Context: an optimization exercise on an open-source flow, tuned for small area. The choices shown serve that exercise and are no tape-out recipe.
In this exercise RTL edits were held to simulation tests only and were not proved equivalent to the original.
Not every run is shown, and edits may drop behaviour that the tests do not exercise. The clock port is modelled as an ideal driver; clocking choices that lean on that would not hold on a real chip.

==> flow/design.v <==
`timescale 1ns / 1ps
module mac(
    input [15:0] in,
    input [15:0] w,
    input [15:0] b,
    output [15:0] out
    );
wire [15:0] d;
assign d = w * in;
assign out = d + b;
endmodule
`timescale 1ns / 1ps
module mux(
    input [15:0] A,
    input [15:0] B,
    input reset,
    input sel,
    output reg [15:0] out
    );
    always @(*) begin
        if(reset)
            out =0;
        else begin
            if(sel)
                out=A;
            else
                out=B;
        end
    end
endmodule
`timescale 1ns / 1ps
module register(
    input clk,
    input reset,
    input [15:0] in,
    output [15:0] out
    );
reg [15:0] data;
assign out[15:0] = data[15:0];
always @(posedge clk) begin
	if (reset) begin
		data[15:0] <= 16'b0000000000000000;
	end
	else begin
		data[15:0] <= in[15:0];
	end
end
endmodule
`timescale 1ns / 1ps
module shift_reg #(
    parameter pool=0,
    parameter M=28,
    parameter P=2,
    parameter K=3
)
(
  input clk,
  input reset,
  input [15:0] data_in,
  output [15:0] data_out
);
localparam D = (pool)?M-P+1:M-K;
reg [D-1:0] hr_0; reg [D-1:0] hr_1; reg [D-1:0] hr_2; reg [D-1:0] hr_3;
reg [D-1:0] hr_4; reg [D-1:0] hr_5; reg [D-1:0] hr_6; reg [D-1:0] hr_7;
reg [D-1:0] hr_8; reg [D-1:0] hr_9; reg [D-1:0] hr_10; reg [D-1:0] hr_11;
reg [D-1:0] hr_12; reg [D-1:0] hr_13; reg [D-1:0] hr_14; reg [D-1:0] hr_15;
always @ (posedge clk) begin
    if(reset) begin
        hr_0 [D-1:0] <= 0;
        hr_1 [D-1:0] <= 0;
        hr_2 [D-1:0] <= 0;
        hr_3 [D-1:0] <= 0;
        hr_4 [D-1:0] <= 0;
        hr_5 [D-1:0] <= 0;
        hr_6 [D-1:0] <= 0;
        hr_7 [D-1:0] <= 0;
        hr_8 [D-1:0] <= 0;
        hr_9 [D-1:0] <= 0;
        hr_10 [D-1:0] <=0;
        hr_11 [D-1:0] <= 0;
        hr_12 [D-1:0] <= 0;
        hr_13 [D-1:0] <= 0;
        hr_14 [D-1:0] <= 0;
        hr_15 [D-1:0] <= 0;
    end
    else begin
        hr_0 [D-1:0] <= {hr_0[D-2:0], data_in[0]};
        hr_1 [D-1:0] <= {hr_1[D-2:0], data_in[1]};
        hr_2 [D-1:0] <= {hr_2[D-2:0], data_in[2]};
        hr_3 [D-1:0] <= {hr_3[D-2:0], data_in[3]};
        hr_4 [D-1:0] <= {hr_4[D-2:0], data_in[4]};
        hr_5 [D-1:0] <= {hr_5[D-2:0], data_in[5]};
        hr_6 [D-1:0] <= {hr_6[D-2:0], data_in[6]};
        hr_7 [D-1:0] <= {hr_7[D-2:0], data_in[7]};
        hr_8 [D-1:0] <= {hr_8[D-2:0], data_in[8]};
        hr_9 [D-1:0] <= {hr_9[D-2:0], data_in[9]};
        hr_10 [D-1:0] <= {hr_10[D-2:0], data_in[10]};
        hr_11 [D-1:0] <= {hr_11[D-2:0], data_in[11]};
        hr_12 [D-1:0] <= {hr_12[D-2:0], data_in[12]};
        hr_13 [D-1:0] <= {hr_13[D-2:0], data_in[13]};
        hr_14 [D-1:0] <= {hr_14[D-2:0], data_in[14]};
        hr_15 [D-1:0] <= {hr_15[D-2:0], data_in[15]};
    end
end
assign data_out[0] = hr_0[D-1]; assign data_out[1] = hr_1[D-1];
assign data_out[2] = hr_2[D-1]; assign data_out[3] = hr_3[D-1];
assign data_out[4] = hr_4[D-1]; assign data_out[5] = hr_5[D-1];
assign data_out[6] = hr_6[D-1]; assign data_out[7] = hr_7[D-1];
assign data_out[8] = hr_8[D-1]; assign data_out[9] = hr_9[D-1];
assign data_out[10] = hr_10[D-1]; assign data_out[11] = hr_11[D-1];
assign data_out[12] = hr_12[D-1]; assign data_out[13] = hr_13[D-1];
assign data_out[14] = hr_14[D-1]; assign data_out[15] = hr_15[D-1];
endmodule
`timescale 1ns / 1ps
module max_data(
    input [15:0] A,
    input [15:0] B,
    output reg [15:0] Y
    );
    always @(*) begin
        if(A>B)
            Y = A;
        else
            Y = B;
    end
endmodule
`timescale 1ns / 1ps
module conv_final #(
	parameter N=28,
	parameter M=28,
	parameter K=3,
	parameter P=2,
	parameter P_stride=2,
	parameter K_stride=2,
	parameter pool=0
) (
    	input clk,
    	input reset,
    	input [15:0] pxl_in,
		input i_data_valid,
		input [(K*K*16)-1:0]i_kernel_data,
   		output [15:0] pxl_out,
		output reg o_data_valid
    );
	wire [15:0] reg_00,reg_01,reg_02,sr_0;
	wire[15:0] reg_10, reg_11,reg_12,sr_1;
	wire[15:0] reg_20, reg_21,reg_22;
	wire [15:0] wire_00; wire [15:0] wire_01; wire [15:0] wire_02;
	wire [15:0] wire_10; wire [15:0] wire_11; wire [15:0] wire_12;
	wire [15:0] wire_20; wire [15:0] wire_21; wire [15:0] wire_22;
	wire signed [15:0] kernel [(K*K)-1:0];
	genvar i;
	generate
		for(i=0;i<(K*K);i=i+1) begin
			assign kernel[i] = i_kernel_data[16*(i)+:16];
		end
	endgenerate
	wire sel_1,sel_2,sel_3;
	wire [15:0] out_1,out_2,out_3,out_4,out_5,out_6,out_7,out_8,out_9;
	mux M1 (.A(pxl_in),.B(16'd0),.reset(reset),.sel(sel_1),.out(out_1));
	mac mac_00(out_1, kernel[0], 16'd0, wire_00);
	register r_00(clk, reset, wire_00, reg_00); 
	mux M2 (.A(pxl_in),.B(16'd0),.reset(reset),.sel(sel_2),.out(out_2));
	mac mac_01(out_2, kernel[1], reg_00, wire_01); 
	register r_01(clk, reset, wire_01, reg_01); 
	mux M3 (.A(pxl_in),.B(16'd0),.reset(reset),.sel(sel_3),.out(out_3));
	mac mac_02(out_3, kernel[2], reg_01, wire_02); 
	register r_02(clk, reset, wire_02, reg_02); 
	shift_reg #(.pool(0),.M(M),.K(K),.P(P)) row_1(.clk(clk),.reset(reset), .data_in(reg_02), .data_out(sr_0));
	mux M4 (.A(pxl_in),.B(16'd0),.reset(reset),.sel(sel_1),.out(out_4));
	mac mac_10(out_4, kernel[3], sr_0, wire_10); 
	register r_10(clk, reset, wire_10, reg_10); 
	mux M5 (.A(pxl_in),.B(16'd0),.reset(reset),.sel(sel_2),.out(out_5));
	mac mac_11(out_5, kernel[4], reg_10, wire_11); 
	register r_11(clk, reset, wire_11, reg_11); 
	mux M6 (.A(pxl_in),.B(16'd0),.reset(reset),.sel(sel_3),.out(out_6));
	mac mac_12(out_6, kernel[5], reg_11, wire_12); 
	register r_12(clk, reset, wire_12, reg_12); 
	shift_reg #(.pool(0),.M(M),.K(K),.P(P)) row_2(.clk(clk),.reset(reset), .data_in(reg_12), .data_out(sr_1));
	mux M7 (.A(pxl_in),.B(16'd0),.reset(reset),.sel(sel_1),.out(out_7));
	mac mac_20(out_7, kernel[6], sr_1, wire_20); 
	register r_20(clk, reset, wire_20, reg_20); 
	mux M8 (.A(pxl_in),.B(16'd0),.reset(reset),.sel(sel_2),.out(out_8));
	mac mac_21(out_8, kernel[7], reg_20, wire_21); 
	register r_21(clk, reset, wire_21, reg_21); 
	mux M9 (.A(pxl_in),.B(16'd0),.reset(reset),.sel(sel_3),.out(out_9));
	mac mac_22(out_9, kernel[8], reg_21, wire_22); 
	register r_22(clk, reset, wire_22, reg_22); 
	assign pxl_out = reg_22;	
	reg [9:0] counter;
	reg [$clog2(M)-1:0] col;
	reg [$clog2(M*M)-1:0] count_valid;
	always @(posedge clk) begin
		if ((reset == 1) | (!i_data_valid)) begin
			counter <= 0;
			col <= 0;
		end else begin
			counter <= counter + 1;
			if (col == M-1)
				col <= 0;
			else
				col <= col + 1;
		end
	end
	always @(posedge clk) begin
		if(reset) begin
		    count_valid <= 0;
			o_data_valid <= 1'b0;
		end
		else begin
			if(o_data_valid) begin
				count_valid <= count_valid+1;
				if(count_valid == (M*M)-1) begin
				    o_data_valid <= 1'b0;
				    count_valid <= 0;
				end
			end
			else if (i_data_valid && (counter == ((M*(K-1))/2)+((K-1)/2))) begin
				o_data_valid <= 1'b1;
			end
		end
	end
	assign sel_1 = i_data_valid & (col != M-1);
	assign sel_2 = i_data_valid;
	assign sel_3 = i_data_valid & (col != 0);
endmodule
`timescale 1ns / 1ps
module max_pooling #(
    parameter N=28,
	parameter M=28,
	parameter K=3,
	parameter P=2,
	parameter P_stride=2,
	parameter K_stride=2,
	parameter pool=1
    ) (
        input clk,
        input reset,
        input [15:0] pixel_in,
        input i_data_valid,
        output [15:0] o_max_pooled_pixel,
        output o_data_valid
    );
    wire [15:0] wire_1,reg1,sr_out,wire_2,reg2;
    register R1 (.clk(clk),.reset(reset),.in(pixel_in),.out(reg1));
    max_data M1(.A(pixel_in),.B(reg1),.Y(wire_1));
    shift_reg #(.M(M),.K(K),.pool(pool),.P(P)) LD1 (.clk(clk),.reset(reset),.data_in(wire_1),.data_out(sr_out));
    max_data M2(.A(sr_out),.B(pixel_in),.Y(wire_2));
    register R2 (.clk(clk),.reset(reset),.in(wire_2),.out(reg2));
    max_data M3(.A(pixel_in),.B(reg2),.Y(o_max_pooled_pixel));
    reg [$clog2(M)-1:0] col;
    reg row_odd;
    always@(posedge clk) begin
        if(reset | !(i_data_valid)) begin
            col <= 0;
            row_odd <= 1'b0;
        end
        else begin
            if(col == M-1) begin
                col <= 0;
                row_odd <= ~row_odd;
            end
            else begin
                col <= col+1;
            end
        end
    end
    assign o_data_valid = i_data_valid & row_odd & col[0];
endmodule
`timescale 1ns / 1ps
module cnn_layer1 (
    input          clk,
    input          reset,
    input  [15:0]  pxl_in,
    input          i_data_valid,
    input  [143:0] i_kernel_data,
    output [15:0]  conv_out,
    output         conv_valid,
    output [15:0]  pool_out,
    output         pool_valid
);
    conv_final #(
        .N(28), .M(28), .K(3), .P(2), .P_stride(2), .K_stride(1), .pool(0)
    ) C1 (
        .clk(clk),
        .reset(reset),
        .pxl_in(pxl_in),
        .i_data_valid(i_data_valid),
        .i_kernel_data(i_kernel_data),
        .pxl_out(conv_out),
        .o_data_valid(conv_valid)
    );
    max_pooling #(
        .N(28), .M(28), .K(3), .P(2), .P_stride(2), .K_stride(1), .pool(1)
    ) MP1 (
        .clk(clk),
        .reset(reset),
        .pixel_in(conv_out),
        .i_data_valid(conv_valid),
        .o_max_pooled_pixel(pool_out),
        .o_data_valid(pool_valid)
    );
endmodule
==> flow/run.sh <==
#!/bin/bash
# synth_recipe.tcl (not shown) runs the flow's synth.tcl, then flattens the netlist and writes it again
# the make line also repeats each setting of config.mk as NAME=value (left out here)
make -C /OpenROAD-flow-scripts/flow DESIGN_CONFIG=/design/flow/config.mk WORK_HOME=/design/flow/orfs CLKGATE_MAP_FILE= SYNTH_SCRIPT=/design/flow/synth_recipe.tcl finish
==> flow/config.mk <==
export PLATFORM = sky130hd
export DESIGN_NAME = cnn_layer1
export DESIGN_NICKNAME = cnn_layer1
export VERILOG_FILES = /design/flow/design.v
export SDC_FILE = /design/flow/constraint.sdc
export NUM_CORES = 4
export LEC_CHECK = 0
export CAP_MARGIN = 20
export CORE_MARGIN = 2
export CORE_UTILIZATION = 40
export SLEW_MARGIN = 20
==> flow/constraint.sdc <==
create_clock -name core_clock -period 8.0 [get_ports {clk}]
set_input_delay 1.6000 -clock core_clock [delete_from_list [all_inputs] [get_ports {clk}]]
set_output_delay 1.6000 -clock core_clock [all_outputs]
set_load 0.01 [all_outputs]
**Run 1: power grid**

Pins as bars on the die edge. Tap cells in gray.
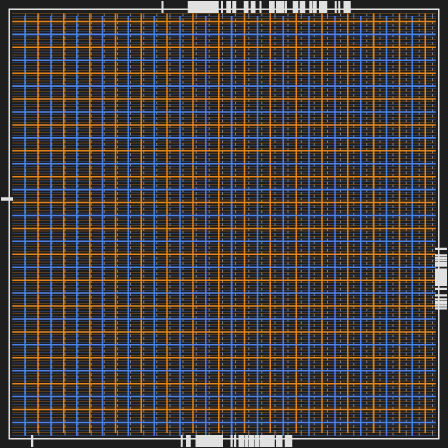
orange -> VDD
blue -> VSS
tap cells = 2,640
met1 rails = 164
met4 straps = 32
rows = 163

**Run 1: placed cells, one color a class**

(1 px per µm) Fill, decap, tap and diode cells in gray.
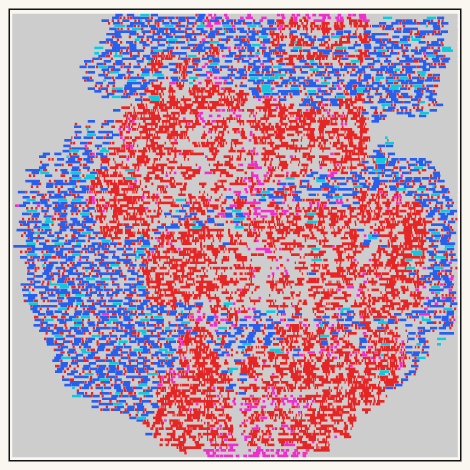
blue -> sequential cells  # cells 1,440, share of their area 33%
red -> remaining logic cells  # cells 6,236, share of their area 56%
magenta -> remaining buffers and delay cells  # cells 521, share of their area 5.5%
cyan -> clock drivers and dummy loads  # cells 269, share of their area 6.0%
design area: 91,400 µm²
Seq/total area: 0.315

==> flow_metrics.env, run 1 <==
export IMPL_status="no timing/DRC/antenna violations"
export IMPL_cp_max_fo=16
export IMPL_syn2layout_area_growth_pct=14.9
export IMPL_postCtsHoldBufs=0
export IMPL_io_pins=197
export IMPL_rsz0062_at_grt="false"
export IMPL_vias_per_cell=4.64
export IMPL_cts_htree_levels=4
export IMPL_path_clk_slew_ns=0.06
export IMPL_netlist_instances=8092
export IMPL_r2r_start="C1.col[0]"
export IMPL_cts_buffer_depth=3
export IMPL_fin_crit_sh=0.918
export IMPL_tns_ns=0
export IMPL_initial_core_util=0.403
export IMPL_drv_cap=0
export IMPL_drc_errors=0
export IMPL_synth_top_area_share=0.362
export IMPL_post_cts_buffers=0
export IMPL_row_count=163
export IMPL_hp_start="MP1.LD1.hr_15[24]"
export IMPL_synth_compound_area_frac=0.0186
export IMPL_routabilityCongestion=0.924
export IMPL_startpoint_type="primary input"
export IMPL_synth_top_family_by_area="adder cells"
export IMPL_grt_max_degree=214
export IMPL_hold_viol=0
export IMPL_dr_wl_met3_mm=10.1
export IMPL_wl_mm=205
export IMPL_drt_met1_wl_mm=90.2
export IMPL_cts_tree="built"
export IMPL_end_kind="flip-flop"
export IMPL_detail_route_first_pass_iterations=7
export IMPL_async_reset_ff_frac=0
export IMPL_syn_cell_area_um2=79500
export IMPL_drtIter0Drc=3117
export IMPL_rr_endpoint="C1.r_22.data[15]"
export IMPL_finalSetupViolCount=0
export IMPL_finalMaxSlewViolations=0
export IMPL_crit_required_ns=8.62
export IMPL_hold_end="MP1.LD1.hr_15[25]"
export IMPL_synth_most_common_cell="dfxtp_1"
export IMPL_synth_seq_cells=1440
export IMPL_synth_warnings=7
export IMPL_io_buffers=196
export IMPL_cp_arrival_ns=7.96
export IMPL_synth_area_leaders="dfxtp_1 (36%), fa_1 (21%), nor2b_1 (10%)"
export IMPL_synth_largest_area_cell="dfxtp_1"
export IMPL_grt_pass1_wl_mm=321
export IMPL_synthFlopType="dfxtp_1"
export IMPL_ys_types=65
export IMPL_die_x_um=450
export IMPL_wl_met2_mm=94.9
export IMPL_fin_crit_ns=7.34
export IMPL_fmax_mhz=136
**Run 1: clock network drawn from the DEF**

(1 px per µm)
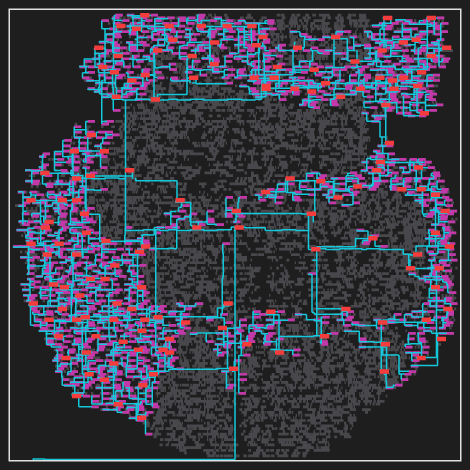
red -> clock-net drivers  # count 150
magenta -> flip-flops  # count 1,440
cyan -> clock wires  # length 17,200 µm
flops lie = spread over the die
Worst-Skew Late Latency: 0.81 ns
clk_skew: 0.0468 ns

-- run 1: logic make-up after synthesis --
group,after synthesis
and+or+nand+nor,2883
buffers and inverters,1760
DFF,1440
adders and majority gates,1351
xor gates and xnor gates,375
AOI/OAI and AO/OA,234
muxes,49
-- run 1: cells in the final DEF, fill, tap and decap left out, drive strengths merged, types with 94 or more instances in the layout --
cell and count:
clkbuf 198, xnor2 278, inv 1356, nor2 181
fa 832, buf 330, nor2b 1294, xor2 94
clkdlybuf4s50 191, ha 519, dfxtp 1440, nand2 806
and3 417
-- run 1: final cells by class --
| type | count | area (µm²) |
|---|---|---|
| Antenna cell | 27 | 67.6 |
| Inverter | 1344 | 5040 |
| Clock inverter | 71 | 1030 |
| Sequential cell | 1440 | 28800 |
| Tap cell | 2640 | 3300 |
| Multi-Input combinational cell | 4892 | 44100 |
| Fill cell | 18800 | 106000 |
| Clock buffer | 198 | 4220 |
| Timing Repair Buffer | 521 | 4830 |
-- run 1: metrics by stage --
stage	area [µm²]	std cells	utilization	worst slack (ns)
4_1_cts	91300	11100	0.463	0.673
5_1_grt	91400	11100	0.463	0.283
3_3_place_gp	86100	10800	0.436	-0.00780
2_1_floorplan	79500	8092	-	0.705
6_report	91400	11100	0.463	0.659
3_5_place_dp	86100	10800	0.436	-0.124
-- run 1: layer usage --
metal,global-route usage,vias to the layer above
li1,-,24700
met1,0.272,25400
met2,0.333,1247
met3,0.0310,383
met4,0.0899,4
met5,0,-
-- run 1: how the worst max path moves through the flow --
stage,start,endpoint,slack (ns),cells past startpoint
6_report,i_data_valid,C1.r_22.data[15],0.66,23
5_1_grt,i_data_valid,C1.r_22.data[15],0.28,23
4_1_cts,i_data_valid,C1.r_22.data[15],0.67,23
3_5_place_dp,i_data_valid,C1.r_22.data[15],-0.12,23
3_3_place_gp,i_data_valid,C1.r_12.data[15],-0.008,24
2_1_floorplan,i_data_valid,C1.r_22.data[15],0.71,24
-- run 1: critical path, stage by stage --
cell and delay, ns:
clkdlybuf4s50_1 0.63, nor2b_4 0.41, and2_1 0.36, and2_1 0.22, buf_4 0.18, nand2_1 0.08
fa_1 0.51, inv_1 0.05, fa_1 0.47, ha_1 0.20, fa_1 0.48, inv_1 0.06
fa_1 0.49, fa_1 0.50, inv_1 0.04, ha_1 0.28, o21ai_0 0.23, a21oi_1 0.09
nor2_1 0.15, o21ai_0 0.13, a2111oi_0 0.55, or3_1 0.18, a21oi_1 0.06
## Run 2: files that changed since run 1, shown whole
==> flow/design.v <==
`timescale 1ns / 1ps
module mac #(
    parameter STYLE = 1
) (
    input  [15:0] in,
    input  [15:0] w,
    input  [15:0] b,
    output [15:0] out
);
generate
if (STYLE == 0) begin : g_beh
    assign out = w * in + b;
end else begin : g_booth4
    wire [16:0] wx = {w, 1'b0};
    wire [15:0] row [0:7];
    wire [15:0] negs;
    genvar r, m;
    for (r = 0; r < 8; r = r + 1) begin : g_row
        wire b2 = wx[2*r+2], b1 = wx[2*r+1], b0 = wx[2*r];
        wire one = b1 ^ b0;
        wire two = (b2 & ~b1 & ~b0) | (~b2 & b1 & b0);
        wire neg = b2 & ~(b1 & b0);
        for (m = 0; m < 16; m = m + 1) begin : g_bit
            if (m < 2*r) begin : g_z
                assign row[r][m] = 1'b0;
            end else if (m == 2*r) begin : g_l
                assign row[r][m] = (one & in[0]) ^ neg;
            end else begin : g_h
                assign row[r][m] = ((one & in[m-2*r]) | (two & in[m-2*r-1])) ^ neg;
            end
        end
        assign negs[2*r]   = neg;
        assign negs[2*r+1] = 1'b0;
    end
    assign out = b + row[0] + row[1] + row[2] + row[3] + row[4] + row[5]
               + row[6] + row[7] + negs;
end
endgenerate
endmodule
`timescale 1ns / 1ps
module mux (
    input  [15:0] A,
    input         sel,
    output [15:0] out
);
assign out = A & {16{sel}};
endmodule
`timescale 1ns / 1ps
module register (
    input         clk,
    input  [15:0] in,
    output [15:0] out
);
reg [15:0] data;
assign out = data;
always @(posedge clk)
    data <= in;
endmodule
`timescale 1ns / 1ps
module shift_reg #(
    parameter D = 25
) (
    input         clk,
    input  [15:0] data_in,
    output [15:0] data_out
);
reg [15:0] sr [0:D-1];
integer i;
always @(posedge clk) begin
    sr[0] <= data_in;
    for (i = 1; i < D; i = i + 1)
        sr[i] <= sr[i-1];
end
assign data_out = sr[D-1];
endmodule
`timescale 1ns / 1ps
module max_data (
    input  [15:0] A,
    input  [15:0] B,
    output [15:0] Y
);
assign Y = (A > B) ? A : B;
endmodule
`timescale 1ns / 1ps
module conv_final #(
    parameter M = 28,
    parameter STYLE = 1
) (
    input          clk,
    input          reset,
    input  [15:0]  pxl_in,
    input          i_data_valid,
    input  [143:0] i_kernel_data,
    output [15:0]  pxl_out,
    output reg     o_data_valid,
    output reg     o_col_odd,     
    output reg     o_row_odd      
);
    wire [15:0] k [0:8];
    genvar i;
    generate
        for (i = 0; i < 9; i = i + 1) begin : g_k
            assign k[i] = i_kernel_data[16*i +: 16];
        end
    endgenerate
    reg [4:0] row, col;
    wire running = (row != 0) | (col != 0);
    wire last    = (row == M+1) & (col == 1);
    always @(posedge clk) begin
        if (reset | last | ~(i_data_valid | running)) begin
            row <= 0;
            col <= 0;
        end else if (col == M-1) begin
            col <= 0;
            row <= row + 1;
        end else begin
            col <= col + 1;
        end
    end
    wire v     = i_data_valid & ~reset;
    wire sel_l = v & (col != M-1);
    wire sel_r = v & (col != 0);
    wire sel_sr = v & ((row != 0) | (col == M-1));
    wire [15:0] x_l, x_m, x_r;
    mux ML (.A(pxl_in), .sel(sel_l), .out(x_l));
    mux MM (.A(pxl_in), .sel(v),     .out(x_m));
    mux MR (.A(pxl_in), .sel(sel_r), .out(x_r));
    wire [15:0] reg_00, reg_01, reg_02, reg_10, reg_11, reg_12, reg_20, reg_21, reg_22;
    wire [15:0] wire_00, wire_01, wire_02, wire_10, wire_11, wire_12, wire_20, wire_21, wire_22;
    wire [15:0] sr_0, sr_1, sr_0m;
    mac #(.STYLE(STYLE)) mac_00 (x_l, k[0], 16'd0,  wire_00);
    register r_00 (clk, wire_00, reg_00);
    mac #(.STYLE(STYLE)) mac_01 (x_m, k[1], reg_00, wire_01);
    register r_01 (clk, wire_01, reg_01);
    mac #(.STYLE(STYLE)) mac_02 (x_r, k[2], reg_01, wire_02);
    register r_02 (clk, wire_02, reg_02);
    shift_reg #(.D(M-3)) row_1 (.clk(clk), .data_in(reg_02), .data_out(sr_0));
    mux MS (.A(sr_0), .sel(sel_sr), .out(sr_0m));
    mac #(.STYLE(STYLE)) mac_10 (x_l, k[3], sr_0m,  wire_10);
    register r_10 (clk, wire_10, reg_10);
    mac #(.STYLE(STYLE)) mac_11 (x_m, k[4], reg_10, wire_11);
    register r_11 (clk, wire_11, reg_11);
    mac #(.STYLE(STYLE)) mac_12 (x_r, k[5], reg_11, wire_12);
    register r_12 (clk, wire_12, reg_12);
    shift_reg #(.D(M-3)) row_2 (.clk(clk), .data_in(reg_12), .data_out(sr_1));
    mac #(.STYLE(STYLE)) mac_20 (x_l, k[6], sr_1,   wire_20);
    register r_20 (clk, wire_20, reg_20);
    mac #(.STYLE(STYLE)) mac_21 (x_m, k[7], reg_20, wire_21);
    register r_21 (clk, wire_21, reg_21);
    mac #(.STYLE(STYLE)) mac_22 (x_r, k[8], reg_21, wire_22);
    register r_22 (clk, wire_22, reg_22);
    assign pxl_out = reg_22;
    wire first_out = (row == 1) & (col == 1);
    always @(posedge clk) begin
        if (reset | last)
            o_data_valid <= 1'b0;
        else if (first_out & i_data_valid)
            o_data_valid <= 1'b1;
        o_col_odd <= ~col[0];
        o_row_odd <= ~(row[0] ^ (col == 0));
    end
endmodule
`timescale 1ns / 1ps
module max_pooling #(
    parameter M = 28
) (
    input             clk,
    input             reset,
    input      [15:0] pixel_in,
    input             i_data_valid,
    input             i_col_odd,
    input             i_row_odd,
    output reg [15:0] o_max_pooled_pixel,
    output reg        o_data_valid
);
    localparam Q = M / 2;
    reg  [15:0] prev;
    reg  [15:0] q [0:Q-1];
    wire [15:0] pair, quad;
    wire        pair_end = i_data_valid & i_col_odd;
    integer j;
    max_data M1 (.A(pixel_in), .B(prev), .Y(pair));
    max_data M2 (.A(pair), .B(q[Q-1]), .Y(quad));
    always @(posedge clk) begin
        prev <= pixel_in;
        if (pair_end) begin
            q[0] <= pair;
            for (j = 1; j < Q; j = j + 1)
                q[j] <= q[j-1];
        end
        o_max_pooled_pixel <= quad;
        o_data_valid <= ~reset & pair_end & i_row_odd;
    end
endmodule
`timescale 1ns / 1ps
module cnn_layer1 (
    input          clk,
    input          reset,
    input  [15:0]  pxl_in,
    input          i_data_valid,
    input  [143:0] i_kernel_data,
    output [15:0]  conv_out,
    output         conv_valid,
    output [15:0]  pool_out,
    output         pool_valid
);
    wire col_odd, row_odd;
    conv_final #(.M(28)) C1 (
        .clk(clk),
        .reset(reset),
        .pxl_in(pxl_in),
        .i_data_valid(i_data_valid),
        .i_kernel_data(i_kernel_data),
        .pxl_out(conv_out),
        .o_data_valid(conv_valid),
        .o_col_odd(col_odd),
        .o_row_odd(row_odd)
    );
    max_pooling #(.M(28)) MP1 (
        .clk(clk),
        .reset(reset),
        .pixel_in(conv_out),
        .i_data_valid(conv_valid),
        .i_col_odd(col_odd),
        .i_row_odd(row_odd),
        .o_max_pooled_pixel(pool_out),
        .o_data_valid(pool_valid)
    );
endmodule
**Run 2: power grid**

(1 px per µm) Pins as bars on the die edge. Tap cells in gray.
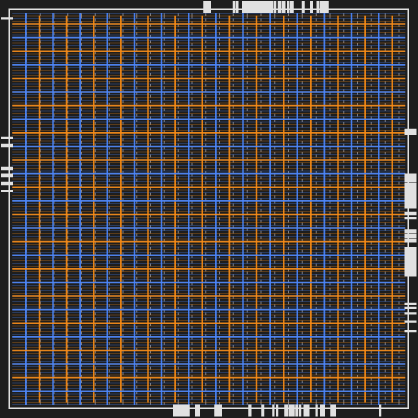
orange -> VDD
blue -> VSS
met1 rails = 145
met4 straps = 28
tap cells = 2,044
Die Wd: 398 µm
die height: 398 µm

**Run 2: routed metal, one color a layer**

(1 px per µm)
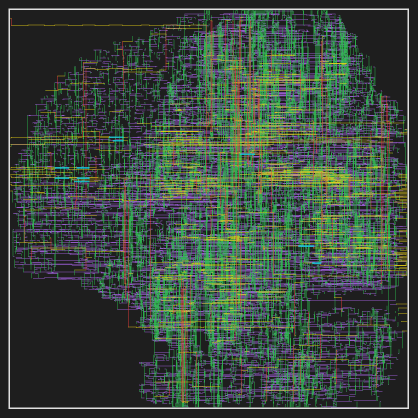
green -> M2  # wire length 74.5 mm
red -> M4  # wire length 5,660 µm
cyan -> M5  # wire length 119 µm
yellow -> M3  # wire length 12,200 µm
purple -> M1  # wire length 76.2 mm
Total Routed Length: 169 mm
Wirelength per Cell: 21.2 µm
Total GRT Usage: 0.215
via count: 39,600

==> run 2 against run 1 <==
Compared with the run above:
- still clean on timing, DRC and antenna
- global-route usage is 0.96 points higher
- first-iteration DRC count is 3.8% higher
- area after synthesis is 22% lower
- clock-buffer cell count is 48 lower
- register-to-register slack worse by 0.56 ns
- worst setup slack worse by 0.28 ns
- worst hold slack worse by 0.15 ns
- final cell count is 28% lower
- via count is 24% lower
- critical path type unchanged
- critical endpoint is now C1.r_12.data[15]
- largest cell class unchanged
==> flow_metrics.env, run 2 <==
export IMPL_async_reset_ff_frac=0
export IMPL_startpoint_type="primary input"
export IMPL_initial_core_util=0.403
export IMPL_wl_met2_mm=74.5
export IMPL_vias_per_cell=4.97
export IMPL_drc_errors=0
export IMPL_fin_skew_ns=0.0851
export IMPL_clock_latency_ns=0.79
export IMPL_cts_tree="built"
export IMPL_hold_viol=0
export IMPL_detail_route_first_pass_iterations=7
export IMPL_synth_largest_area_cell="dfxtp_1"
export IMPL_synthFlopType="dfxtp_1"
export IMPL_row_count=144
export IMPL_synth_warnings=8
export IMPL_grt_max_degree=175
export IMPL_grt_pass1_wl_mm=254
export IMPL_syn2layout_area_growth_pct=15.5
export IMPL_dr_wl_met3_mm=12.2
export IMPL_layout_common_cells="dfxtp_1 (990), xnor2_1 (610), inv_1 (571), ha_1 (464), fa_1 (463)"
export IMPL_postCtsHoldBufs=0
export IMPL_finalSetupViolCount=0
export IMPL_status="no timing/DRC/antenna violations"
export IMPL_r2r_start="C1.col[2]"
-- run 2: changes by cell type in the layout (fill, tap and decap cells not counted), moves of 224 or more --
cell	delta
fa_1	-369
nand2_1	-432
edfxtp_1	+224
a22oi_1	+320
xnor2_1	+336
inv_1	-772
nor2b_1	-1236
dfxtp_1	-450
and3_1	-415
-- run 2: cell type report --
| cell class | instances | area (µm²) | area share |
|---|---|---|---|
| Antenna cell | 7 | 17.5 | 0.000245 |
| Clock buffer | 150 | 3260 | 0.0456 |
| Timing Repair Buffer | 440 | 4050 | 0.0567 |
| Multi-Input combinational cell | 3449 | 32000 | 0.447 |
| Tap cell | 2044 | 2560 | 0.0357 |
| Inverter | 583 | 2190 | 0.0306 |
| Clock inverter | 76 | 926 | 0.0129 |
| Sequential cell | 1214 | 26500 | 0.371 |
-- run 2: worst max path at each step --
stage,depth (start not counted),slack [ns],start,end
after floorplan,28,0.57,i_data_valid,C1.r_10.data[15]
after global placement,24,-0.16,i_data_valid,C1.r_12.data[15]
after detailed placement,23,-0.15,i_data_valid,C1.r_12.data[15]
after CTS,24,0.56,i_data_valid,C1.r_12.data[15]
after global routing,23,0.19,i_data_valid,C1.r_12.data[15]
final,22,0.38,i_data_valid,C1.r_12.data[15]
-- run 2: critical path, stage by stage --
cell and delay [ns]:
clkdlybuf4s50_1 0.48, nor2b_4 0.38, nand2_1 0.22, buf_4 0.20, nor2_2 0.28, buf_4 0.37, a22oi_1 0.14, xor2_1 0.22
fa_1 0.54, fa_1 0.46, fa_1 0.57, inv_1 0.06, fa_1 0.52, fa_1 0.48, xnor2_1 0.15, xnor2_1 0.14
xnor2_1 0.34, xnor2_1 0.18, xnor2_1 0.16, xnor2_1 0.11, xnor2_1 0.44, xnor2_1 0.18
-- run 2: metal layers --
metal  global-route usage  up-vias
met3               0.0423      270
met5                    0        -
li1                     -    18700
met1                0.303    19300
met2                0.329     1254
met4               0.0737       20
-- run 2: cell families after synthesis --
family | Yosys count | synth area share
and+or+nand+nor | 740 | 0.0545
buffers and inverters | 878 | 0.0560
AOI/OAI and AO/OA | 951 | 0.0984
muxes | 51 | 0.00907
DFF | 1214 | 0.428
xor gates and xnor gates | 780 | 0.110
adders and majority gates | 927 | 0.243
-- run 2: through the flow --
| step | instance area (µm²) | setup slack, ns | util |
|---|---|---|---|
| after CTS | 71500 | 0.559 | 0.465 |
| after global placement | 67300 | -0.157 | 0.438 |
| final | 71600 | 0.384 | 0.465 |
| after detailed placement | 67300 | -0.146 | 0.438 |
| after global routing | 71500 | 0.186 | 0.465 |
| after floorplan | 62000 | 0.568 | - |
## Run 3: large edit since run 2, in outline
flow/design.v: 229 -> 1126 lines; modules unchanged: 2
  fa: new, 4 lines
  ha: new, 4 lines
  ppb: new, 3 lines
  mac0: new, 273 lines
  mac: edited, 38 -> 306 lines
  mack: new, 331 lines
  register: edited, 10 -> 8 lines
  shift_reg: edited, 16 -> 17 lines
  max_data: edited, 7 -> 15 lines
  conv_final: edited, 78 -> 86 lines
  max_pooling: edited, 31 -> 30 lines
==> module max_data as of run 3 <==
module max_data (
    input  [15:0] A,
    input  [15:0] B,
    output [15:0] Y
);
wire [16:0] c;
assign c[0] = 1'b0;
genvar i;
generate
    for (i = 0; i < 16; i = i + 1) begin : g
        assign c[i+1] = (A[i] & ~B[i]) | (A[i] & c[i]) | (~B[i] & c[i]);
    end
endgenerate
assign Y = c[16] ? A : B;
endmodule
==> module conv_final as of run 3 <==
module conv_final #(
    parameter M = 28
) (
    input          clk,
    input          reset,
    input  [15:0]  pxl_in,
    input          i_data_valid,
    input  [143:0] i_kernel_data,
    output [15:0]  pxl_out,
    output reg     o_data_valid,
    output reg     o_col_odd,     
    output reg     o_row_odd      
);
    wire [15:0] k [0:8];
    genvar i;
    generate
        for (i = 0; i < 9; i = i + 1) begin : g_k
            assign k[i] = i_kernel_data[16*i +: 16];
        end
    endgenerate
    reg [4:0] row, col;
    wire running = (row != 0) | (col != 0);
    wire last    = (row == M+1) & (col == 2);
    always @(posedge clk) begin
        if (reset | last | ~(i_data_valid | running)) begin
            row <= 0;
            col <= 0;
        end else if (col == M-1) begin
            col <= 0;
            row <= row + 1;
        end else begin
            col <= col + 1;
        end
    end
    wire v = i_data_valid & ~reset;
    reg [15:0] x;
    reg [15:1] x3h;           
    wire [15:0] x3 = {x3h, x[0]};
    reg        sel_l, sel_r, sel_sr;
    always @(posedge clk) begin
        x      <= v ? pxl_in : 16'd0;
        x3h    <= v ? pxl_in[15:1] + pxl_in[14:0] : 15'd0;
        sel_l  <= (col != M-1);
        sel_r  <= (col != 0);
        sel_sr <= v & ((row != 0) | (col == M-1));
    end
    wire [15:0] x_l, x3_l, x_r, x3_r;
    mux ML  (.A(x),  .sel(sel_l), .out(x_l));
    mux ML3 (.A(x3), .sel(sel_l), .out(x3_l));
    mux MR  (.A(x),  .sel(sel_r), .out(x_r));
    mux MR3 (.A(x3), .sel(sel_r), .out(x3_r));
    wire [15:0] reg_00, reg_01, reg_02, reg_10, reg_11, reg_12, reg_20, reg_21, reg_22;
    wire [15:0] wire_00, wire_01, wire_02, wire_10, wire_11, wire_12, wire_20, wire_21, wire_22;
    wire [15:0] sr_0, sr_1;
    wire [15:0] sr_0m = {sr_0[15:1] & {15{sel_sr}}, sr_0[0] | ~sel_sr};
    mac0 mac_00 (.x(x_l), .x3(x3_l), .w(k[0]),                 .out(wire_00));
    register r_00 (clk, wire_00, reg_00);
    mac  mac_01 (.x(x),   .x3(x3),   .w(k[1]), .acc(reg_00),   .out(wire_01));
    register r_01 (clk, wire_01, reg_01);
    mac  mac_02 (.x(x_r), .x3(x3_r), .w(k[2]), .acc(reg_01),   .out(wire_02));
    register r_02 (clk, wire_02, reg_02);
    shift_reg #(.D(M-3)) row_1 (.clk(clk), .data_in(reg_02), .data_out(sr_0));
    mac  mac_10 (.x(x_l), .x3(x3_l), .w(k[3]), .acc(sr_0m),    .out(wire_10));
    register r_10 (clk, wire_10, reg_10);
    mac  mac_11 (.x(x),   .x3(x3),   .w(k[4]), .acc(reg_10),   .out(wire_11));
    register r_11 (clk, wire_11, reg_11);
    mac  mac_12 (.x(x_r), .x3(x3_r), .w(k[5]), .acc(reg_11),   .out(wire_12));
    register r_12 (clk, wire_12, reg_12);
    shift_reg #(.D(M-3)) row_2 (.clk(clk), .data_in(reg_12), .data_out(sr_1));
    mac  mac_20 (.x(x_l), .x3(x3_l), .w(k[6]), .acc(sr_1),     .out(wire_20));
    register r_20 (clk, wire_20, reg_20);
    mac  mac_21 (.x(x),   .x3(x3),   .w(k[7]), .acc(reg_20),   .out(wire_21));
    register r_21 (clk, wire_21, reg_21);
    mack mac_22 (.x(x_r), .x3(x3_r), .w(k[8]), .acc(reg_21),   .out(wire_22));
    register r_22 (clk, wire_22, reg_22);
    assign pxl_out = ~reg_22;
    wire first_out = (row == 1) & (col == 2);
    always @(posedge clk) begin
        if (reset | last)
            o_data_valid <= 1'b0;
        else if (first_out & i_data_valid)
            o_data_valid <= 1'b1;
        o_col_odd <= col[0];
        o_row_odd <= (col > 1) ? ~row[0] : row[0];
    end
endmodule
==> module shift_reg as of run 3 <==
module shift_reg #(
    parameter D = 25,
    parameter W = 16
) (
    input          clk,
    input  [W-1:0] data_in,
    output [W-1:0] data_out
);
reg [W-1:0] sr [0:D-1];
integer i;
always @(posedge clk) begin
    sr[0] <= data_in;
    for (i = 1; i < D; i = i + 1)
        sr[i] <= sr[i-1];
end
assign data_out = sr[D-1];
endmodule
==> module ha as of run 3 <==
module ha (input a, input b, output s, output co);
    assign s = a ^ b;
    assign co = a & b;
endmodule
==> module max_pooling as of run 3 <==
module max_pooling #(
    parameter M = 28
) (
    input             clk,
    input             reset,
    input      [15:0] pixel_in,
    input             i_data_valid,
    input             i_col_odd,
    input             i_row_odd,
    output reg [15:0] o_max_pooled_pixel,
    output reg        o_data_valid
);
    reg  [15:0] prev;         
    reg  [7:0]  lo;           
    reg         found;        
    wire [15:0] pair, above, best;
    wire [7:0]  q_in, q_out;
    max_data M1 (.A(pixel_in), .B(prev), .Y(pair));
    assign above = {q_out, lo};
    max_data M2 (.A(o_max_pooled_pixel), .B(above), .Y(best));
    assign q_in = i_col_odd ? pair[7:0] : o_max_pooled_pixel[15:8];
    shift_reg #(.D(M), .W(8)) Q (.clk(clk), .data_in(q_in), .data_out(q_out));
    always @(posedge clk) begin
        prev <= pixel_in;
        lo   <= q_out;
        o_max_pooled_pixel <= i_col_odd ? pair : best;
        found        <= ~reset & i_data_valid & i_col_odd & i_row_odd;
        o_data_valid <= ~reset & found;
    end
endmodule
==> module fa as of run 3 <==
module fa (input a, input b, input c, output s, output co);
    assign s = a ^ b ^ c;
    assign co = (a & b) | (a & c) | (b & c);
endmodule
==> module register as of run 3 <==
module register (
    input             clk,
    input      [15:0] in,
    output reg [15:0] out
);
always @(posedge clk)
    out <= in;
endmodule
==> module ppb as of run 3 <==
module ppb (input s1, input a, input s2, input b, input s3, input c, output y);
    assign y = ~((s1 & a) | (s2 & b) | (s3 & c));
endmodule
--- a/flow/config.mk
+++ b/flow/config.mk
@@ -10,2 +10,3 @@
 export CORE_UTILIZATION = 40
 export SLEW_MARGIN = 20
+export SYNTH_HIERARCHICAL = 1
**Run 3: power grid**

(1 px per µm) Pins as bars on the die edge. Tap cells in gray.
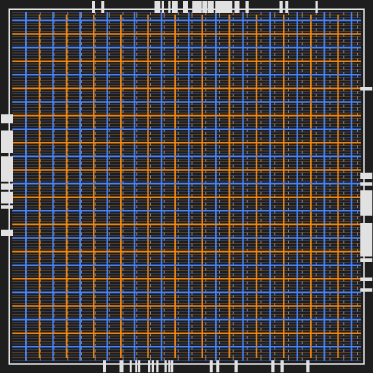
blue -> VSS
orange -> VDD
met1 rails = 129
tap cells = 1,625
met4 straps = 25

**Run 3: routed metal, one color a layer**

(1.5 px per µm)
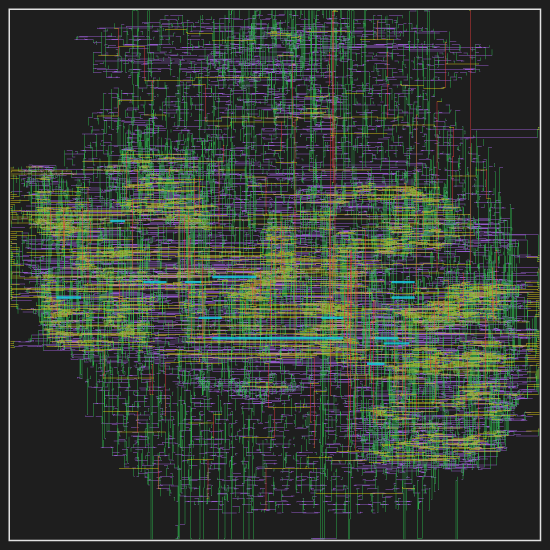
red -> M4  # wire length 4,230 µm
cyan -> M5  # wire length 253 µm
purple -> M1  # wire length 57.6 mm
yellow -> M3  # wire length 18,500 µm
green -> M2  # wire length 58.8 mm

==> run 3 against run 2 <==
Compared with the run above:
- final cell count is 30% lower
- clock-buffer cell count rose by 1
- synthesized cell count fell by 40%
- worst setup slack gained 0.17 ns
- worst hold slack improved by 0.060 ns
- non-clock buffer count is 82 lower
==> flow_metrics.env, run 3 <==
export IMPL_grt_pass1_wl_mm=205
export IMPL_drc_errors=0
export IMPL_synth_warnings=13
export IMPL_drv_cap=0
export IMPL_row_count=128
export IMPL_die_x_um=353
export IMPL_vias_per_cell=5.77
export IMPL_hold_viol=0
export IMPL_die_h_um=353
export IMPL_synth_top_family_by_area="adder cells"
export IMPL_routabilityCongestion=0.930
export IMPL_fin_skew_ns=0.0416
export IMPL_dr_total_vias=32200
export IMPL_synth_most_common_cell="dfxtp_1"
export IMPL_synth_seq_cells=1257
export IMPL_async_reset_ff_frac=0
export IMPL_drtIter0Drc=7314
export IMPL_cts_htree_levels=3
export IMPL_cts_tree="built"
export IMPL_crit_required_ns=8.59
export IMPL_synth_simple_gate_area_share=0.0541
export IMPL_fin_crit_sh=0.931
export IMPL_post_cts_buffers=0
export IMPL_detail_route_first_pass_iterations=15
export IMPL_cp_max_fo=8
export IMPL_io_pins=197
export IMPL_postCtsHoldBufs=0
export IMPL_cts_buffer_depth=3
export IMPL_startpoint_type="primary input"
export IMPL_grt_max_degree=64
export IMPL_initial_core_util=0.402
export IMPL_cp_arrival_ns=8.04
export IMPL_fmax_mhz=134
export IMPL_status="no timing/DRC/antenna violations"
export IMPL_synthFlopType="dfxtp_1"
export IMPL_synth_largest_area_cell="dfxtp_1"
==> run 3: changes by cell type in the layout (fill, tap and decap cells not counted), moves of 316 or more <==
cell	change
a22oi_1	-316
ha_1	-359
nand2_1	-355
xnor2_1	-493
inv_1	-471
a222oi_1	+648
==> run 3: worst paths after layout <==
kind,start,endpoint,cells after the start
hold reg to reg,C1.row_2.sr[1][6],C1.row_2.sr[2][6],0
setup reg to reg,C1.sel_l,C1.r_20.out[15],21
hold / removal,C1.row_2.sr[1][6],C1.row_2.sr[2][6],0
setup / recovery,i_kernel_data[82],C1.r_12.out[15],22
==> run 3: logic make-up (layout without fill, tap and decap cells) <==
family          Yosys count  after routing
flops                  1257           1257
compound gates          719            719
fa+ha+maj               601            601
simple gates            427            427
xor+xnor                146            146
buf+inv                 116            673
mux                      54             54
other cells               9             78
==> run 3: critical path, cell delays in order <==
cell and delay, ns:
clkdlybuf4s50_1 0.49, nor2b_1 0.55, a222oi_1 0.25, buf_4 0.18
fa_1 0.44, ha_1 0.23, fa_1 0.38, ha_1 0.20
fa_1 0.37, ha_1 0.20, fa_1 0.37, ha_1 0.20
fa_1 0.39, ha_1 0.20, fa_1 0.38, ha_1 0.20
fa_1 0.36, ha_1 0.20, xnor2_1 0.13, xnor2_1 0.23
xnor3_1 0.35, xnor2_1 0.13
==> run 3: cell type report <==
class / count / share of cell area
antenna: 6 / 0.000258
clock buffer: 151 / 0.0551
clock inverter: 62 / 0.0146
inverter: 102 / 0.00659
multi-input combinational: 2019 / 0.401
sequential: 1257 / 0.433
tap: 1625 / 0.0350
timing repair buffer: 358 / 0.0547
==> run 3: metrics by stage <==
step | util | setup slack, ns | hold WS, ns | setup TNS [ns]
finish | 0.479 | 0.549 | 0.306 | 0
global route | 0.479 | 0.342 | 0.314 | 0
CTS | 0.479 | 0.578 | 0.299 | 0
detailed placement | 0.445 | -0.176 | 0.312 | -0.176
global placement | 0.445 | -0.0934 | 0.310 | -0.0934
floorplan | - | 0.577 | 0.310 | 0
==> run 3: per-layer routing <==
metal	track usage	share of wire	vias up
met3	0.0733	0.13	291
met2	0.318	0.42	2263
li1	-	-	13900
met1	0.308	0.41	15700
met4	0.0656	0.030	26
met5	0.00491	0.0018	-
==> run 3: modules after synthesis, one instance, submodules excluded, excerpt <==
module	times used	cell area [µm²]
max_data	2	543
mac0	1	292
ppb	648	10.0
fa	489	20.0
mac	7	299
register	9	320
## Run 4: what changed since run 3
--- a/flow/design.v
+++ b/flow/design.v
@@ -36,5 +36,5 @@
     wire s2_7 = ~w[14] & w[15];
     wire s3_7 = w[14] & w[15];
-    ppb up0_0 (.s1(s1_0), .a(x[0]), .s2(s2_0), .b(1'b0), .s3(s3_0), .c(x3[0]), .y(out[0]));
+    assign out[0] = ~((s1_0 & x[0]) | (s3_0 & x3[0]));
     ppb up0_1 (.s1(s1_0), .a(x[1]), .s2(s2_0), .b(x[0]), .s3(s3_0), .c(x3[1]), .y(out[1]));
     wire p0_2;
@@ -66,6 +66,5 @@
     wire p0_15;
     ppb up0_15 (.s1(s1_0), .a(x[15]), .s2(s2_0), .b(x[14]), .s3(s3_0), .c(x3[15]), .y(p0_15));
-    wire p1_2;
-    ppb up1_2 (.s1(s1_1), .a(x[0]), .s2(s2_1), .b(1'b0), .s3(s3_1), .c(x3[0]), .y(p1_2));
+    wire p1_2 = ~((s1_1 & x[0]) | (s3_1 & x3[0]));
     wire p1_3;
     ppb up1_3 (.s1(s1_1), .a(x[1]), .s2(s2_1), .b(x[0]), .s3(s3_1), .c(x3[1]), .y(p1_3));
@@ -94,6 +93,5 @@
     wire p1_15;
     ppb up1_15 (.s1(s1_1), .a(x[13]), .s2(s2_1), .b(x[12]), .s3(s3_1), .c(x3[13]), .y(p1_15));
-    wire p2_4;
-    ppb up2_4 (.s1(s1_2), .a(x[0]), .s2(s2_2), .b(1'b0), .s3(s3_2), .c(x3[0]), .y(p2_4));
+    wire p2_4 = ~((s1_2 & x[0]) | (s3_2 & x3[0]));
     wire p2_5;
     ppb up2_5 (.s1(s1_2), .a(x[1]), .s2(s2_2), .b(x[0]), .s3(s3_2), .c(x3[1]), .y(p2_5));
@@ -118,6 +116,5 @@
     wire p2_15;
     ppb up2_15 (.s1(s1_2), .a(x[11]), .s2(s2_2), .b(x[10]), .s3(s3_2), .c(x3[11]), .y(p2_15));
-    wire p3_6;
-    ppb up3_6 (.s1(s1_3), .a(x[0]), .s2(s2_3), .b(1'b0), .s3(s3_3), .c(x3[0]), .y(p3_6));
+    wire p3_6 = ~((s1_3 & x[0]) | (s3_3 & x3[0]));
     wire p3_7;
     ppb up3_7 (.s1(s1_3), .a(x[1]), .s2(s2_3), .b(x[0]), .s3(s3_3), .c(x3[1]), .y(p3_7));
@@ -138,6 +135,5 @@
     wire p3_15;
     ppb up3_15 (.s1(s1_3), .a(x[9]), .s2(s2_3), .b(x[8]), .s3(s3_3), .c(x3[9]), .y(p3_15));
-    wire p4_8;
-    ppb up4_8 (.s1(s1_4), .a(x[0]), .s2(s2_4), .b(1'b0), .s3(s3_4), .c(x3[0]), .y(p4_8));
+    wire p4_8 = ~((s1_4 & x[0]) | (s3_4 & x3[0]));
     wire p4_9;
     ppb up4_9 (.s1(s1_4), .a(x[1]), .s2(s2_4), .b(x[0]), .s3(s3_4), .c(x3[1]), .y(p4_9));
@@ -154,6 +150,5 @@
     wire p4_15;
     ppb up4_15 (.s1(s1_4), .a(x[7]), .s2(s2_4), .b(x[6]), .s3(s3_4), .c(x3[7]), .y(p4_15));
-    wire p5_10;
-    ppb up5_10 (.s1(s1_5), .a(x[0]), .s2(s2_5), .b(1'b0), .s3(s3_5), .c(x3[0]), .y(p5_10));
+    wire p5_10 = ~((s1_5 & x[0]) | (s3_5 & x3[0]));
     wire p5_11;
     ppb up5_11 (.s1(s1_5), .a(x[1]), .s2(s2_5), .b(x[0]), .s3(s3_5), .c(x3[1]), .y(p5_11));
@@ -166,6 +161,5 @@
     wire p5_15;
     ppb up5_15 (.s1(s1_5), .a(x[5]), .s2(s2_5), .b(x[4]), .s3(s3_5), .c(x3[5]), .y(p5_15));
-    wire p6_12;
-    ppb up6_12 (.s1(s1_6), .a(x[0]), .s2(s2_6), .b(1'b0), .s3(s3_6), .c(x3[0]), .y(p6_12));
+    wire p6_12 = ~((s1_6 & x[0]) | (s3_6 & x3[0]));
     wire p6_13;
     ppb up6_13 (.s1(s1_6), .a(x[1]), .s2(s2_6), .b(x[0]), .s3(s3_6), .c(x3[1]), .y(p6_13));
@@ -174,6 +168,5 @@
     wire p6_15;
     ppb up6_15 (.s1(s1_6), .a(x[3]), .s2(s2_6), .b(x[2]), .s3(s3_6), .c(x3[3]), .y(p6_15));
-    wire p7_14;
-    ppb up7_14 (.s1(s1_7), .a(x[0]), .s2(s2_7), .b(1'b0), .s3(s3_7), .c(x3[0]), .y(p7_14));
+    wire p7_14 = ~((s1_7 & x[0]) | (s3_7 & x3[0]));
     wire p7_15;
     ppb up7_15 (.s1(s1_7), .a(x[1]), .s2(s2_7), .b(x[0]), .s3(s3_7), .c(x3[1]), .y(p7_15));
@@ -309,6 +302,5 @@
     wire s2_7 = ~w[14] & w[15];
     wire s3_7 = w[14] & w[15];
-    wire p0_0;
-    ppb up0_0 (.s1(s1_0), .a(x[0]), .s2(s2_0), .b(1'b0), .s3(s3_0), .c(x3[0]), .y(p0_0));
+    wire p0_0 = ~((s1_0 & x[0]) | (s3_0 & x3[0]));
     wire p0_1;
     ppb up0_1 (.s1(s1_0), .a(x[1]), .s2(s2_0), .b(x[0]), .s3(s3_0), .c(x3[1]), .y(p0_1));
@@ -341,6 +333,5 @@
     wire p0_15;
     ppb up0_15 (.s1(s1_0), .a(x[15]), .s2(s2_0), .b(x[14]), .s3(s3_0), .c(x3[15]), .y(p0_15));
-    wire p1_2;
-    ppb up1_2 (.s1(s1_1), .a(x[0]), .s2(s2_1), .b(1'b0), .s3(s3_1), .c(x3[0]), .y(p1_2));
+    wire p1_2 = ~((s1_1 & x[0]) | (s3_1 & x3[0]));
     wire p1_3;
     ppb up1_3 (.s1(s1_1), .a(x[1]), .s2(s2_1), .b(x[0]), .s3(s3_1), .c(x3[1]), .y(p1_3));
@@ -369,6 +360,5 @@
     wire p1_15;
     ppb up1_15 (.s1(s1_1), .a(x[13]), .s2(s2_1), .b(x[12]), .s3(s3_1), .c(x3[13]), .y(p1_15));
-    wire p2_4;
-    ppb up2_4 (.s1(s1_2), .a(x[0]), .s2(s2_2), .b(1'b0), .s3(s3_2), .c(x3[0]), .y(p2_4));
+    wire p2_4 = ~((s1_2 & x[0]) | (s3_2 & x3[0]));
     wire p2_5;
     ppb up2_5 (.s1(s1_2), .a(x[1]), .s2(s2_2), .b(x[0]), .s3(s3_2), .c(x3[1]), .y(p2_5));
@@ -393,6 +383,5 @@
     wire p2_15;
     ppb up2_15 (.s1(s1_2), .a(x[11]), .s2(s2_2), .b(x[10]), .s3(s3_2), .c(x3[11]), .y(p2_15));
-    wire p3_6;
-    ppb up3_6 (.s1(s1_3), .a(x[0]), .s2(s2_3), .b(1'b0), .s3(s3_3), .c(x3[0]), .y(p3_6));
+    wire p3_6 = ~((s1_3 & x[0]) | (s3_3 & x3[0]));
     wire p3_7;
     ppb up3_7 (.s1(s1_3), .a(x[1]), .s2(s2_3), .b(x[0]), .s3(s3_3), .c(x3[1]), .y(p3_7));
@@ -413,6 +402,5 @@
     wire p3_15;
     ppb up3_15 (.s1(s1_3), .a(x[9]), .s2(s2_3), .b(x[8]), .s3(s3_3), .c(x3[9]), .y(p3_15));
-    wire p4_8;
-    ppb up4_8 (.s1(s1_4), .a(x[0]), .s2(s2_4), .b(1'b0), .s3(s3_4), .c(x3[0]), .y(p4_8));
+    wire p4_8 = ~((s1_4 & x[0]) | (s3_4 & x3[0]));
     wire p4_9;
     ppb up4_9 (.s1(s1_4), .a(x[1]), .s2(s2_4), .b(x[0]), .s3(s3_4), .c(x3[1]), .y(p4_9));
@@ -429,6 +417,5 @@
     wire p4_15;
     ppb up4_15 (.s1(s1_4), .a(x[7]), .s2(s2_4), .b(x[6]), .s3(s3_4), .c(x3[7]), .y(p4_15));
-    wire p5_10;
-    ppb up5_10 (.s1(s1_5), .a(x[0]), .s2(s2_5), .b(1'b0), .s3(s3_5), .c(x3[0]), .y(p5_10));
+    wire p5_10 = ~((s1_5 & x[0]) | (s3_5 & x3[0]));
     wire p5_11;
     ppb up5_11 (.s1(s1_5), .a(x[1]), .s2(s2_5), .b(x[0]), .s3(s3_5), .c(x3[1]), .y(p5_11));
@@ -441,6 +428,5 @@
     wire p5_15;
     ppb up5_15 (.s1(s1_5), .a(x[5]), .s2(s2_5), .b(x[4]), .s3(s3_5), .c(x3[5]), .y(p5_15));
-    wire p6_12;
-    ppb up6_12 (.s1(s1_6), .a(x[0]), .s2(s2_6), .b(1'b0), .s3(s3_6), .c(x3[0]), .y(p6_12));
+    wire p6_12 = ~((s1_6 & x[0]) | (s3_6 & x3[0]));
     wire p6_13;
     ppb up6_13 (.s1(s1_6), .a(x[1]), .s2(s2_6), .b(x[0]), .s3(s3_6), .c(x3[1]), .y(p6_13));
@@ -449,6 +435,5 @@
     wire p6_15;
     ppb up6_15 (.s1(s1_6), .a(x[3]), .s2(s2_6), .b(x[2]), .s3(s3_6), .c(x3[3]), .y(p6_15));
-    wire p7_14;
-    ppb up7_14 (.s1(s1_7), .a(x[0]), .s2(s2_7), .b(1'b0), .s3(s3_7), .c(x3[0]), .y(p7_14));
+    wire p7_14 = ~((s1_7 & x[0]) | (s3_7 & x3[0]));
     wire p7_15;
     ppb up7_15 (.s1(s1_7), .a(x[1]), .s2(s2_7), .b(x[0]), .s3(s3_7), .c(x3[1]), .y(p7_15));
@@ -615,6 +600,5 @@
     wire s2_7 = ~w[14] & w[15];
     wire s3_7 = w[14] & w[15];
-    wire p0_0;
-    ppb up0_0 (.s1(s1_0), .a(x[0]), .s2(s2_0), .b(1'b0), .s3(s3_0), .c(x3[0]), .y(p0_0));
+    wire p0_0 = ~((s1_0 & x[0]) | (s3_0 & x3[0]));
     wire p0_1;
     ppb up0_1 (.s1(s1_0), .a(x[1]), .s2(s2_0), .b(x[0]), .s3(s3_0), .c(x3[1]), .y(p0_1));
@@ -647,6 +631,5 @@
     wire p0_15;
     ppb up0_15 (.s1(s1_0), .a(x[15]), .s2(s2_0), .b(x[14]), .s3(s3_0), .c(x3[15]), .y(p0_15));
-    wire p1_2;
-    ppb up1_2 (.s1(s1_1), .a(x[0]), .s2(s2_1), .b(1'b0), .s3(s3_1), .c(x3[0]), .y(p1_2));
+    wire p1_2 = ~((s1_1 & x[0]) | (s3_1 & x3[0]));
     wire p1_3;
     ppb up1_3 (.s1(s1_1), .a(x[1]), .s2(s2_1), .b(x[0]), .s3(s3_1), .c(x3[1]), .y(p1_3));
@@ -675,6 +658,5 @@
     wire p1_15;
     ppb up1_15 (.s1(s1_1), .a(x[13]), .s2(s2_1), .b(x[12]), .s3(s3_1), .c(x3[13]), .y(p1_15));
-    wire p2_4;
-    ppb up2_4 (.s1(s1_2), .a(x[0]), .s2(s2_2), .b(1'b0), .s3(s3_2), .c(x3[0]), .y(p2_4));
+    wire p2_4 = ~((s1_2 & x[0]) | (s3_2 & x3[0]));
     wire p2_5;
     ppb up2_5 (.s1(s1_2), .a(x[1]), .s2(s2_2), .b(x[0]), .s3(s3_2), .c(x3[1]), .y(p2_5));
@@ -699,6 +681,5 @@
     wire p2_15;
     ppb up2_15 (.s1(s1_2), .a(x[11]), .s2(s2_2), .b(x[10]), .s3(s3_2), .c(x3[11]), .y(p2_15));
-    wire p3_6;
-    ppb up3_6 (.s1(s1_3), .a(x[0]), .s2(s2_3), .b(1'b0), .s3(s3_3), .c(x3[0]), .y(p3_6));
+    wire p3_6 = ~((s1_3 & x[0]) | (s3_3 & x3[0]));
     wire p3_7;
     ppb up3_7 (.s1(s1_3), .a(x[1]), .s2(s2_3), .b(x[0]), .s3(s3_3), .c(x3[1]), .y(p3_7));
@@ -719,6 +700,5 @@
     wire p3_15;
     ppb up3_15 (.s1(s1_3), .a(x[9]), .s2(s2_3), .b(x[8]), .s3(s3_3), .c(x3[9]), .y(p3_15));
-    wire p4_8;
-    ppb up4_8 (.s1(s1_4), .a(x[0]), .s2(s2_4), .b(1'b0), .s3(s3_4), .c(x3[0]), .y(p4_8));
+    wire p4_8 = ~((s1_4 & x[0]) | (s3_4 & x3[0]));
     wire p4_9;
     ppb up4_9 (.s1(s1_4), .a(x[1]), .s2(s2_4), .b(x[0]), .s3(s3_4), .c(x3[1]), .y(p4_9));
@@ -735,6 +715,5 @@
     wire p4_15;
     ppb up4_15 (.s1(s1_4), .a(x[7]), .s2(s2_4), .b(x[6]), .s3(s3_4), .c(x3[7]), .y(p4_15));
-    wire p5_10;
-    ppb up5_10 (.s1(s1_5), .a(x[0]), .s2(s2_5), .b(1'b0), .s3(s3_5), .c(x3[0]), .y(p5_10));
+    wire p5_10 = ~((s1_5 & x[0]) | (s3_5 & x3[0]));
     wire p5_11;
     ppb up5_11 (.s1(s1_5), .a(x[1]), .s2(s2_5), .b(x[0]), .s3(s3_5), .c(x3[1]), .y(p5_11));
@@ -747,6 +726,5 @@
     wire p5_15;
     ppb up5_15 (.s1(s1_5), .a(x[5]), .s2(s2_5), .b(x[4]), .s3(s3_5), .c(x3[5]), .y(p5_15));
-    wire p6_12;
-    ppb up6_12 (.s1(s1_6), .a(x[0]), .s2(s2_6), .b(1'b0), .s3(s3_6), .c(x3[0]), .y(p6_12));
+    wire p6_12 = ~((s1_6 & x[0]) | (s3_6 & x3[0]));
     wire p6_13;
     ppb up6_13 (.s1(s1_6), .a(x[1]), .s2(s2_6), .b(x[0]), .s3(s3_6), .c(x3[1]), .y(p6_13));
@@ -755,6 +733,5 @@
     wire p6_15;
     ppb up6_15 (.s1(s1_6), .a(x[3]), .s2(s2_6), .b(x[2]), .s3(s3_6), .c(x3[3]), .y(p6_15));
-    wire p7_14;
-    ppb up7_14 (.s1(s1_7), .a(x[0]), .s2(s2_7), .b(1'b0), .s3(s3_7), .c(x3[0]), .y(p7_14));
+    wire p7_14 = ~((s1_7 & x[0]) | (s3_7 & x3[0]));
     wire p7_15;
     ppb up7_15 (.s1(s1_7), .a(x[1]), .s2(s2_7), .b(x[0]), .s3(s3_7), .c(x3[1]), .y(p7_15));
==> flow/flow/run.sh (new file) <==
#!/bin/bash
# Layout flow: the standard flow (standard.sh, unchanged synthesis), with
#  - the input and output port buffers made of the smallest buffer, and
#  - a clock tree without dummy loads, larger sink clusters.
# make's output goes to standard.log here; ORFS keeps each step's log under
# orfs/logs.
set -euo pipefail
export BUFFER_PORTS_ARGS="-buffer_cell sky130_fd_sc_hd__buf_1"
export CTS_ARGS="-sink_clustering_enable -repair_clock_nets -dont_use_dummy_load -sink_clustering_size 30 -sink_clustering_max_diameter 120 -buf_list {sky130_fd_sc_hd__clkbuf_8 sky130_fd_sc_hd__clkbuf_16}"
bash standard.sh finish > standard.log 2>&1
==> flow/standard.sh (new file) <==
#!/bin/bash
# synth_recipe.tcl (not shown) runs the flow's synth.tcl, then flattens the netlist and writes it again
# the make line also repeats each setting of config.mk as NAME=value (left out here)
make -C /OpenROAD-flow-scripts/flow DESIGN_CONFIG=/design/flow/config.mk WORK_HOME=/design/flow/orfs CLKGATE_MAP_FILE= SYNTH_SCRIPT=/design/flow/synth_recipe.tcl "${@:-finish}"
--- a/flow/config.mk
+++ b/flow/config.mk
@@ -7,4 +7,5 @@
 export LEC_CHECK = 0
 export CAP_MARGIN = 20
+export CELL_PAD_IN_SITES_DETAIL_PLACEMENT = 1
 export CORE_MARGIN = 2
 export CORE_UTILIZATION = 40
removed: flow/run.sh
**Run 4: placed cells, one color a class**

(1.5 px per µm) Fill, decap, tap and diode cells in gray.
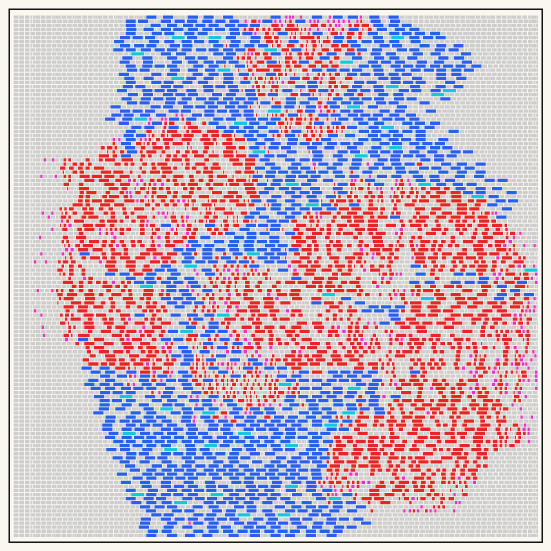
cyan -> clock-net drivers  # cells 50, share of their area 2.4%
blue -> sequential cells  # cells 1,257, share of their area 49%
red -> remaining logic cells  # cells 2,121, share of their area 46%
magenta -> remaining buffers and delay cells  # cells 314, share of their area 3.1%

**Run 4: clock network drawn from the DEF**

(1.5 px per µm)
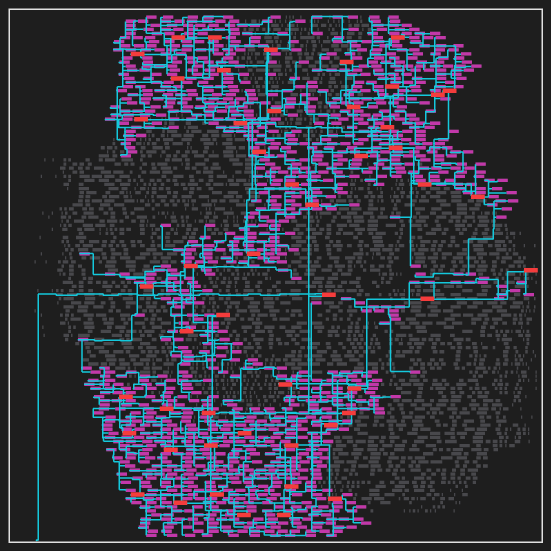
cyan -> clock wires  # length 11,600 µm
red -> clock-net drivers  # count 50
magenta -> flip-flops  # count 1,257
routed clock nets = 51
Worst-Skew Late Latency: 0.67 ns
clk_skew: 0.106 ns

==> run 4 against run 3 <==
Compared with the run above:
- die area up 0.66%
- sequential share of layout area up 3.4 points
- clock skew up 0.065 ns
- non-clock buffer count down 44
- worst hold slack worse by 0.028 ns
- largest cell class unchanged
==> flow_metrics.env, run 4 <==
export IMPL_wl_mm=144
export IMPL_status="no timing/DRC/antenna violations"
export IMPL_row_count=128
export IMPL_crit_family="adder cells"
export IMPL_fin_crit_sh=0.886
export IMPL_grt_max_degree=73
export IMPL_die_h_um=354
export IMPL_end_kind="flip-flop"
export IMPL_finalSetupViolCount=0
export IMPL_crit_required_ns=8.54
export IMPL_cts_tree="built"
export IMPL_hold_depth=0
export IMPL_netlist_instances=3392
export IMPL_rsz0062_at_grt="false"
export IMPL_hold_end="C1.row_2.sr[18][2]"
export IMPL_fin_crit_ns=7.08
export IMPL_cts_buffer_depth=3
export IMPL_layout_common_cells="dfxtp_1 (1,255), a222oi_1 (576), fa_1 (490), buf_1 (196), nor2b_1 (155)"
export IMPL_rr_endpoint="C1.r_22.out[15]"
export IMPL_cp_num_buf_inv=1
export IMPL_grt_pass1_wl_mm=213
export IMPL_synth_largest_area_cell="dfxtp_1"
export IMPL_io_buffers=196
export IMPL_wire_per_inst_um=26.8
export IMPL_startpoint_type="flip-flop"
export IMPL_final_common_cell="dfxtp_1"
export IMPL_detail_route_first_pass_iterations=17
-- run 4: modules after synthesis (local to each module, per instance), a selection --
module,cells,flops+latches
ppb,1,0
mux,17,0
mack,120,0
mac,55,0
ha,1,0
max_data,64,0
mac0,51,0
fa,1,0
register,16,16
-- run 4: layout make-up --
cell class                      count  area (µm²)  share of cell area
Clock buffer                       50        1250              0.0232
Timing Repair Buffer              314        1620              0.0301
Tap cell                         1625        2030              0.0377
Multi-Input combinational cell   2019       23400               0.434
Sequential cell                  1257       25200               0.467
Antenna cell                       17        42.5            0.000789
Inverter                          102         383             0.00710
-- run 4: metal layers --
layer / up-vias / routed length, µm / GRT usage
met5: - / 226 / 0
met4: 36 / 5020 / 0.0687
met3: 336 / 17700 / 0.0723
met2: 2061 / 65400 / 0.357
met1: 16000 / 56000 / 0.298
li1: 13600 / - / -
-- run 4: cells by family (layout without fill, tap and decap cells) --
family | count (synthesis) | count (layout) | synth area share
DFF | 1257 | 1257 | 0.513
AOI/OAI and AO/OA | 647 | 647 | 0.129
adders and majority gates | 601 | 601 | 0.228
and+or+nand+nor | 499 | 499 | 0.0593
xor gates and xnor gates | 146 | 146 | 0.0293
muxes | 126 | 126 | 0.0314
buffers and inverters | 116 | 466 | 0.0106
other | 0 | 17 | 0
-- run 4: worst max-delay path by stage --
stage | from | endpoint | slack, ns | depth (start not counted)
after floorplan | i_kernel_data[128] | C1.r_22.out[15] | 0.61 | 22
after global placement | i_kernel_data[17] | C1.r_01.out[15] | 0.45 | 21
after global routing | C1.sel_r | C1.r_22.out[15] | 0.65 | 21
after CTS | C1.sel_r | C1.r_22.out[15] | 0.91 | 21
after detailed placement | i_kernel_data[17] | C1.r_01.out[15] | 0.30 | 21
final | C1.sel_r | C1.r_22.out[15] | 0.92 | 21
-- run 4: metrics by stage --
step                utilization  worst slack [ns]  hold WS [ns]  cells
floorplan                     -             0.614         0.310   3392
global placement          0.432             0.446         0.309   5317
detailed placement        0.432             0.302         0.313   5317
CTS                       0.442             0.907         0.278   5367
global route              0.443             0.650         0.274   5371
finish                    0.443             0.916         0.278   5384
-- run 4: worst register-to-register path: cells and delay by family (launching register included) --
family / cells / cell delay, ns
AND/OR/NAND/NOR: 2 / 0.65
multiplexers: 1 / 0.23
adder cells (fa/ha/maj): 13 / 4.08
flip-flops: 1 / 0.71
XOR/XNOR: 4 / 0.89
buffers and inverters: 1 / 0.42
## Run 5: what changed since run 4
--- a/flow/design.v
+++ b/flow/design.v
@@ -36,5 +36,5 @@
     wire s2_7 = ~w[14] & w[15];
     wire s3_7 = w[14] & w[15];
-    assign out[0] = ~((s1_0 & x[0]) | (s3_0 & x3[0]));
+    assign out[0] = ~((w[0] & x[0]));
     ppb up0_1 (.s1(s1_0), .a(x[1]), .s2(s2_0), .b(x[0]), .s3(s3_0), .c(x3[1]), .y(out[1]));
     wire p0_2;
@@ -66,5 +66,5 @@
     wire p0_15;
     ppb up0_15 (.s1(s1_0), .a(x[15]), .s2(s2_0), .b(x[14]), .s3(s3_0), .c(x3[15]), .y(p0_15));
-    wire p1_2 = ~((s1_1 & x[0]) | (s3_1 & x3[0]));
+    wire p1_2 = ~((w[2] & x[0]));
     wire p1_3;
     ppb up1_3 (.s1(s1_1), .a(x[1]), .s2(s2_1), .b(x[0]), .s3(s3_1), .c(x3[1]), .y(p1_3));
@@ -93,5 +93,5 @@
     wire p1_15;
     ppb up1_15 (.s1(s1_1), .a(x[13]), .s2(s2_1), .b(x[12]), .s3(s3_1), .c(x3[13]), .y(p1_15));
-    wire p2_4 = ~((s1_2 & x[0]) | (s3_2 & x3[0]));
+    wire p2_4 = ~((w[4] & x[0]));
     wire p2_5;
     ppb up2_5 (.s1(s1_2), .a(x[1]), .s2(s2_2), .b(x[0]), .s3(s3_2), .c(x3[1]), .y(p2_5));
@@ -116,5 +116,5 @@
     wire p2_15;
     ppb up2_15 (.s1(s1_2), .a(x[11]), .s2(s2_2), .b(x[10]), .s3(s3_2), .c(x3[11]), .y(p2_15));
-    wire p3_6 = ~((s1_3 & x[0]) | (s3_3 & x3[0]));
+    wire p3_6 = ~((w[6] & x[0]));
     wire p3_7;
     ppb up3_7 (.s1(s1_3), .a(x[1]), .s2(s2_3), .b(x[0]), .s3(s3_3), .c(x3[1]), .y(p3_7));
@@ -135,5 +135,5 @@
     wire p3_15;
     ppb up3_15 (.s1(s1_3), .a(x[9]), .s2(s2_3), .b(x[8]), .s3(s3_3), .c(x3[9]), .y(p3_15));
-    wire p4_8 = ~((s1_4 & x[0]) | (s3_4 & x3[0]));
+    wire p4_8 = ~((w[8] & x[0]));
     wire p4_9;
     ppb up4_9 (.s1(s1_4), .a(x[1]), .s2(s2_4), .b(x[0]), .s3(s3_4), .c(x3[1]), .y(p4_9));
@@ -150,5 +150,5 @@
     wire p4_15;
     ppb up4_15 (.s1(s1_4), .a(x[7]), .s2(s2_4), .b(x[6]), .s3(s3_4), .c(x3[7]), .y(p4_15));
-    wire p5_10 = ~((s1_5 & x[0]) | (s3_5 & x3[0]));
+    wire p5_10 = ~((w[10] & x[0]));
     wire p5_11;
     ppb up5_11 (.s1(s1_5), .a(x[1]), .s2(s2_5), .b(x[0]), .s3(s3_5), .c(x3[1]), .y(p5_11));
@@ -161,5 +161,5 @@
     wire p5_15;
     ppb up5_15 (.s1(s1_5), .a(x[5]), .s2(s2_5), .b(x[4]), .s3(s3_5), .c(x3[5]), .y(p5_15));
-    wire p6_12 = ~((s1_6 & x[0]) | (s3_6 & x3[0]));
+    wire p6_12 = ~((w[12] & x[0]));
     wire p6_13;
     ppb up6_13 (.s1(s1_6), .a(x[1]), .s2(s2_6), .b(x[0]), .s3(s3_6), .c(x3[1]), .y(p6_13));
@@ -168,5 +168,5 @@
     wire p6_15;
     ppb up6_15 (.s1(s1_6), .a(x[3]), .s2(s2_6), .b(x[2]), .s3(s3_6), .c(x3[3]), .y(p6_15));
-    wire p7_14 = ~((s1_7 & x[0]) | (s3_7 & x3[0]));
+    wire p7_14 = ~((w[14] & x[0]));
     wire p7_15;
     ppb up7_15 (.s1(s1_7), .a(x[1]), .s2(s2_7), .b(x[0]), .s3(s3_7), .c(x3[1]), .y(p7_15));
@@ -302,5 +302,5 @@
     wire s2_7 = ~w[14] & w[15];
     wire s3_7 = w[14] & w[15];
-    wire p0_0 = ~((s1_0 & x[0]) | (s3_0 & x3[0]));
+    wire p0_0 = ~((w[0] & x[0]));
     wire p0_1;
     ppb up0_1 (.s1(s1_0), .a(x[1]), .s2(s2_0), .b(x[0]), .s3(s3_0), .c(x3[1]), .y(p0_1));
@@ -333,5 +333,5 @@
     wire p0_15;
     ppb up0_15 (.s1(s1_0), .a(x[15]), .s2(s2_0), .b(x[14]), .s3(s3_0), .c(x3[15]), .y(p0_15));
-    wire p1_2 = ~((s1_1 & x[0]) | (s3_1 & x3[0]));
+    wire p1_2 = ~((w[2] & x[0]));
     wire p1_3;
     ppb up1_3 (.s1(s1_1), .a(x[1]), .s2(s2_1), .b(x[0]), .s3(s3_1), .c(x3[1]), .y(p1_3));
@@ -360,5 +360,5 @@
     wire p1_15;
     ppb up1_15 (.s1(s1_1), .a(x[13]), .s2(s2_1), .b(x[12]), .s3(s3_1), .c(x3[13]), .y(p1_15));
-    wire p2_4 = ~((s1_2 & x[0]) | (s3_2 & x3[0]));
+    wire p2_4 = ~((w[4] & x[0]));
     wire p2_5;
     ppb up2_5 (.s1(s1_2), .a(x[1]), .s2(s2_2), .b(x[0]), .s3(s3_2), .c(x3[1]), .y(p2_5));
@@ -383,5 +383,5 @@
     wire p2_15;
     ppb up2_15 (.s1(s1_2), .a(x[11]), .s2(s2_2), .b(x[10]), .s3(s3_2), .c(x3[11]), .y(p2_15));
-    wire p3_6 = ~((s1_3 & x[0]) | (s3_3 & x3[0]));
+    wire p3_6 = ~((w[6] & x[0]));
     wire p3_7;
     ppb up3_7 (.s1(s1_3), .a(x[1]), .s2(s2_3), .b(x[0]), .s3(s3_3), .c(x3[1]), .y(p3_7));
@@ -402,5 +402,5 @@
     wire p3_15;
     ppb up3_15 (.s1(s1_3), .a(x[9]), .s2(s2_3), .b(x[8]), .s3(s3_3), .c(x3[9]), .y(p3_15));
-    wire p4_8 = ~((s1_4 & x[0]) | (s3_4 & x3[0]));
+    wire p4_8 = ~((w[8] & x[0]));
     wire p4_9;
     ppb up4_9 (.s1(s1_4), .a(x[1]), .s2(s2_4), .b(x[0]), .s3(s3_4), .c(x3[1]), .y(p4_9));
@@ -417,5 +417,5 @@
     wire p4_15;
     ppb up4_15 (.s1(s1_4), .a(x[7]), .s2(s2_4), .b(x[6]), .s3(s3_4), .c(x3[7]), .y(p4_15));
-    wire p5_10 = ~((s1_5 & x[0]) | (s3_5 & x3[0]));
+    wire p5_10 = ~((w[10] & x[0]));
     wire p5_11;
     ppb up5_11 (.s1(s1_5), .a(x[1]), .s2(s2_5), .b(x[0]), .s3(s3_5), .c(x3[1]), .y(p5_11));
@@ -428,5 +428,5 @@
     wire p5_15;
     ppb up5_15 (.s1(s1_5), .a(x[5]), .s2(s2_5), .b(x[4]), .s3(s3_5), .c(x3[5]), .y(p5_15));
-    wire p6_12 = ~((s1_6 & x[0]) | (s3_6 & x3[0]));
+    wire p6_12 = ~((w[12] & x[0]));
     wire p6_13;
     ppb up6_13 (.s1(s1_6), .a(x[1]), .s2(s2_6), .b(x[0]), .s3(s3_6), .c(x3[1]), .y(p6_13));
@@ -435,5 +435,5 @@
     wire p6_15;
     ppb up6_15 (.s1(s1_6), .a(x[3]), .s2(s2_6), .b(x[2]), .s3(s3_6), .c(x3[3]), .y(p6_15));
-    wire p7_14 = ~((s1_7 & x[0]) | (s3_7 & x3[0]));
+    wire p7_14 = ~((w[14] & x[0]));
     wire p7_15;
     ppb up7_15 (.s1(s1_7), .a(x[1]), .s2(s2_7), .b(x[0]), .s3(s3_7), .c(x3[1]), .y(p7_15));
@@ -600,5 +600,5 @@
     wire s2_7 = ~w[14] & w[15];
     wire s3_7 = w[14] & w[15];
-    wire p0_0 = ~((s1_0 & x[0]) | (s3_0 & x3[0]));
+    wire p0_0 = ~((w[0] & x[0]));
     wire p0_1;
     ppb up0_1 (.s1(s1_0), .a(x[1]), .s2(s2_0), .b(x[0]), .s3(s3_0), .c(x3[1]), .y(p0_1));
@@ -631,5 +631,5 @@
     wire p0_15;
     ppb up0_15 (.s1(s1_0), .a(x[15]), .s2(s2_0), .b(x[14]), .s3(s3_0), .c(x3[15]), .y(p0_15));
-    wire p1_2 = ~((s1_1 & x[0]) | (s3_1 & x3[0]));
+    wire p1_2 = ~((w[2] & x[0]));
     wire p1_3;
     ppb up1_3 (.s1(s1_1), .a(x[1]), .s2(s2_1), .b(x[0]), .s3(s3_1), .c(x3[1]), .y(p1_3));
@@ -658,5 +658,5 @@
     wire p1_15;
     ppb up1_15 (.s1(s1_1), .a(x[13]), .s2(s2_1), .b(x[12]), .s3(s3_1), .c(x3[13]), .y(p1_15));
-    wire p2_4 = ~((s1_2 & x[0]) | (s3_2 & x3[0]));
+    wire p2_4 = ~((w[4] & x[0]));
     wire p2_5;
     ppb up2_5 (.s1(s1_2), .a(x[1]), .s2(s2_2), .b(x[0]), .s3(s3_2), .c(x3[1]), .y(p2_5));
@@ -681,5 +681,5 @@
     wire p2_15;
     ppb up2_15 (.s1(s1_2), .a(x[11]), .s2(s2_2), .b(x[10]), .s3(s3_2), .c(x3[11]), .y(p2_15));
-    wire p3_6 = ~((s1_3 & x[0]) | (s3_3 & x3[0]));
+    wire p3_6 = ~((w[6] & x[0]));
     wire p3_7;
     ppb up3_7 (.s1(s1_3), .a(x[1]), .s2(s2_3), .b(x[0]), .s3(s3_3), .c(x3[1]), .y(p3_7));
@@ -700,5 +700,5 @@
     wire p3_15;
     ppb up3_15 (.s1(s1_3), .a(x[9]), .s2(s2_3), .b(x[8]), .s3(s3_3), .c(x3[9]), .y(p3_15));
-    wire p4_8 = ~((s1_4 & x[0]) | (s3_4 & x3[0]));
+    wire p4_8 = ~((w[8] & x[0]));
     wire p4_9;
     ppb up4_9 (.s1(s1_4), .a(x[1]), .s2(s2_4), .b(x[0]), .s3(s3_4), .c(x3[1]), .y(p4_9));
@@ -715,5 +715,5 @@
     wire p4_15;
     ppb up4_15 (.s1(s1_4), .a(x[7]), .s2(s2_4), .b(x[6]), .s3(s3_4), .c(x3[7]), .y(p4_15));
-    wire p5_10 = ~((s1_5 & x[0]) | (s3_5 & x3[0]));
+    wire p5_10 = ~((w[10] & x[0]));
     wire p5_11;
     ppb up5_11 (.s1(s1_5), .a(x[1]), .s2(s2_5), .b(x[0]), .s3(s3_5), .c(x3[1]), .y(p5_11));
@@ -726,5 +726,5 @@
     wire p5_15;
     ppb up5_15 (.s1(s1_5), .a(x[5]), .s2(s2_5), .b(x[4]), .s3(s3_5), .c(x3[5]), .y(p5_15));
-    wire p6_12 = ~((s1_6 & x[0]) | (s3_6 & x3[0]));
+    wire p6_12 = ~((w[12] & x[0]));
     wire p6_13;
     ppb up6_13 (.s1(s1_6), .a(x[1]), .s2(s2_6), .b(x[0]), .s3(s3_6), .c(x3[1]), .y(p6_13));
@@ -733,5 +733,5 @@
     wire p6_15;
     ppb up6_15 (.s1(s1_6), .a(x[3]), .s2(s2_6), .b(x[2]), .s3(s3_6), .c(x3[3]), .y(p6_15));
-    wire p7_14 = ~((s1_7 & x[0]) | (s3_7 & x3[0]));
+    wire p7_14 = ~((w[14] & x[0]));
     wire p7_15;
     ppb up7_15 (.s1(s1_7), .a(x[1]), .s2(s2_7), .b(x[0]), .s3(s3_7), .c(x3[1]), .y(p7_15));
@@ -944,8 +944,18 @@
 generate
     for (i = 0; i < 16; i = i + 1) begin : g
-        assign c[i+1] = (A[i] & ~B[i]) | (A[i] & c[i]) | (~B[i] & c[i]);
+        if (i == 0) begin : g0
+            assign c[1] = A[0] & ~B[0];
+        end else begin : gi
+            gt_cell G (.a(A[i]), .b(B[i]), .ci(c[i]), .co(c[i+1]));
+        end
+        sel_cell S (.s(c[16]), .a(A[i]), .b(B[i]), .y(Y[i]));
     end
 endgenerate
-assign Y = c[16] ? A : B;
+endmodule
+module gt_cell (input a, input b, input ci, output co);
+    assign co = (a & ~b) | (a & ci) | (~b & ci);
+endmodule
+module sel_cell (input s, input a, input b, output y);
+    assign y = s ? a : b;
 endmodule
 `timescale 1ns / 1ps
--- a/flow/flow/run.sh
+++ b/flow/flow/run.sh
@@ -2,5 +2,6 @@
 # Layout flow: the standard flow (standard.sh, unchanged synthesis), with
 #  - the input and output port buffers made of the smallest buffer, and
-#  - a clock tree without dummy loads, larger sink clusters.
+#  - a clock tree without dummy loads, with sink clusters of up to 30
+#    flip-flops within 120 um.
 # make's output goes to standard.log here; ORFS keeps each step's log under
 # orfs/logs.
--- a/flow/config.mk
+++ b/flow/config.mk
@@ -10,4 +10,5 @@
 export CORE_MARGIN = 2
 export CORE_UTILIZATION = 40
+export GPL_TIMING_DRIVEN = 0
 export SLEW_MARGIN = 20
 export SYNTH_HIERARCHICAL = 1
**Run 5: routed metal, one color a layer**

(1.5 px per µm)
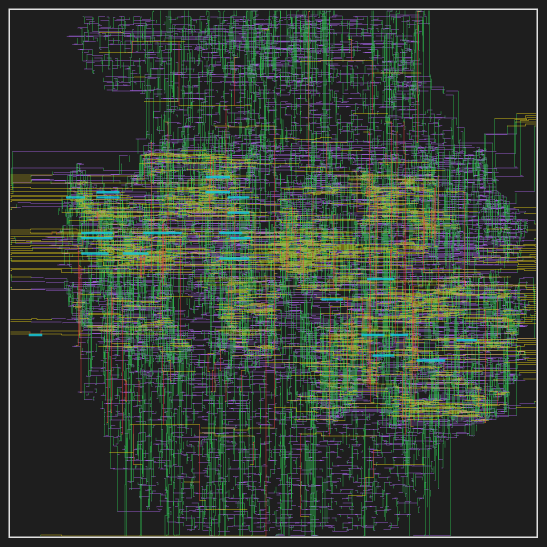
purple -> M1  # wire length 52.0 mm
yellow -> M3  # wire length 17,100 µm
cyan -> M5  # wire length 336 µm
red -> M4  # wire length 4,720 µm
green -> M2  # wire length 61.6 mm
Wirelength per Cell: 26.2 µm
via count: 30,700
Total GRT Usage: 0.218

**Run 5: critical path on the layout**

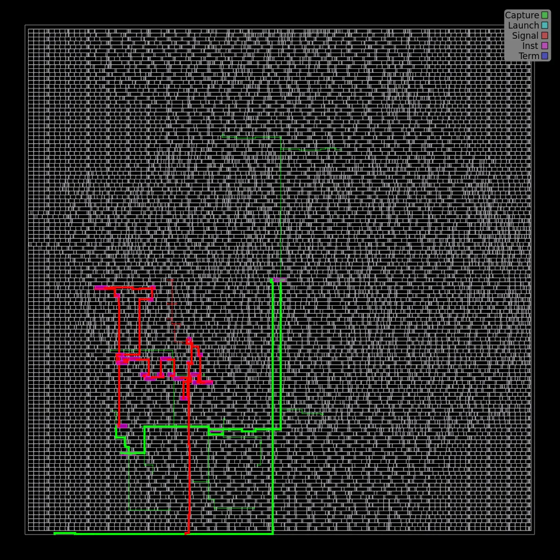
post-layout util: 0.438
Final WS setup: 0.212 ns

==> run 5 against run 4 <==
Compared with the run above:
- register-to-register slack got worse by 0.69 ns
- first-iteration DRC count decreased by 8.9%
- critical path type is now in2reg
==> flow_metrics.env, run 5 <==
export IMPL_path_clk_slew_ns=0.10
export IMPL_drc_errors=0
export IMPL_row_count=127
export IMPL_reg2reg_depth=21
export IMPL_grt_max_degree=46
export IMPL_io_buffers=196
export IMPL_vias_per_cell=5.93
export IMPL_initial_core_util=0.403
export IMPL_die_h_um=351
export IMPL_syn_cell_area_um2=48200
export IMPL_tns_ns=0
export IMPL_die_x_um=351
export IMPL_slowest_stage="nor2b_1"
export IMPL_crit_required_ns=8.46
export IMPL_postCtsHoldBufs=0
export IMPL_finalSetupViolCount=0
export IMPL_routabilityCongestion=0.921
export IMPL_fmax_mhz=128
export IMPL_wl_mm=136
export IMPL_drv_cap=0
export IMPL_status="no timing/DRC/antenna violations"
export IMPL_finalMaxSlewViolations=0
export IMPL_final_common_cell="dfxtp_1"
export IMPL_hold_depth=0
export IMPL_syn2layout_area_growth_pct=8.75
export IMPL_end_kind="flip-flop"
export IMPL_drtIter0Drc=6326
export IMPL_cts_buffer_depth=3
export IMPL_fin_crit_sh=0.973
export IMPL_hold_viol=0
export IMPL_clock_latency_ns=0.65
export IMPL_pre_cts_ws_ns=-0.556
export IMPL_r2r_start="C1.x[1]"
export IMPL_cp_arrival_ns=8.25
export IMPL_cts_tree="built"
export IMPL_io_pins=197
export IMPL_layout_common_cells="dfxtp_1 (1,243), a222oi_1 (576), fa_1 (490), buf_1 (196), nor2b_1 (136)"
export IMPL_cp_max_fo=15
export IMPL_hold_end="C1.row_1.sr[1][14]"
export IMPL_n_fill_cell=12000
export IMPL_startpoint_type="primary input"
export IMPL_fin_skew_ns=0.0653
export IMPL_synth_warnings=13
export IMPL_max_stage_delay_ns=0.82
export IMPL_rsz0062_at_grt="false"
export IMPL_grt_pass1_vias=31800
export IMPL_grt_overflow_total=0
export IMPL_rr_endpoint="C1.r_02.out[15]"
## run 5: changes by cell type in the layout (fill, tap and decap cells not counted), moves of 8 or more
| cell | before | now |
|---|---|---|
| buf_12 | 0 | 8 |
| buf_4 | 118 | 0 |
| clkbuf_1 | 0 | 14 |
| dfxtp_1 | 1255 | 1243 |
| dfxtp_2 | 2 | 14 |
| inv_1 | 100 | 108 |
| maj3_2 | 0 | 30 |
| mux2_1 | 8 | 0 |
| mux2_2 | 77 | 5 |
| mux2_4 | 35 | 51 |
| nand2b_1 | 14 | 4 |
| nor2b_1 | 155 | 136 |
| nor2b_2 | 0 | 11 |
## run 5: what timing repair did
item / 4_1_cts / 5_1_grt
buffers inserted: 0 / 0
setup endpoints to repair: 0 / 4
gates resized for setup: 0 / 7
## run 5: how the worst max path moves through the flow
stage	startpoint	endpoint	slack [ns]
after detailed placement	i_kernel_data[48]	C1.r_10.out[15]	-0.56
after floorplan	i_kernel_data[128]	C1.r_22.out[15]	0.61
after global placement	C1.x[1]	C1.r_10.out[15]	-0.61
after global routing	i_kernel_data[129]	C1.r_22.out[15]	0.02
after CTS	i_kernel_data[32]	C1.r_02.out[15]	0.11
final	i_kernel_data[33]	C1.r_02.out[15]	0.21
## run 5: stage by stage
stage	cell area (µm²)	util	instances	hold WS (ns)
after floorplan	48200	-	3293	0.310
after global placement	50900	0.426	5101	0.310
after detailed placement	51100	0.427	5107	0.313
after CTS	52300	0.437	5157	0.279
after global routing	52400	0.438	5162	0.269
final	52400	0.438	5174	0.276
## run 5: layout make-up
cell class                 instances  area, µm²  area share
tap                             1612       2020      0.0385
sequential                      1257      25200       0.481
multi-input combinational       1907      22500       0.429
timing repair buffer             202        856      0.0163
inverter                         108        405     0.00774
buffer                            21        149     0.00284
clock buffer                      50       1250      0.0239
antenna                           17       42.5    0.000812
## run 5: layer usage
| metal | share of wire | up-vias | track usage | wire, µm |
|---|---|---|---|---|
| met5 | 0.0025 | - | 0 | 335 |
| met4 | 0.035 | 46 | 0.0779 | 4720 |
| met3 | 0.13 | 328 | 0.0703 | 17100 |
| met2 | 0.45 | 1950 | 0.340 | 61600 |
| met1 | 0.38 | 15400 | 0.285 | 52000 |
| li1 | - | 12900 | - | - |
## run 5: critical path, delay by kind of cell
kind            cells  cell delay [ns]
compound gates      1             0.23
buf+inv             1             0.14
simple gates        1             0.82
xor+xnor            4             1.20
fa+ha+maj          14             4.27
## Run 6: what changed since run 5
==> flow/flow/run.sh (replaced) <==
#!/bin/bash
# Layout flow: the standard flow (standard.sh, unchanged synthesis), with
#  - the input and output port buffers made of the smallest buffer, and
#  - a clock tree without dummy loads, with larger sink clusters.
# make's output goes to standard.log here; ORFS keeps each step's log under
# orfs/logs.
set -euo pipefail
export BUFFER_PORTS_ARGS="-buffer_cell sky130_fd_sc_hd__buf_1"
export CTS_ARGS="-sink_clustering_enable -repair_clock_nets -dont_use_dummy_load -sink_clustering_size 35 -sink_clustering_max_diameter 90 -buf_list {sky130_fd_sc_hd__clkbuf_8 sky130_fd_sc_hd__clkbuf_16}"
bash standard.sh finish > standard.log 2>&1
--- a/flow/config.mk
+++ b/flow/config.mk
@@ -10,5 +10,5 @@
 export CORE_MARGIN = 2
 export CORE_UTILIZATION = 40
-export GPL_TIMING_DRIVEN = 0
+export PLACE_DENSITY = 0.5
 export SLEW_MARGIN = 20
 export SYNTH_HIERARCHICAL = 1
**Run 6: placed cells, one color a class**

(1.5 px per µm) Fill, decap, tap and diode cells in gray.
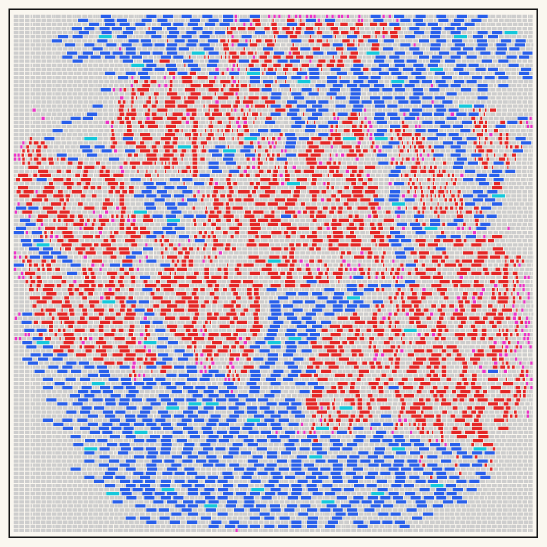
red -> remaining logic cells  # cells 2,015, share of their area 45%
blue -> sequential cells  # cells 1,257, share of their area 49%
magenta -> remaining buffers and delay cells  # cells 323, share of their area 3.3%
cyan -> clock-net drivers  # cells 51, share of their area 2.5%

**Run 6: routed metal, one color a layer**

(1.5 px per µm)
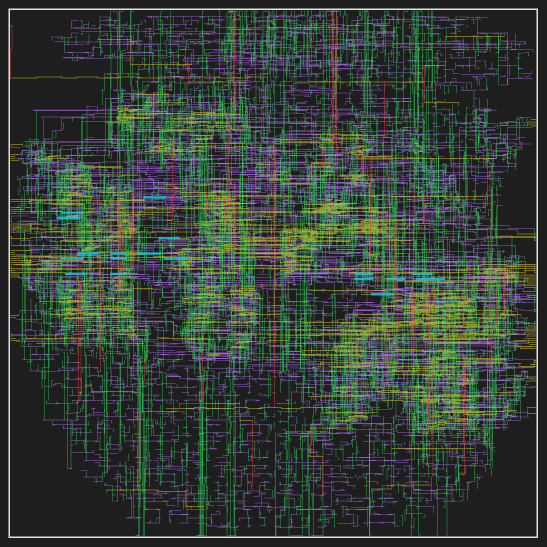
red -> M4  # wire length 3,890 µm
green -> M2  # wire length 61.5 mm
yellow -> M3  # wire length 14,800 µm
purple -> M1  # wire length 58.6 mm
cyan -> M5  # wire length 224 µm

==> run 6 against run 5 <==
Compared with the run above:
- still clean
- wire length increased by 2.4%
- clock-buffer cell count grew 1
- global-route usage is 0.61 points higher
- critical endpoint is now C1.r_11.out[15]
- highest routed layer unchanged
==> flow_metrics.env, run 6 <==
export IMPL_drt_met1_wl_mm=58.6
export IMPL_cts_buffer_depth=3
export IMPL_vias_per_cell=5.77
export IMPL_crit_required_ns=8.50
export IMPL_dr_wl_met3_mm=14.8
export IMPL_post_route_util=0.443
export IMPL_routabilityCongestion=0.910
export IMPL_dpl_cell_count=5207
export IMPL_netlist_instances=3293
export IMPL_hold_viol=0
export IMPL_io_buffers=196
export IMPL_status="no timing/DRC/antenna violations"
export IMPL_row_count=127
export IMPL_wl_mm=139
export IMPL_grt_pass1_wl_mm=206
export IMPL_fin_crit_sh=0.913
export IMPL_grt_overflow_total=0
export IMPL_reg2reg_depth=20
export IMPL_io_pins=197
export IMPL_tns_ns=0
export IMPL_path_clk_slew_ns=0.12
export IMPL_cts_htree_levels=2
export IMPL_syn_cell_area_um2=48200
export IMPL_fin_cells=5270
export IMPL_drtIter0Drc=6484
export IMPL_top_layer="met5"
export IMPL_rr_endpoint="C1.r_22.out[15]"
export IMPL_cp_arrival_ns=7.80
export IMPL_drc_errors=0
export IMPL_hp_start="C1.row_2.sr[7][3]"
export IMPL_die_x_um=351
export IMPL_grt_max_degree=36
export IMPL_finalMaxSlewViolations=0
export IMPL_synth_warnings=13
export IMPL_end_kind="flip-flop"
export IMPL_cts_tree="built"
export IMPL_rsz0062_at_grt="false"
export IMPL_startpoint_type="primary input"
export IMPL_hold_ws_ns=0.249
export IMPL_finalSetupViolCount=0
export IMPL_post_cts_buffers=0
export IMPL_final_common_cell="dfxtp_1"
export IMPL_drv_cap=0
export IMPL_critPathCapture="C1.r_11.out[15]"
export IMPL_startpoint="i_kernel_data[67]"
export IMPL_cp_max_fo=13
export IMPL_fin_skew_ns=0.0838
export IMPL_die_h_um=351
export IMPL_grt_pass1_vias=30500
export IMPL_detail_route_first_pass_iterations=17
run 6: worst min-delay path by stage:
stage                     slack, ns           endpoint
after floorplan                0.31  C1.row_1.sr[0][0]
after global placement         0.31  C1.row_2.sr[0][2]
after detailed placement       0.31  C1.row_1.sr[6][7]
after CTS                      0.25  C1.row_2.sr[8][3]
after global routing           0.25  C1.row_2.sr[8][3]
final                          0.25  C1.row_2.sr[8][3]
run 6: worst max-delay path: stages:
cell	delay, ns
buf_1	0.19
nor2b_1	0.80
a222oi_1	0.29
fa_1	0.55
fa_1	0.42
ha_1	0.23
fa_1	0.37
ha_1	0.20
fa_1	0.38
ha_1	0.20
fa_1	0.37
ha_1	0.20
fa_1	0.37
ha_1	0.21
fa_1	0.37
ha_1	0.20
xnor2_1	0.13
xnor2_1	0.22
xnor3_1	0.35
xnor2_1	0.13
run 6: stage by stage:
stage,instance area (µm²),worst slack [ns]
finish,53000,0.699
global route,53000,0.470
CTS,53000,0.811
detailed placement,51700,0.0963
global placement,51700,0.194
floorplan,48200,0.614
run 6: layout make-up:
type                            instances  area (µm²)
Fill cell                           12100       66600
Sequential cell                      1257       25200
Multi-Input combinational cell       1907       22400
Tap cell                             1612        2020
Timing Repair Buffer                  323        1690
Clock buffer                           51        1280
Inverter                              108         405
Antenna cell                           12        30.0
run 6: routing by layer:
| metal | vias up | global-route usage |
|---|---|---|
| li1 | 13100 | - |
| met1 | 15200 | 0.319 |
| met2 | 1777 | 0.340 |
| met3 | 252 | 0.0539 |
| met4 | 36 | 0.0625 |
| met5 | - | 0 |
## Run 7: what changed since run 6
--- a/flow/design.v
+++ b/flow/design.v
@@ -937,5 +937,5 @@
     input  [15:0] A,
     input  [15:0] B,
-    output [15:0] Y
+    output        gt
 );
 wire [16:0] c;
@@ -949,14 +949,11 @@
             gt_cell G (.a(A[i]), .b(B[i]), .ci(c[i]), .co(c[i+1]));
         end
-        sel_cell S (.s(c[16]), .a(A[i]), .b(B[i]), .y(Y[i]));
     end
 endgenerate
+assign gt = c[16];
 endmodule
 module gt_cell (input a, input b, input ci, output co);
     assign co = (a & ~b) | (a & ci) | (~b & ci);
 endmodule
-module sel_cell (input s, input a, input b, output y);
-    assign y = s ? a : b;
-endmodule
 `timescale 1ns / 1ps
 module conv_final #(
@@ -1062,15 +1059,24 @@
     reg  [7:0]  lo;           
     reg         found;        
-    wire [15:0] pair, above, best;
+    wire [15:0] above = {q_out, lo};
     wire [7:0]  q_in, q_out;
-    max_data M1 (.A(pixel_in), .B(prev), .Y(pair));
-    assign above = {q_out, lo};
-    max_data M2 (.A(o_max_pooled_pixel), .B(above), .Y(best));
-    assign q_in = i_col_odd ? pair[7:0] : o_max_pooled_pixel[15:8];
+    wire        new_gt, above_gt;
+    max_data C1 (.A(pixel_in), .B(prev), .gt(new_gt));
+    max_data C2 (.A(above), .B(o_max_pooled_pixel), .gt(above_gt));
+    wire take_new   = i_col_odd & new_gt;
+    wire take_prev  = i_col_odd & ~new_gt;
+    wire take_above = ~i_col_odd & above_gt;
+    wire keep       = ~i_col_odd & ~above_gt;
+    assign q_in = ({8{take_new}}  & pixel_in[7:0])
+                | ({8{take_prev}} & prev[7:0])
+                | ({8{~i_col_odd}} & o_max_pooled_pixel[15:8]);
     shift_reg #(.D(M), .W(8)) Q (.clk(clk), .data_in(q_in), .data_out(q_out));
     always @(posedge clk) begin
         prev <= pixel_in;
         lo   <= q_out;
-        o_max_pooled_pixel <= i_col_odd ? pair : best;
+        o_max_pooled_pixel <= ({16{take_new}}   & pixel_in)
+                            | ({16{take_prev}}  & prev)
+                            | ({16{take_above}} & above)
+                            | ({16{keep}}       & o_max_pooled_pixel);
         found        <= ~reset & i_data_valid & i_col_odd & i_row_odd;
         o_data_valid <= ~reset & found;
--- a/flow/flow/run.sh
+++ b/flow/flow/run.sh
@@ -2,5 +2,6 @@
 # Layout flow: the standard flow (standard.sh, unchanged synthesis), with
 #  - the input and output port buffers made of the smallest buffer, and
-#  - a clock tree without dummy loads, with larger sink clusters.
+#  - a clock tree without dummy loads, with sink clusters of up to 35
+#    flip-flops within 90 um.
 # make's output goes to standard.log here; ORFS keeps each step's log under
 # orfs/logs.
--- a/flow/config.mk
+++ b/flow/config.mk
@@ -10,5 +10,5 @@
 export CORE_MARGIN = 2
 export CORE_UTILIZATION = 40
-export PLACE_DENSITY = 0.5
+export GPL_TIMING_DRIVEN = 0
 export SLEW_MARGIN = 20
 export SYNTH_HIERARCHICAL = 1
**Run 7: critical path on the layout**

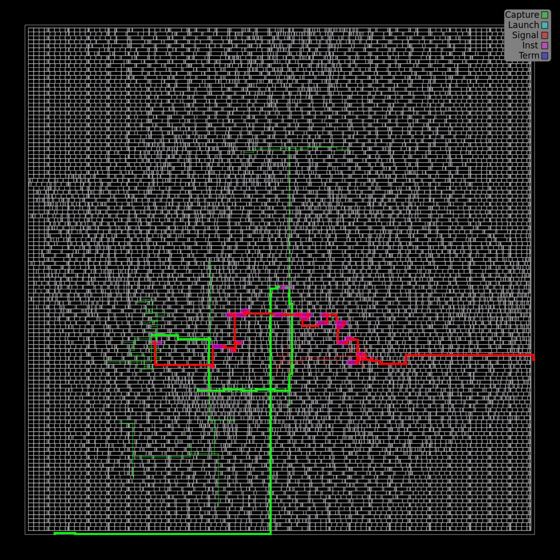
Final WS setup: 0.146 ns
post-layout util: 0.436

**Run 7: clock network drawn from the DEF**

(1.5 px per µm)
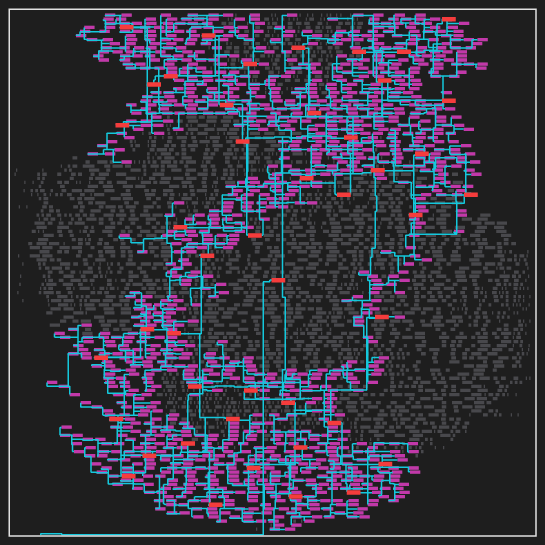
magenta -> flip-flops  # count 1,257
cyan -> clock wires  # length 11,100 µm
red -> clock-net drivers  # count 45
routed clock nets = 46
Worst-Skew Late Latency: 0.66 ns
clk_skew: 0.0793 ns

==> run 7 against run 6 <==
Compared with the run above:
- still clean on timing, DRC and antenna
- final area is 1.8% lower
- synthesized cell count grew 0.43%
- fmax is 7.0% lower
- final cell count decreased by 1.7%
- critical path depth rose by 1
- utilization shrank 0.69 points
- non-clock buffer count is 94 lower
- first-iteration DRC count grew 9.5%
- global-route usage fell by 0.57 points
- largest cell class unchanged
- highest routed layer unchanged
==> flow_metrics.env, run 7 <==
export IMPL_pre_cts_ws_ns=-0.529
export IMPL_fin_crit_ns=7.85
export IMPL_crit_required_ns=8.52
export IMPL_row_count=127
export IMPL_synth_warnings=13
export IMPL_coreArea_um2=119000
export IMPL_die_x_um=350
export IMPL_io_pins=197
export IMPL_grt_pass1_vias=31900
export IMPL_dr_total_vias=30900
export IMPL_drv_cap=0
export IMPL_synth_area_per_cell_um2=14.5
export IMPL_max_stage_delay_ns=0.95
export IMPL_place_area_um2=50900
export IMPL_initial_core_util=0.402
export IMPL_cp_arrival_ns=8.38
export IMPL_finalSetupViolCount=0
export IMPL_finalMaxSlewViolations=0
export IMPL_final_common_cell="dfxtp_1"
export IMPL_hold_depth=0
export IMPL_grt_pass1_wl_mm=202
export IMPL_drtIter0Drc=7101
export IMPL_netlist_instances=3307
export IMPL_syn2layout_area_growth_pct=8.60
export IMPL_postCtsHoldBufs=0
export IMPL_wire_per_inst_um=26.3
export IMPL_grt_overflow_total=0
export IMPL_gr_usage_all_layers=0.219
export IMPL_cts_htree_levels=2
export IMPL_reg2reg_depth=22
export IMPL_rsz0062_at_grt="false"
export IMPL_fin_crit_sh=0.982
export IMPL_routabilityCongestion=0.930
export IMPL_final_cell_area_um2=52100
export IMPL_fmax_mhz=127
export IMPL_io_buffers=196
export IMPL_syn_cell_area_um2=47900
export IMPL_hold_viol=0
export IMPL_end_kind="flip-flop"
export IMPL_cts_tree="built"
export IMPL_cp_max_fo=15
export IMPL_startpoint_type="primary input"
export IMPL_grt_max_degree=46
export IMPL_post_cts_buffers=0
export IMPL_die_h_um=350
export IMPL_wl_mm=136
export IMPL_status="no timing/DRC/antenna violations"
export IMPL_vias_per_cell=5.96
export IMPL_crit_chain="buf_1 > nor2b_1 > a222oi_1 > fa_1 > ha_1 > fa_1 > ha_1 > fa_1 > ha_1 > fa_1 > ha_1 > fa_1 > ha_1 > fa_1 > ha_1 > fa_1 > ha_1 > xnor2_1 > xnor2_1 > xnor3_1 > xnor2_1"
export IMPL_cts_buffer_depth=3
export IMPL_path_clk_slew_ns=0.12
## run 7: area by class of cell
class	count	area, µm²
timing repair buffer	202	886
inverter	107	402
fill	12200	67300
buffer	27	183
tap	1612	2020
sequential	1257	25200
clock buffer	45	1130
multi-input combinational	1916	22200
antenna	17	42.5
## run 7: timing repair
item	4_1_cts	5_1_grt
resized for setup	0	4
endpoints found under the hold margin	0	0
endpoints found under the setup margin	0	2
## run 7: path summary, 6_finish.rpt
path	startpoint	to	slack (ns)
max	i_kernel_data[64]	C1.r_11.out[15]	0.15
min	C1.row_2.sr[18][2]	C1.row_2.sr[19][2]	0.27
max reg2reg	C1.x[0]	C1.r_10.out[15]	0.20
min reg2reg	C1.row_2.sr[18][2]	C1.row_2.sr[19][2]	0.27
## run 7: stage by stage
step	hold WS [ns]	utilization	setup TNS, ns	std cells
2_1_floorplan	0.310	-	0	3307
3_3_place_gp	0.310	0.425	-2.22	5115
3_5_place_dp	0.313	0.426	-2.60	5121
4_1_cts	0.268	0.436	0	5166
5_1_grt	0.257	0.436	0	5170
6_report	0.269	0.436	0	5183
## run 7: layer usage
layer	track usage	wire length, µm	up-vias
met2	0.344	61700	2070
li1	-	-	13000
met1	0.288	53100	15500
met5	0	328	-
met4	0.0592	3850	46
met3	0.0739	17400	328
## run 7: critical path, delay by kind of cell
family / cells / cell delay, ns
AOI/OAI and AO/OA: 1 / 0.34
xor gates and xnor gates: 4 / 1.03
adders and majority gates: 14 / 4.28
buffers and inverters: 1 / 0.17
and+or+nand+nor: 1 / 0.95
## Run 8: what changed since run 7
--- a/flow/design.v
+++ b/flow/design.v
@@ -4,4 +4,10 @@
     assign co = (a & b) | (a & c) | (b & c);
 endmodule
+module xnr (input a, input b, output y);
+    assign y = ~(a ^ b);
+endmodule
+module orr (input a, input b, output y);
+    assign y = a | b;
+endmodule
 module ha (input a, input b, output s, output co);
     assign s = a ^ b;
@@ -740,16 +746,19 @@
     wire t4;
     fa ut3 (.a(acc[1]), .b(p0_1), .c(t2), .s(out[1]), .co(t4));
-    wire t5 = 1'b1 ^ acc[2] ^ p0_2;
-    wire t6 = (1'b1 & acc[2]) | (1'b1 & p0_2) | (acc[2] & p0_2);
+    wire t5, t6;
+    xnr ut5 (.a(acc[2]), .b(p0_2), .y(t5));
+    orr ut6 (.a(acc[2]), .b(p0_2), .y(t6));
     wire t8;
     fa ut7 (.a(p1_2), .b(t5), .c(t4), .s(out[2]), .co(t8));
-    wire t9 = 1'b1 ^ acc[3] ^ p0_3;
-    wire t10 = (1'b1 & acc[3]) | (1'b1 & p0_3) | (acc[3] & p0_3);
+    wire t9, t10;
+    xnr ut9 (.a(acc[3]), .b(p0_3), .y(t9));
+    orr ut10 (.a(acc[3]), .b(p0_3), .y(t10));
     wire t11, t12;
     fa ut11 (.a(p1_3), .b(t6), .c(t9), .s(t11), .co(t12));
     wire t14;
     ha ut13 (.a(t11), .b(t8), .s(out[3]), .co(t14));
-    wire t15 = 1'b1 ^ acc[4] ^ p0_4;
-    wire t16 = (1'b1 & acc[4]) | (1'b1 & p0_4) | (acc[4] & p0_4);
+    wire t15, t16;
+    xnr ut15 (.a(acc[4]), .b(p0_4), .y(t15));
+    orr ut16 (.a(acc[4]), .b(p0_4), .y(t16));
     wire t17, t18;
     fa ut17 (.a(p1_4), .b(p2_4), .c(t10), .s(t17), .co(t18));
@@ -758,6 +767,7 @@
     wire t22;
     ha ut21 (.a(t14), .b(t19), .s(out[4]), .co(t22));
-    wire t23 = 1'b1 ^ acc[5] ^ p0_5;
-    wire t24 = (1'b1 & acc[5]) | (1'b1 & p0_5) | (acc[5] & p0_5);
+    wire t23, t24;
+    xnr ut23 (.a(acc[5]), .b(p0_5), .y(t23));
+    orr ut24 (.a(acc[5]), .b(p0_5), .y(t24));
     wire t25, t26;
     fa ut25 (.a(p1_5), .b(p2_5), .c(t16), .s(t25), .co(t26));
@@ -766,6 +776,7 @@
     wire t30;
     fa ut29 (.a(t20), .b(t27), .c(t22), .s(out[5]), .co(t30));
-    wire t31 = 1'b1 ^ acc[6] ^ p0_6;
-    wire t32 = (1'b1 & acc[6]) | (1'b1 & p0_6) | (acc[6] & p0_6);
+    wire t31, t32;
+    xnr ut31 (.a(acc[6]), .b(p0_6), .y(t31));
+    orr ut32 (.a(acc[6]), .b(p0_6), .y(t32));
     wire t33, t34;
     fa ut33 (.a(p1_6), .b(p2_6), .c(p3_6), .s(t33), .co(t34));
@@ -776,6 +787,7 @@
     wire t40;
     ha ut39 (.a(t37), .b(t30), .s(out[6]), .co(t40));
-    wire t41 = 1'b1 ^ acc[7] ^ p0_7;
-    wire t42 = (1'b1 & acc[7]) | (1'b1 & p0_7) | (acc[7] & p0_7);
+    wire t41, t42;
+    xnr ut41 (.a(acc[7]), .b(p0_7), .y(t41));
+    orr ut42 (.a(acc[7]), .b(p0_7), .y(t42));
     wire t43, t44;
     fa ut43 (.a(p1_7), .b(p2_7), .c(p3_7), .s(t43), .co(t44));
@@ -786,6 +798,7 @@
     wire t50;
     fa ut49 (.a(t47), .b(t38), .c(t40), .s(out[7]), .co(t50));
-    wire t51 = 1'b1 ^ acc[8] ^ p0_8;
-    wire t52 = (1'b1 & acc[8]) | (1'b1 & p0_8) | (acc[8] & p0_8);
+    wire t51, t52;
+    xnr ut51 (.a(acc[8]), .b(p0_8), .y(t51));
+    orr ut52 (.a(acc[8]), .b(p0_8), .y(t52));
     wire t53, t54;
     fa ut53 (.a(p1_8), .b(p2_8), .c(p3_8), .s(t53), .co(t54));
@@ -798,6 +811,7 @@
     wire t62;
     ha ut61 (.a(t59), .b(t50), .s(out[8]), .co(t62));
-    wire t63 = 1'b1 ^ acc[9] ^ p0_9;
-    wire t64 = (1'b1 & acc[9]) | (1'b1 & p0_9) | (acc[9] & p0_9);
+    wire t63, t64;
+    xnr ut63 (.a(acc[9]), .b(p0_9), .y(t63));
+    orr ut64 (.a(acc[9]), .b(p0_9), .y(t64));
     wire t65, t66;
     fa ut65 (.a(p1_9), .b(p2_9), .c(p3_9), .s(t65), .co(t66));
@@ -810,6 +824,7 @@
     wire t74;
     fa ut73 (.a(t60), .b(t71), .c(t62), .s(out[9]), .co(t74));
-    wire t75 = 1'b1 ^ acc[10] ^ p0_10;
-    wire t76 = (1'b1 & acc[10]) | (1'b1 & p0_10) | (acc[10] & p0_10);
+    wire t75, t76;
+    xnr ut75 (.a(acc[10]), .b(p0_10), .y(t75));
+    orr ut76 (.a(acc[10]), .b(p0_10), .y(t76));
     wire t77, t78;
     fa ut77 (.a(p1_10), .b(p2_10), .c(p3_10), .s(t77), .co(t78));
@@ -824,6 +839,7 @@
     wire t88;
     ha ut87 (.a(t85), .b(t74), .s(out[10]), .co(t88));
-    wire t89 = 1'b1 ^ acc[11] ^ p0_11;
-    wire t90 = (1'b1 & acc[11]) | (1'b1 & p0_11) | (acc[11] & p0_11);
+    wire t89, t90;
+    xnr ut89 (.a(acc[11]), .b(p0_11), .y(t89));
+    orr ut90 (.a(acc[11]), .b(p0_11), .y(t90));
     wire t91, t92;
     fa ut91 (.a(p1_11), .b(p2_11), .c(p3_11), .s(t91), .co(t92));
@@ -838,6 +854,7 @@
     wire t102;
     fa ut101 (.a(t99), .b(t86), .c(t88), .s(out[11]), .co(t102));
-    wire t103 = 1'b1 ^ acc[12] ^ p0_12;
-    wire t104 = (1'b1 & acc[12]) | (1'b1 & p0_12) | (acc[12] & p0_12);
+    wire t103, t104;
+    xnr ut103 (.a(acc[12]), .b(p0_12), .y(t103));
+    orr ut104 (.a(acc[12]), .b(p0_12), .y(t104));
     wire t105, t106;
     fa ut105 (.a(p1_12), .b(p2_12), .c(p3_12), .s(t105), .co(t106));
@@ -854,6 +871,7 @@
     wire t118;
     ha ut117 (.a(t115), .b(t102), .s(out[12]), .co(t118));
-    wire t119 = 1'b1 ^ acc[13] ^ p0_13;
-    wire t120 = (1'b1 & acc[13]) | (1'b1 & p0_13) | (acc[13] & p0_13);
+    wire t119, t120;
+    xnr ut119 (.a(acc[13]), .b(p0_13), .y(t119));
+    orr ut120 (.a(acc[13]), .b(p0_13), .y(t120));
     wire t121, t122;
     fa ut121 (.a(p1_13), .b(p2_13), .c(p3_13), .s(t121), .co(t122));
@@ -870,6 +888,7 @@
     wire t134;
     fa ut133 (.a(t116), .b(t131), .c(t118), .s(out[13]), .co(t134));
-    wire t135 = 1'b1 ^ acc[14] ^ p0_14;
-    wire t136 = (1'b1 & acc[14]) | (1'b1 & p0_14) | (acc[14] & p0_14);
+    wire t135, t136;
+    xnr ut135 (.a(acc[14]), .b(p0_14), .y(t135));
+    orr ut136 (.a(acc[14]), .b(p0_14), .y(t136));
     wire t137, t138;
     fa ut137 (.a(p1_14), .b(p2_14), .c(p3_14), .s(t137), .co(t138));
**Run 8: critical path on the layout**

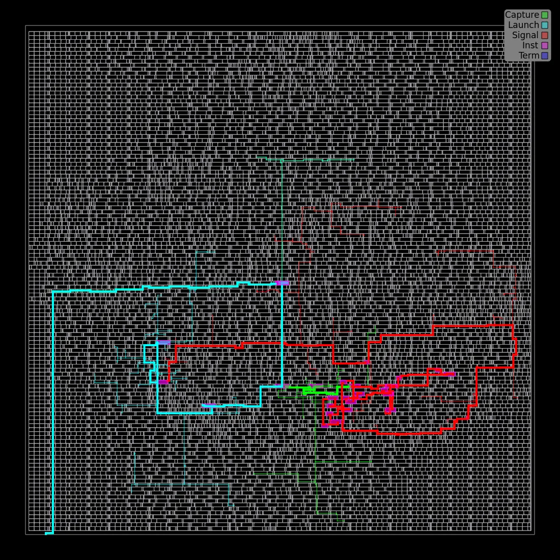
setup TNS: 0 ns
fin cells: 5,065
Final WS setup: 0.187 ns
post-layout util: 0.438
Final min period: 7.81 ns

**Run 8: power grid**

(1 px per µm) Pins as bars on the die edge. Tap cells in gray.
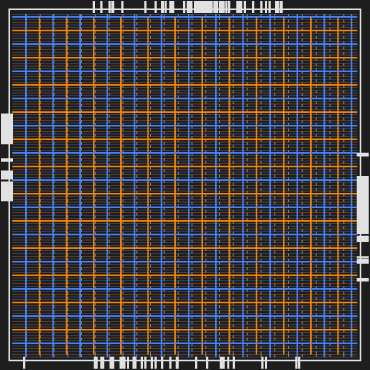
orange -> VDD
blue -> VSS
met1 rails = 127
met4 straps = 25
met5 straps = 25

==> run 8 against run 7 <==
Compared with the run above:
- final area decreased by 0.54%
- register-to-register slack about the same
- still clean
- worst setup slack better by 0.041 ns
- largest cell class unchanged
- final cell count is 2.3% lower
- fmax is 0.52% higher
- clock-buffer cell count unchanged
- clock skew is 0.0085 ns higher
==> flow_metrics.env, run 8 <==
export IMPL_io_pins=197
export IMPL_rr_endpoint="C1.r_10.out[15]"
export IMPL_synth_warnings=13
export IMPL_r2r_setup_slack_ns=0.19
export IMPL_status="no timing/DRC/antenna violations"
export IMPL_hp_start="C1.row_2.sr[17][7]"
export IMPL_finalMaxSlewViolations=0
export IMPL_clock_latency_ns=0.65
export IMPL_grt_max_degree=46
export IMPL_row_count=126
export IMPL_pre_cts_ws_ns=-0.510
export IMPL_syn2layout_area_growth_pct=8.38
export IMPL_layout_common_cells="dfxtp_1 (1,242), a222oi_1 (576), fa_1 (490), buf_1 (196), nor2b_1 (132)"
export IMPL_cp_max_fo=29
export IMPL_cp_arrival_ns=8.26
export IMPL_fmax_mhz=128
export IMPL_vias_per_cell=6.05
export IMPL_grt_pass1_vias=31300
export IMPL_startpoint_type="flip-flop"
export IMPL_path_clk_slew_ns=0.12
export IMPL_hold_depth=0
export IMPL_synth_area_per_cell_um2=14.6
export IMPL_multiInputGateArea_um2=22300
export IMPL_hold_ws_ns=0.270
export IMPL_fin_skew_ns=0.0879
export IMPL_routabilityCongestion=0.934
export IMPL_dr_total_vias=30600
export IMPL_gr_usage_all_layers=0.219
export IMPL_finalSetupViolCount=0
export IMPL_end_kind="flip-flop"
export IMPL_netlist_instances=3269
export IMPL_wire_per_inst_um=26.8
export IMPL_drc_errors=0
export IMPL_r2r_start="C1.x[0]"
export IMPL_syn_cell_area_um2=47800
export IMPL_grt_pass1_wl_mm=202
export IMPL_io_buffers=196
[run 8: timing repair]
action	4_1_cts	5_1_grt
setup endpoints to repair	0	4
hold buffers	0	0
gates resized for setup	0	6
[run 8: cell type report]
type	instances	area share
repair buffers	202	0.0167
flip-flops and latches	1257	0.486
diodes	13	0.000628
inverters	56	0.00406
multi-input cells	1929	0.430
well taps	1536	0.0371
plain buffers	27	0.00353
clock buffers	45	0.0217
[run 8: metrics by stage]
stage	util	instance area [µm²]
finish	0.438	51800
global route	0.438	51800
CTS	0.437	51700
detailed placement	0.428	50600
global placement	0.427	50400
floorplan	-	47800
[run 8: worst max path at each step]
stage                                   from         endpoint  slack [ns]  depth (start not counted)
final                                C1.x[0]  C1.r_10.out[15]        0.19                         22
after CTS                            C1.x[0]  C1.r_10.out[15]         0.1                         22
after global placement     i_kernel_data[16]  C1.r_01.out[15]       -0.49                         21
after detailed placement  i_kernel_data[128]  C1.r_22.out[15]       -0.51                         21
after floorplan           i_kernel_data[128]  C1.r_22.out[15]        0.55                         20
after global routing       i_kernel_data[32]  C1.r_02.out[15]       0.006                         21
[run 8: worst max-delay path: stages (launching register included)]
cell and delay, ns:
dfxtp_2 0.92, and2_4 0.58, clkbuf_1 0.45, nand2_1 0.14
ha_1 0.21, fa_1 0.38, ha_1 0.21, fa_1 0.36
ha_1 0.21, fa_1 0.38, ha_1 0.22, fa_1 0.36
ha_1 0.20, fa_1 0.36, ha_1 0.22, fa_1 0.37
ha_1 0.21, fa_1 0.40, ha_1 0.21, xnor2_1 0.13
xnor2_1 0.30, xnor3_1 0.39, xnor2_1 0.34
[run 8: layer usage]
layer  share of wire  track usage  vias up
met1            0.38        0.286    15300
li1                -            -    12900
met2            0.45        0.342     2053
met5          0.0020            0        -
met4           0.032       0.0632       46
met3            0.13       0.0799      335

[what the ideal ports hide]
How much do the figures lean on ideal ports? The routed layouts below were timed once more, with nothing changed but the port constraints.
Step 1 (the two cells are an assumption about what drives the block):
set clk [get_ports {clk}]
set_driving_cell -lib_cell sky130_fd_sc_hd__clkbuf_16 $clk
set_driving_cell -lib_cell sky130_fd_sc_hd__buf_2 [delete_from_list [all_inputs] $clk]
Step 2, shift: input delay + t, output delay - t, t = (earliest + latest rising clock arrival at the registers) / 2. This alone moves slack from input paths to output paths.
Three values: ideal ports, drivers, drivers and shift; two values: the first two.
run	t (ns)	slack for setup (ns)	slew at the worst register clock pin (ns)	worst slew at a driven data input, ns	cell pins on the clock port's net
run 1	0.873	0.659 / 0.699 / -0.175	0.07 / 0.07	0.25	1
run 2	0.826	0.384 / 0.440 / -0.386	0.08 / 0.08	0.13	1
run 3	0.756	0.549 / 0.597 / -0.159	0.07 / 0.07	0.17	1
run 4	0.700	0.916 / 0.916 / 0.292	0.12 / 0.12	0.19	1
run 5	0.683	0.212 / 0.182 / -0.501	0.12 / 0.12	0.20	1
run 6	0.709	0.699 / 0.685 / -0.024	0.12 / 0.12	0.14	1
run 7	0.686	0.146 / 0.069 / -0.617	0.12 / 0.12	0.19	1
run 8	0.683	0.187 / 0.187 / -0.444	0.12 / 0.12	0.20	1
Met with ideal ports but missed after step 2: setup timing in 7 of these runs. The setup slack of run 1, which loses most, moves by +0.040 ns with the drivers and by -0.834 ns with both steps.
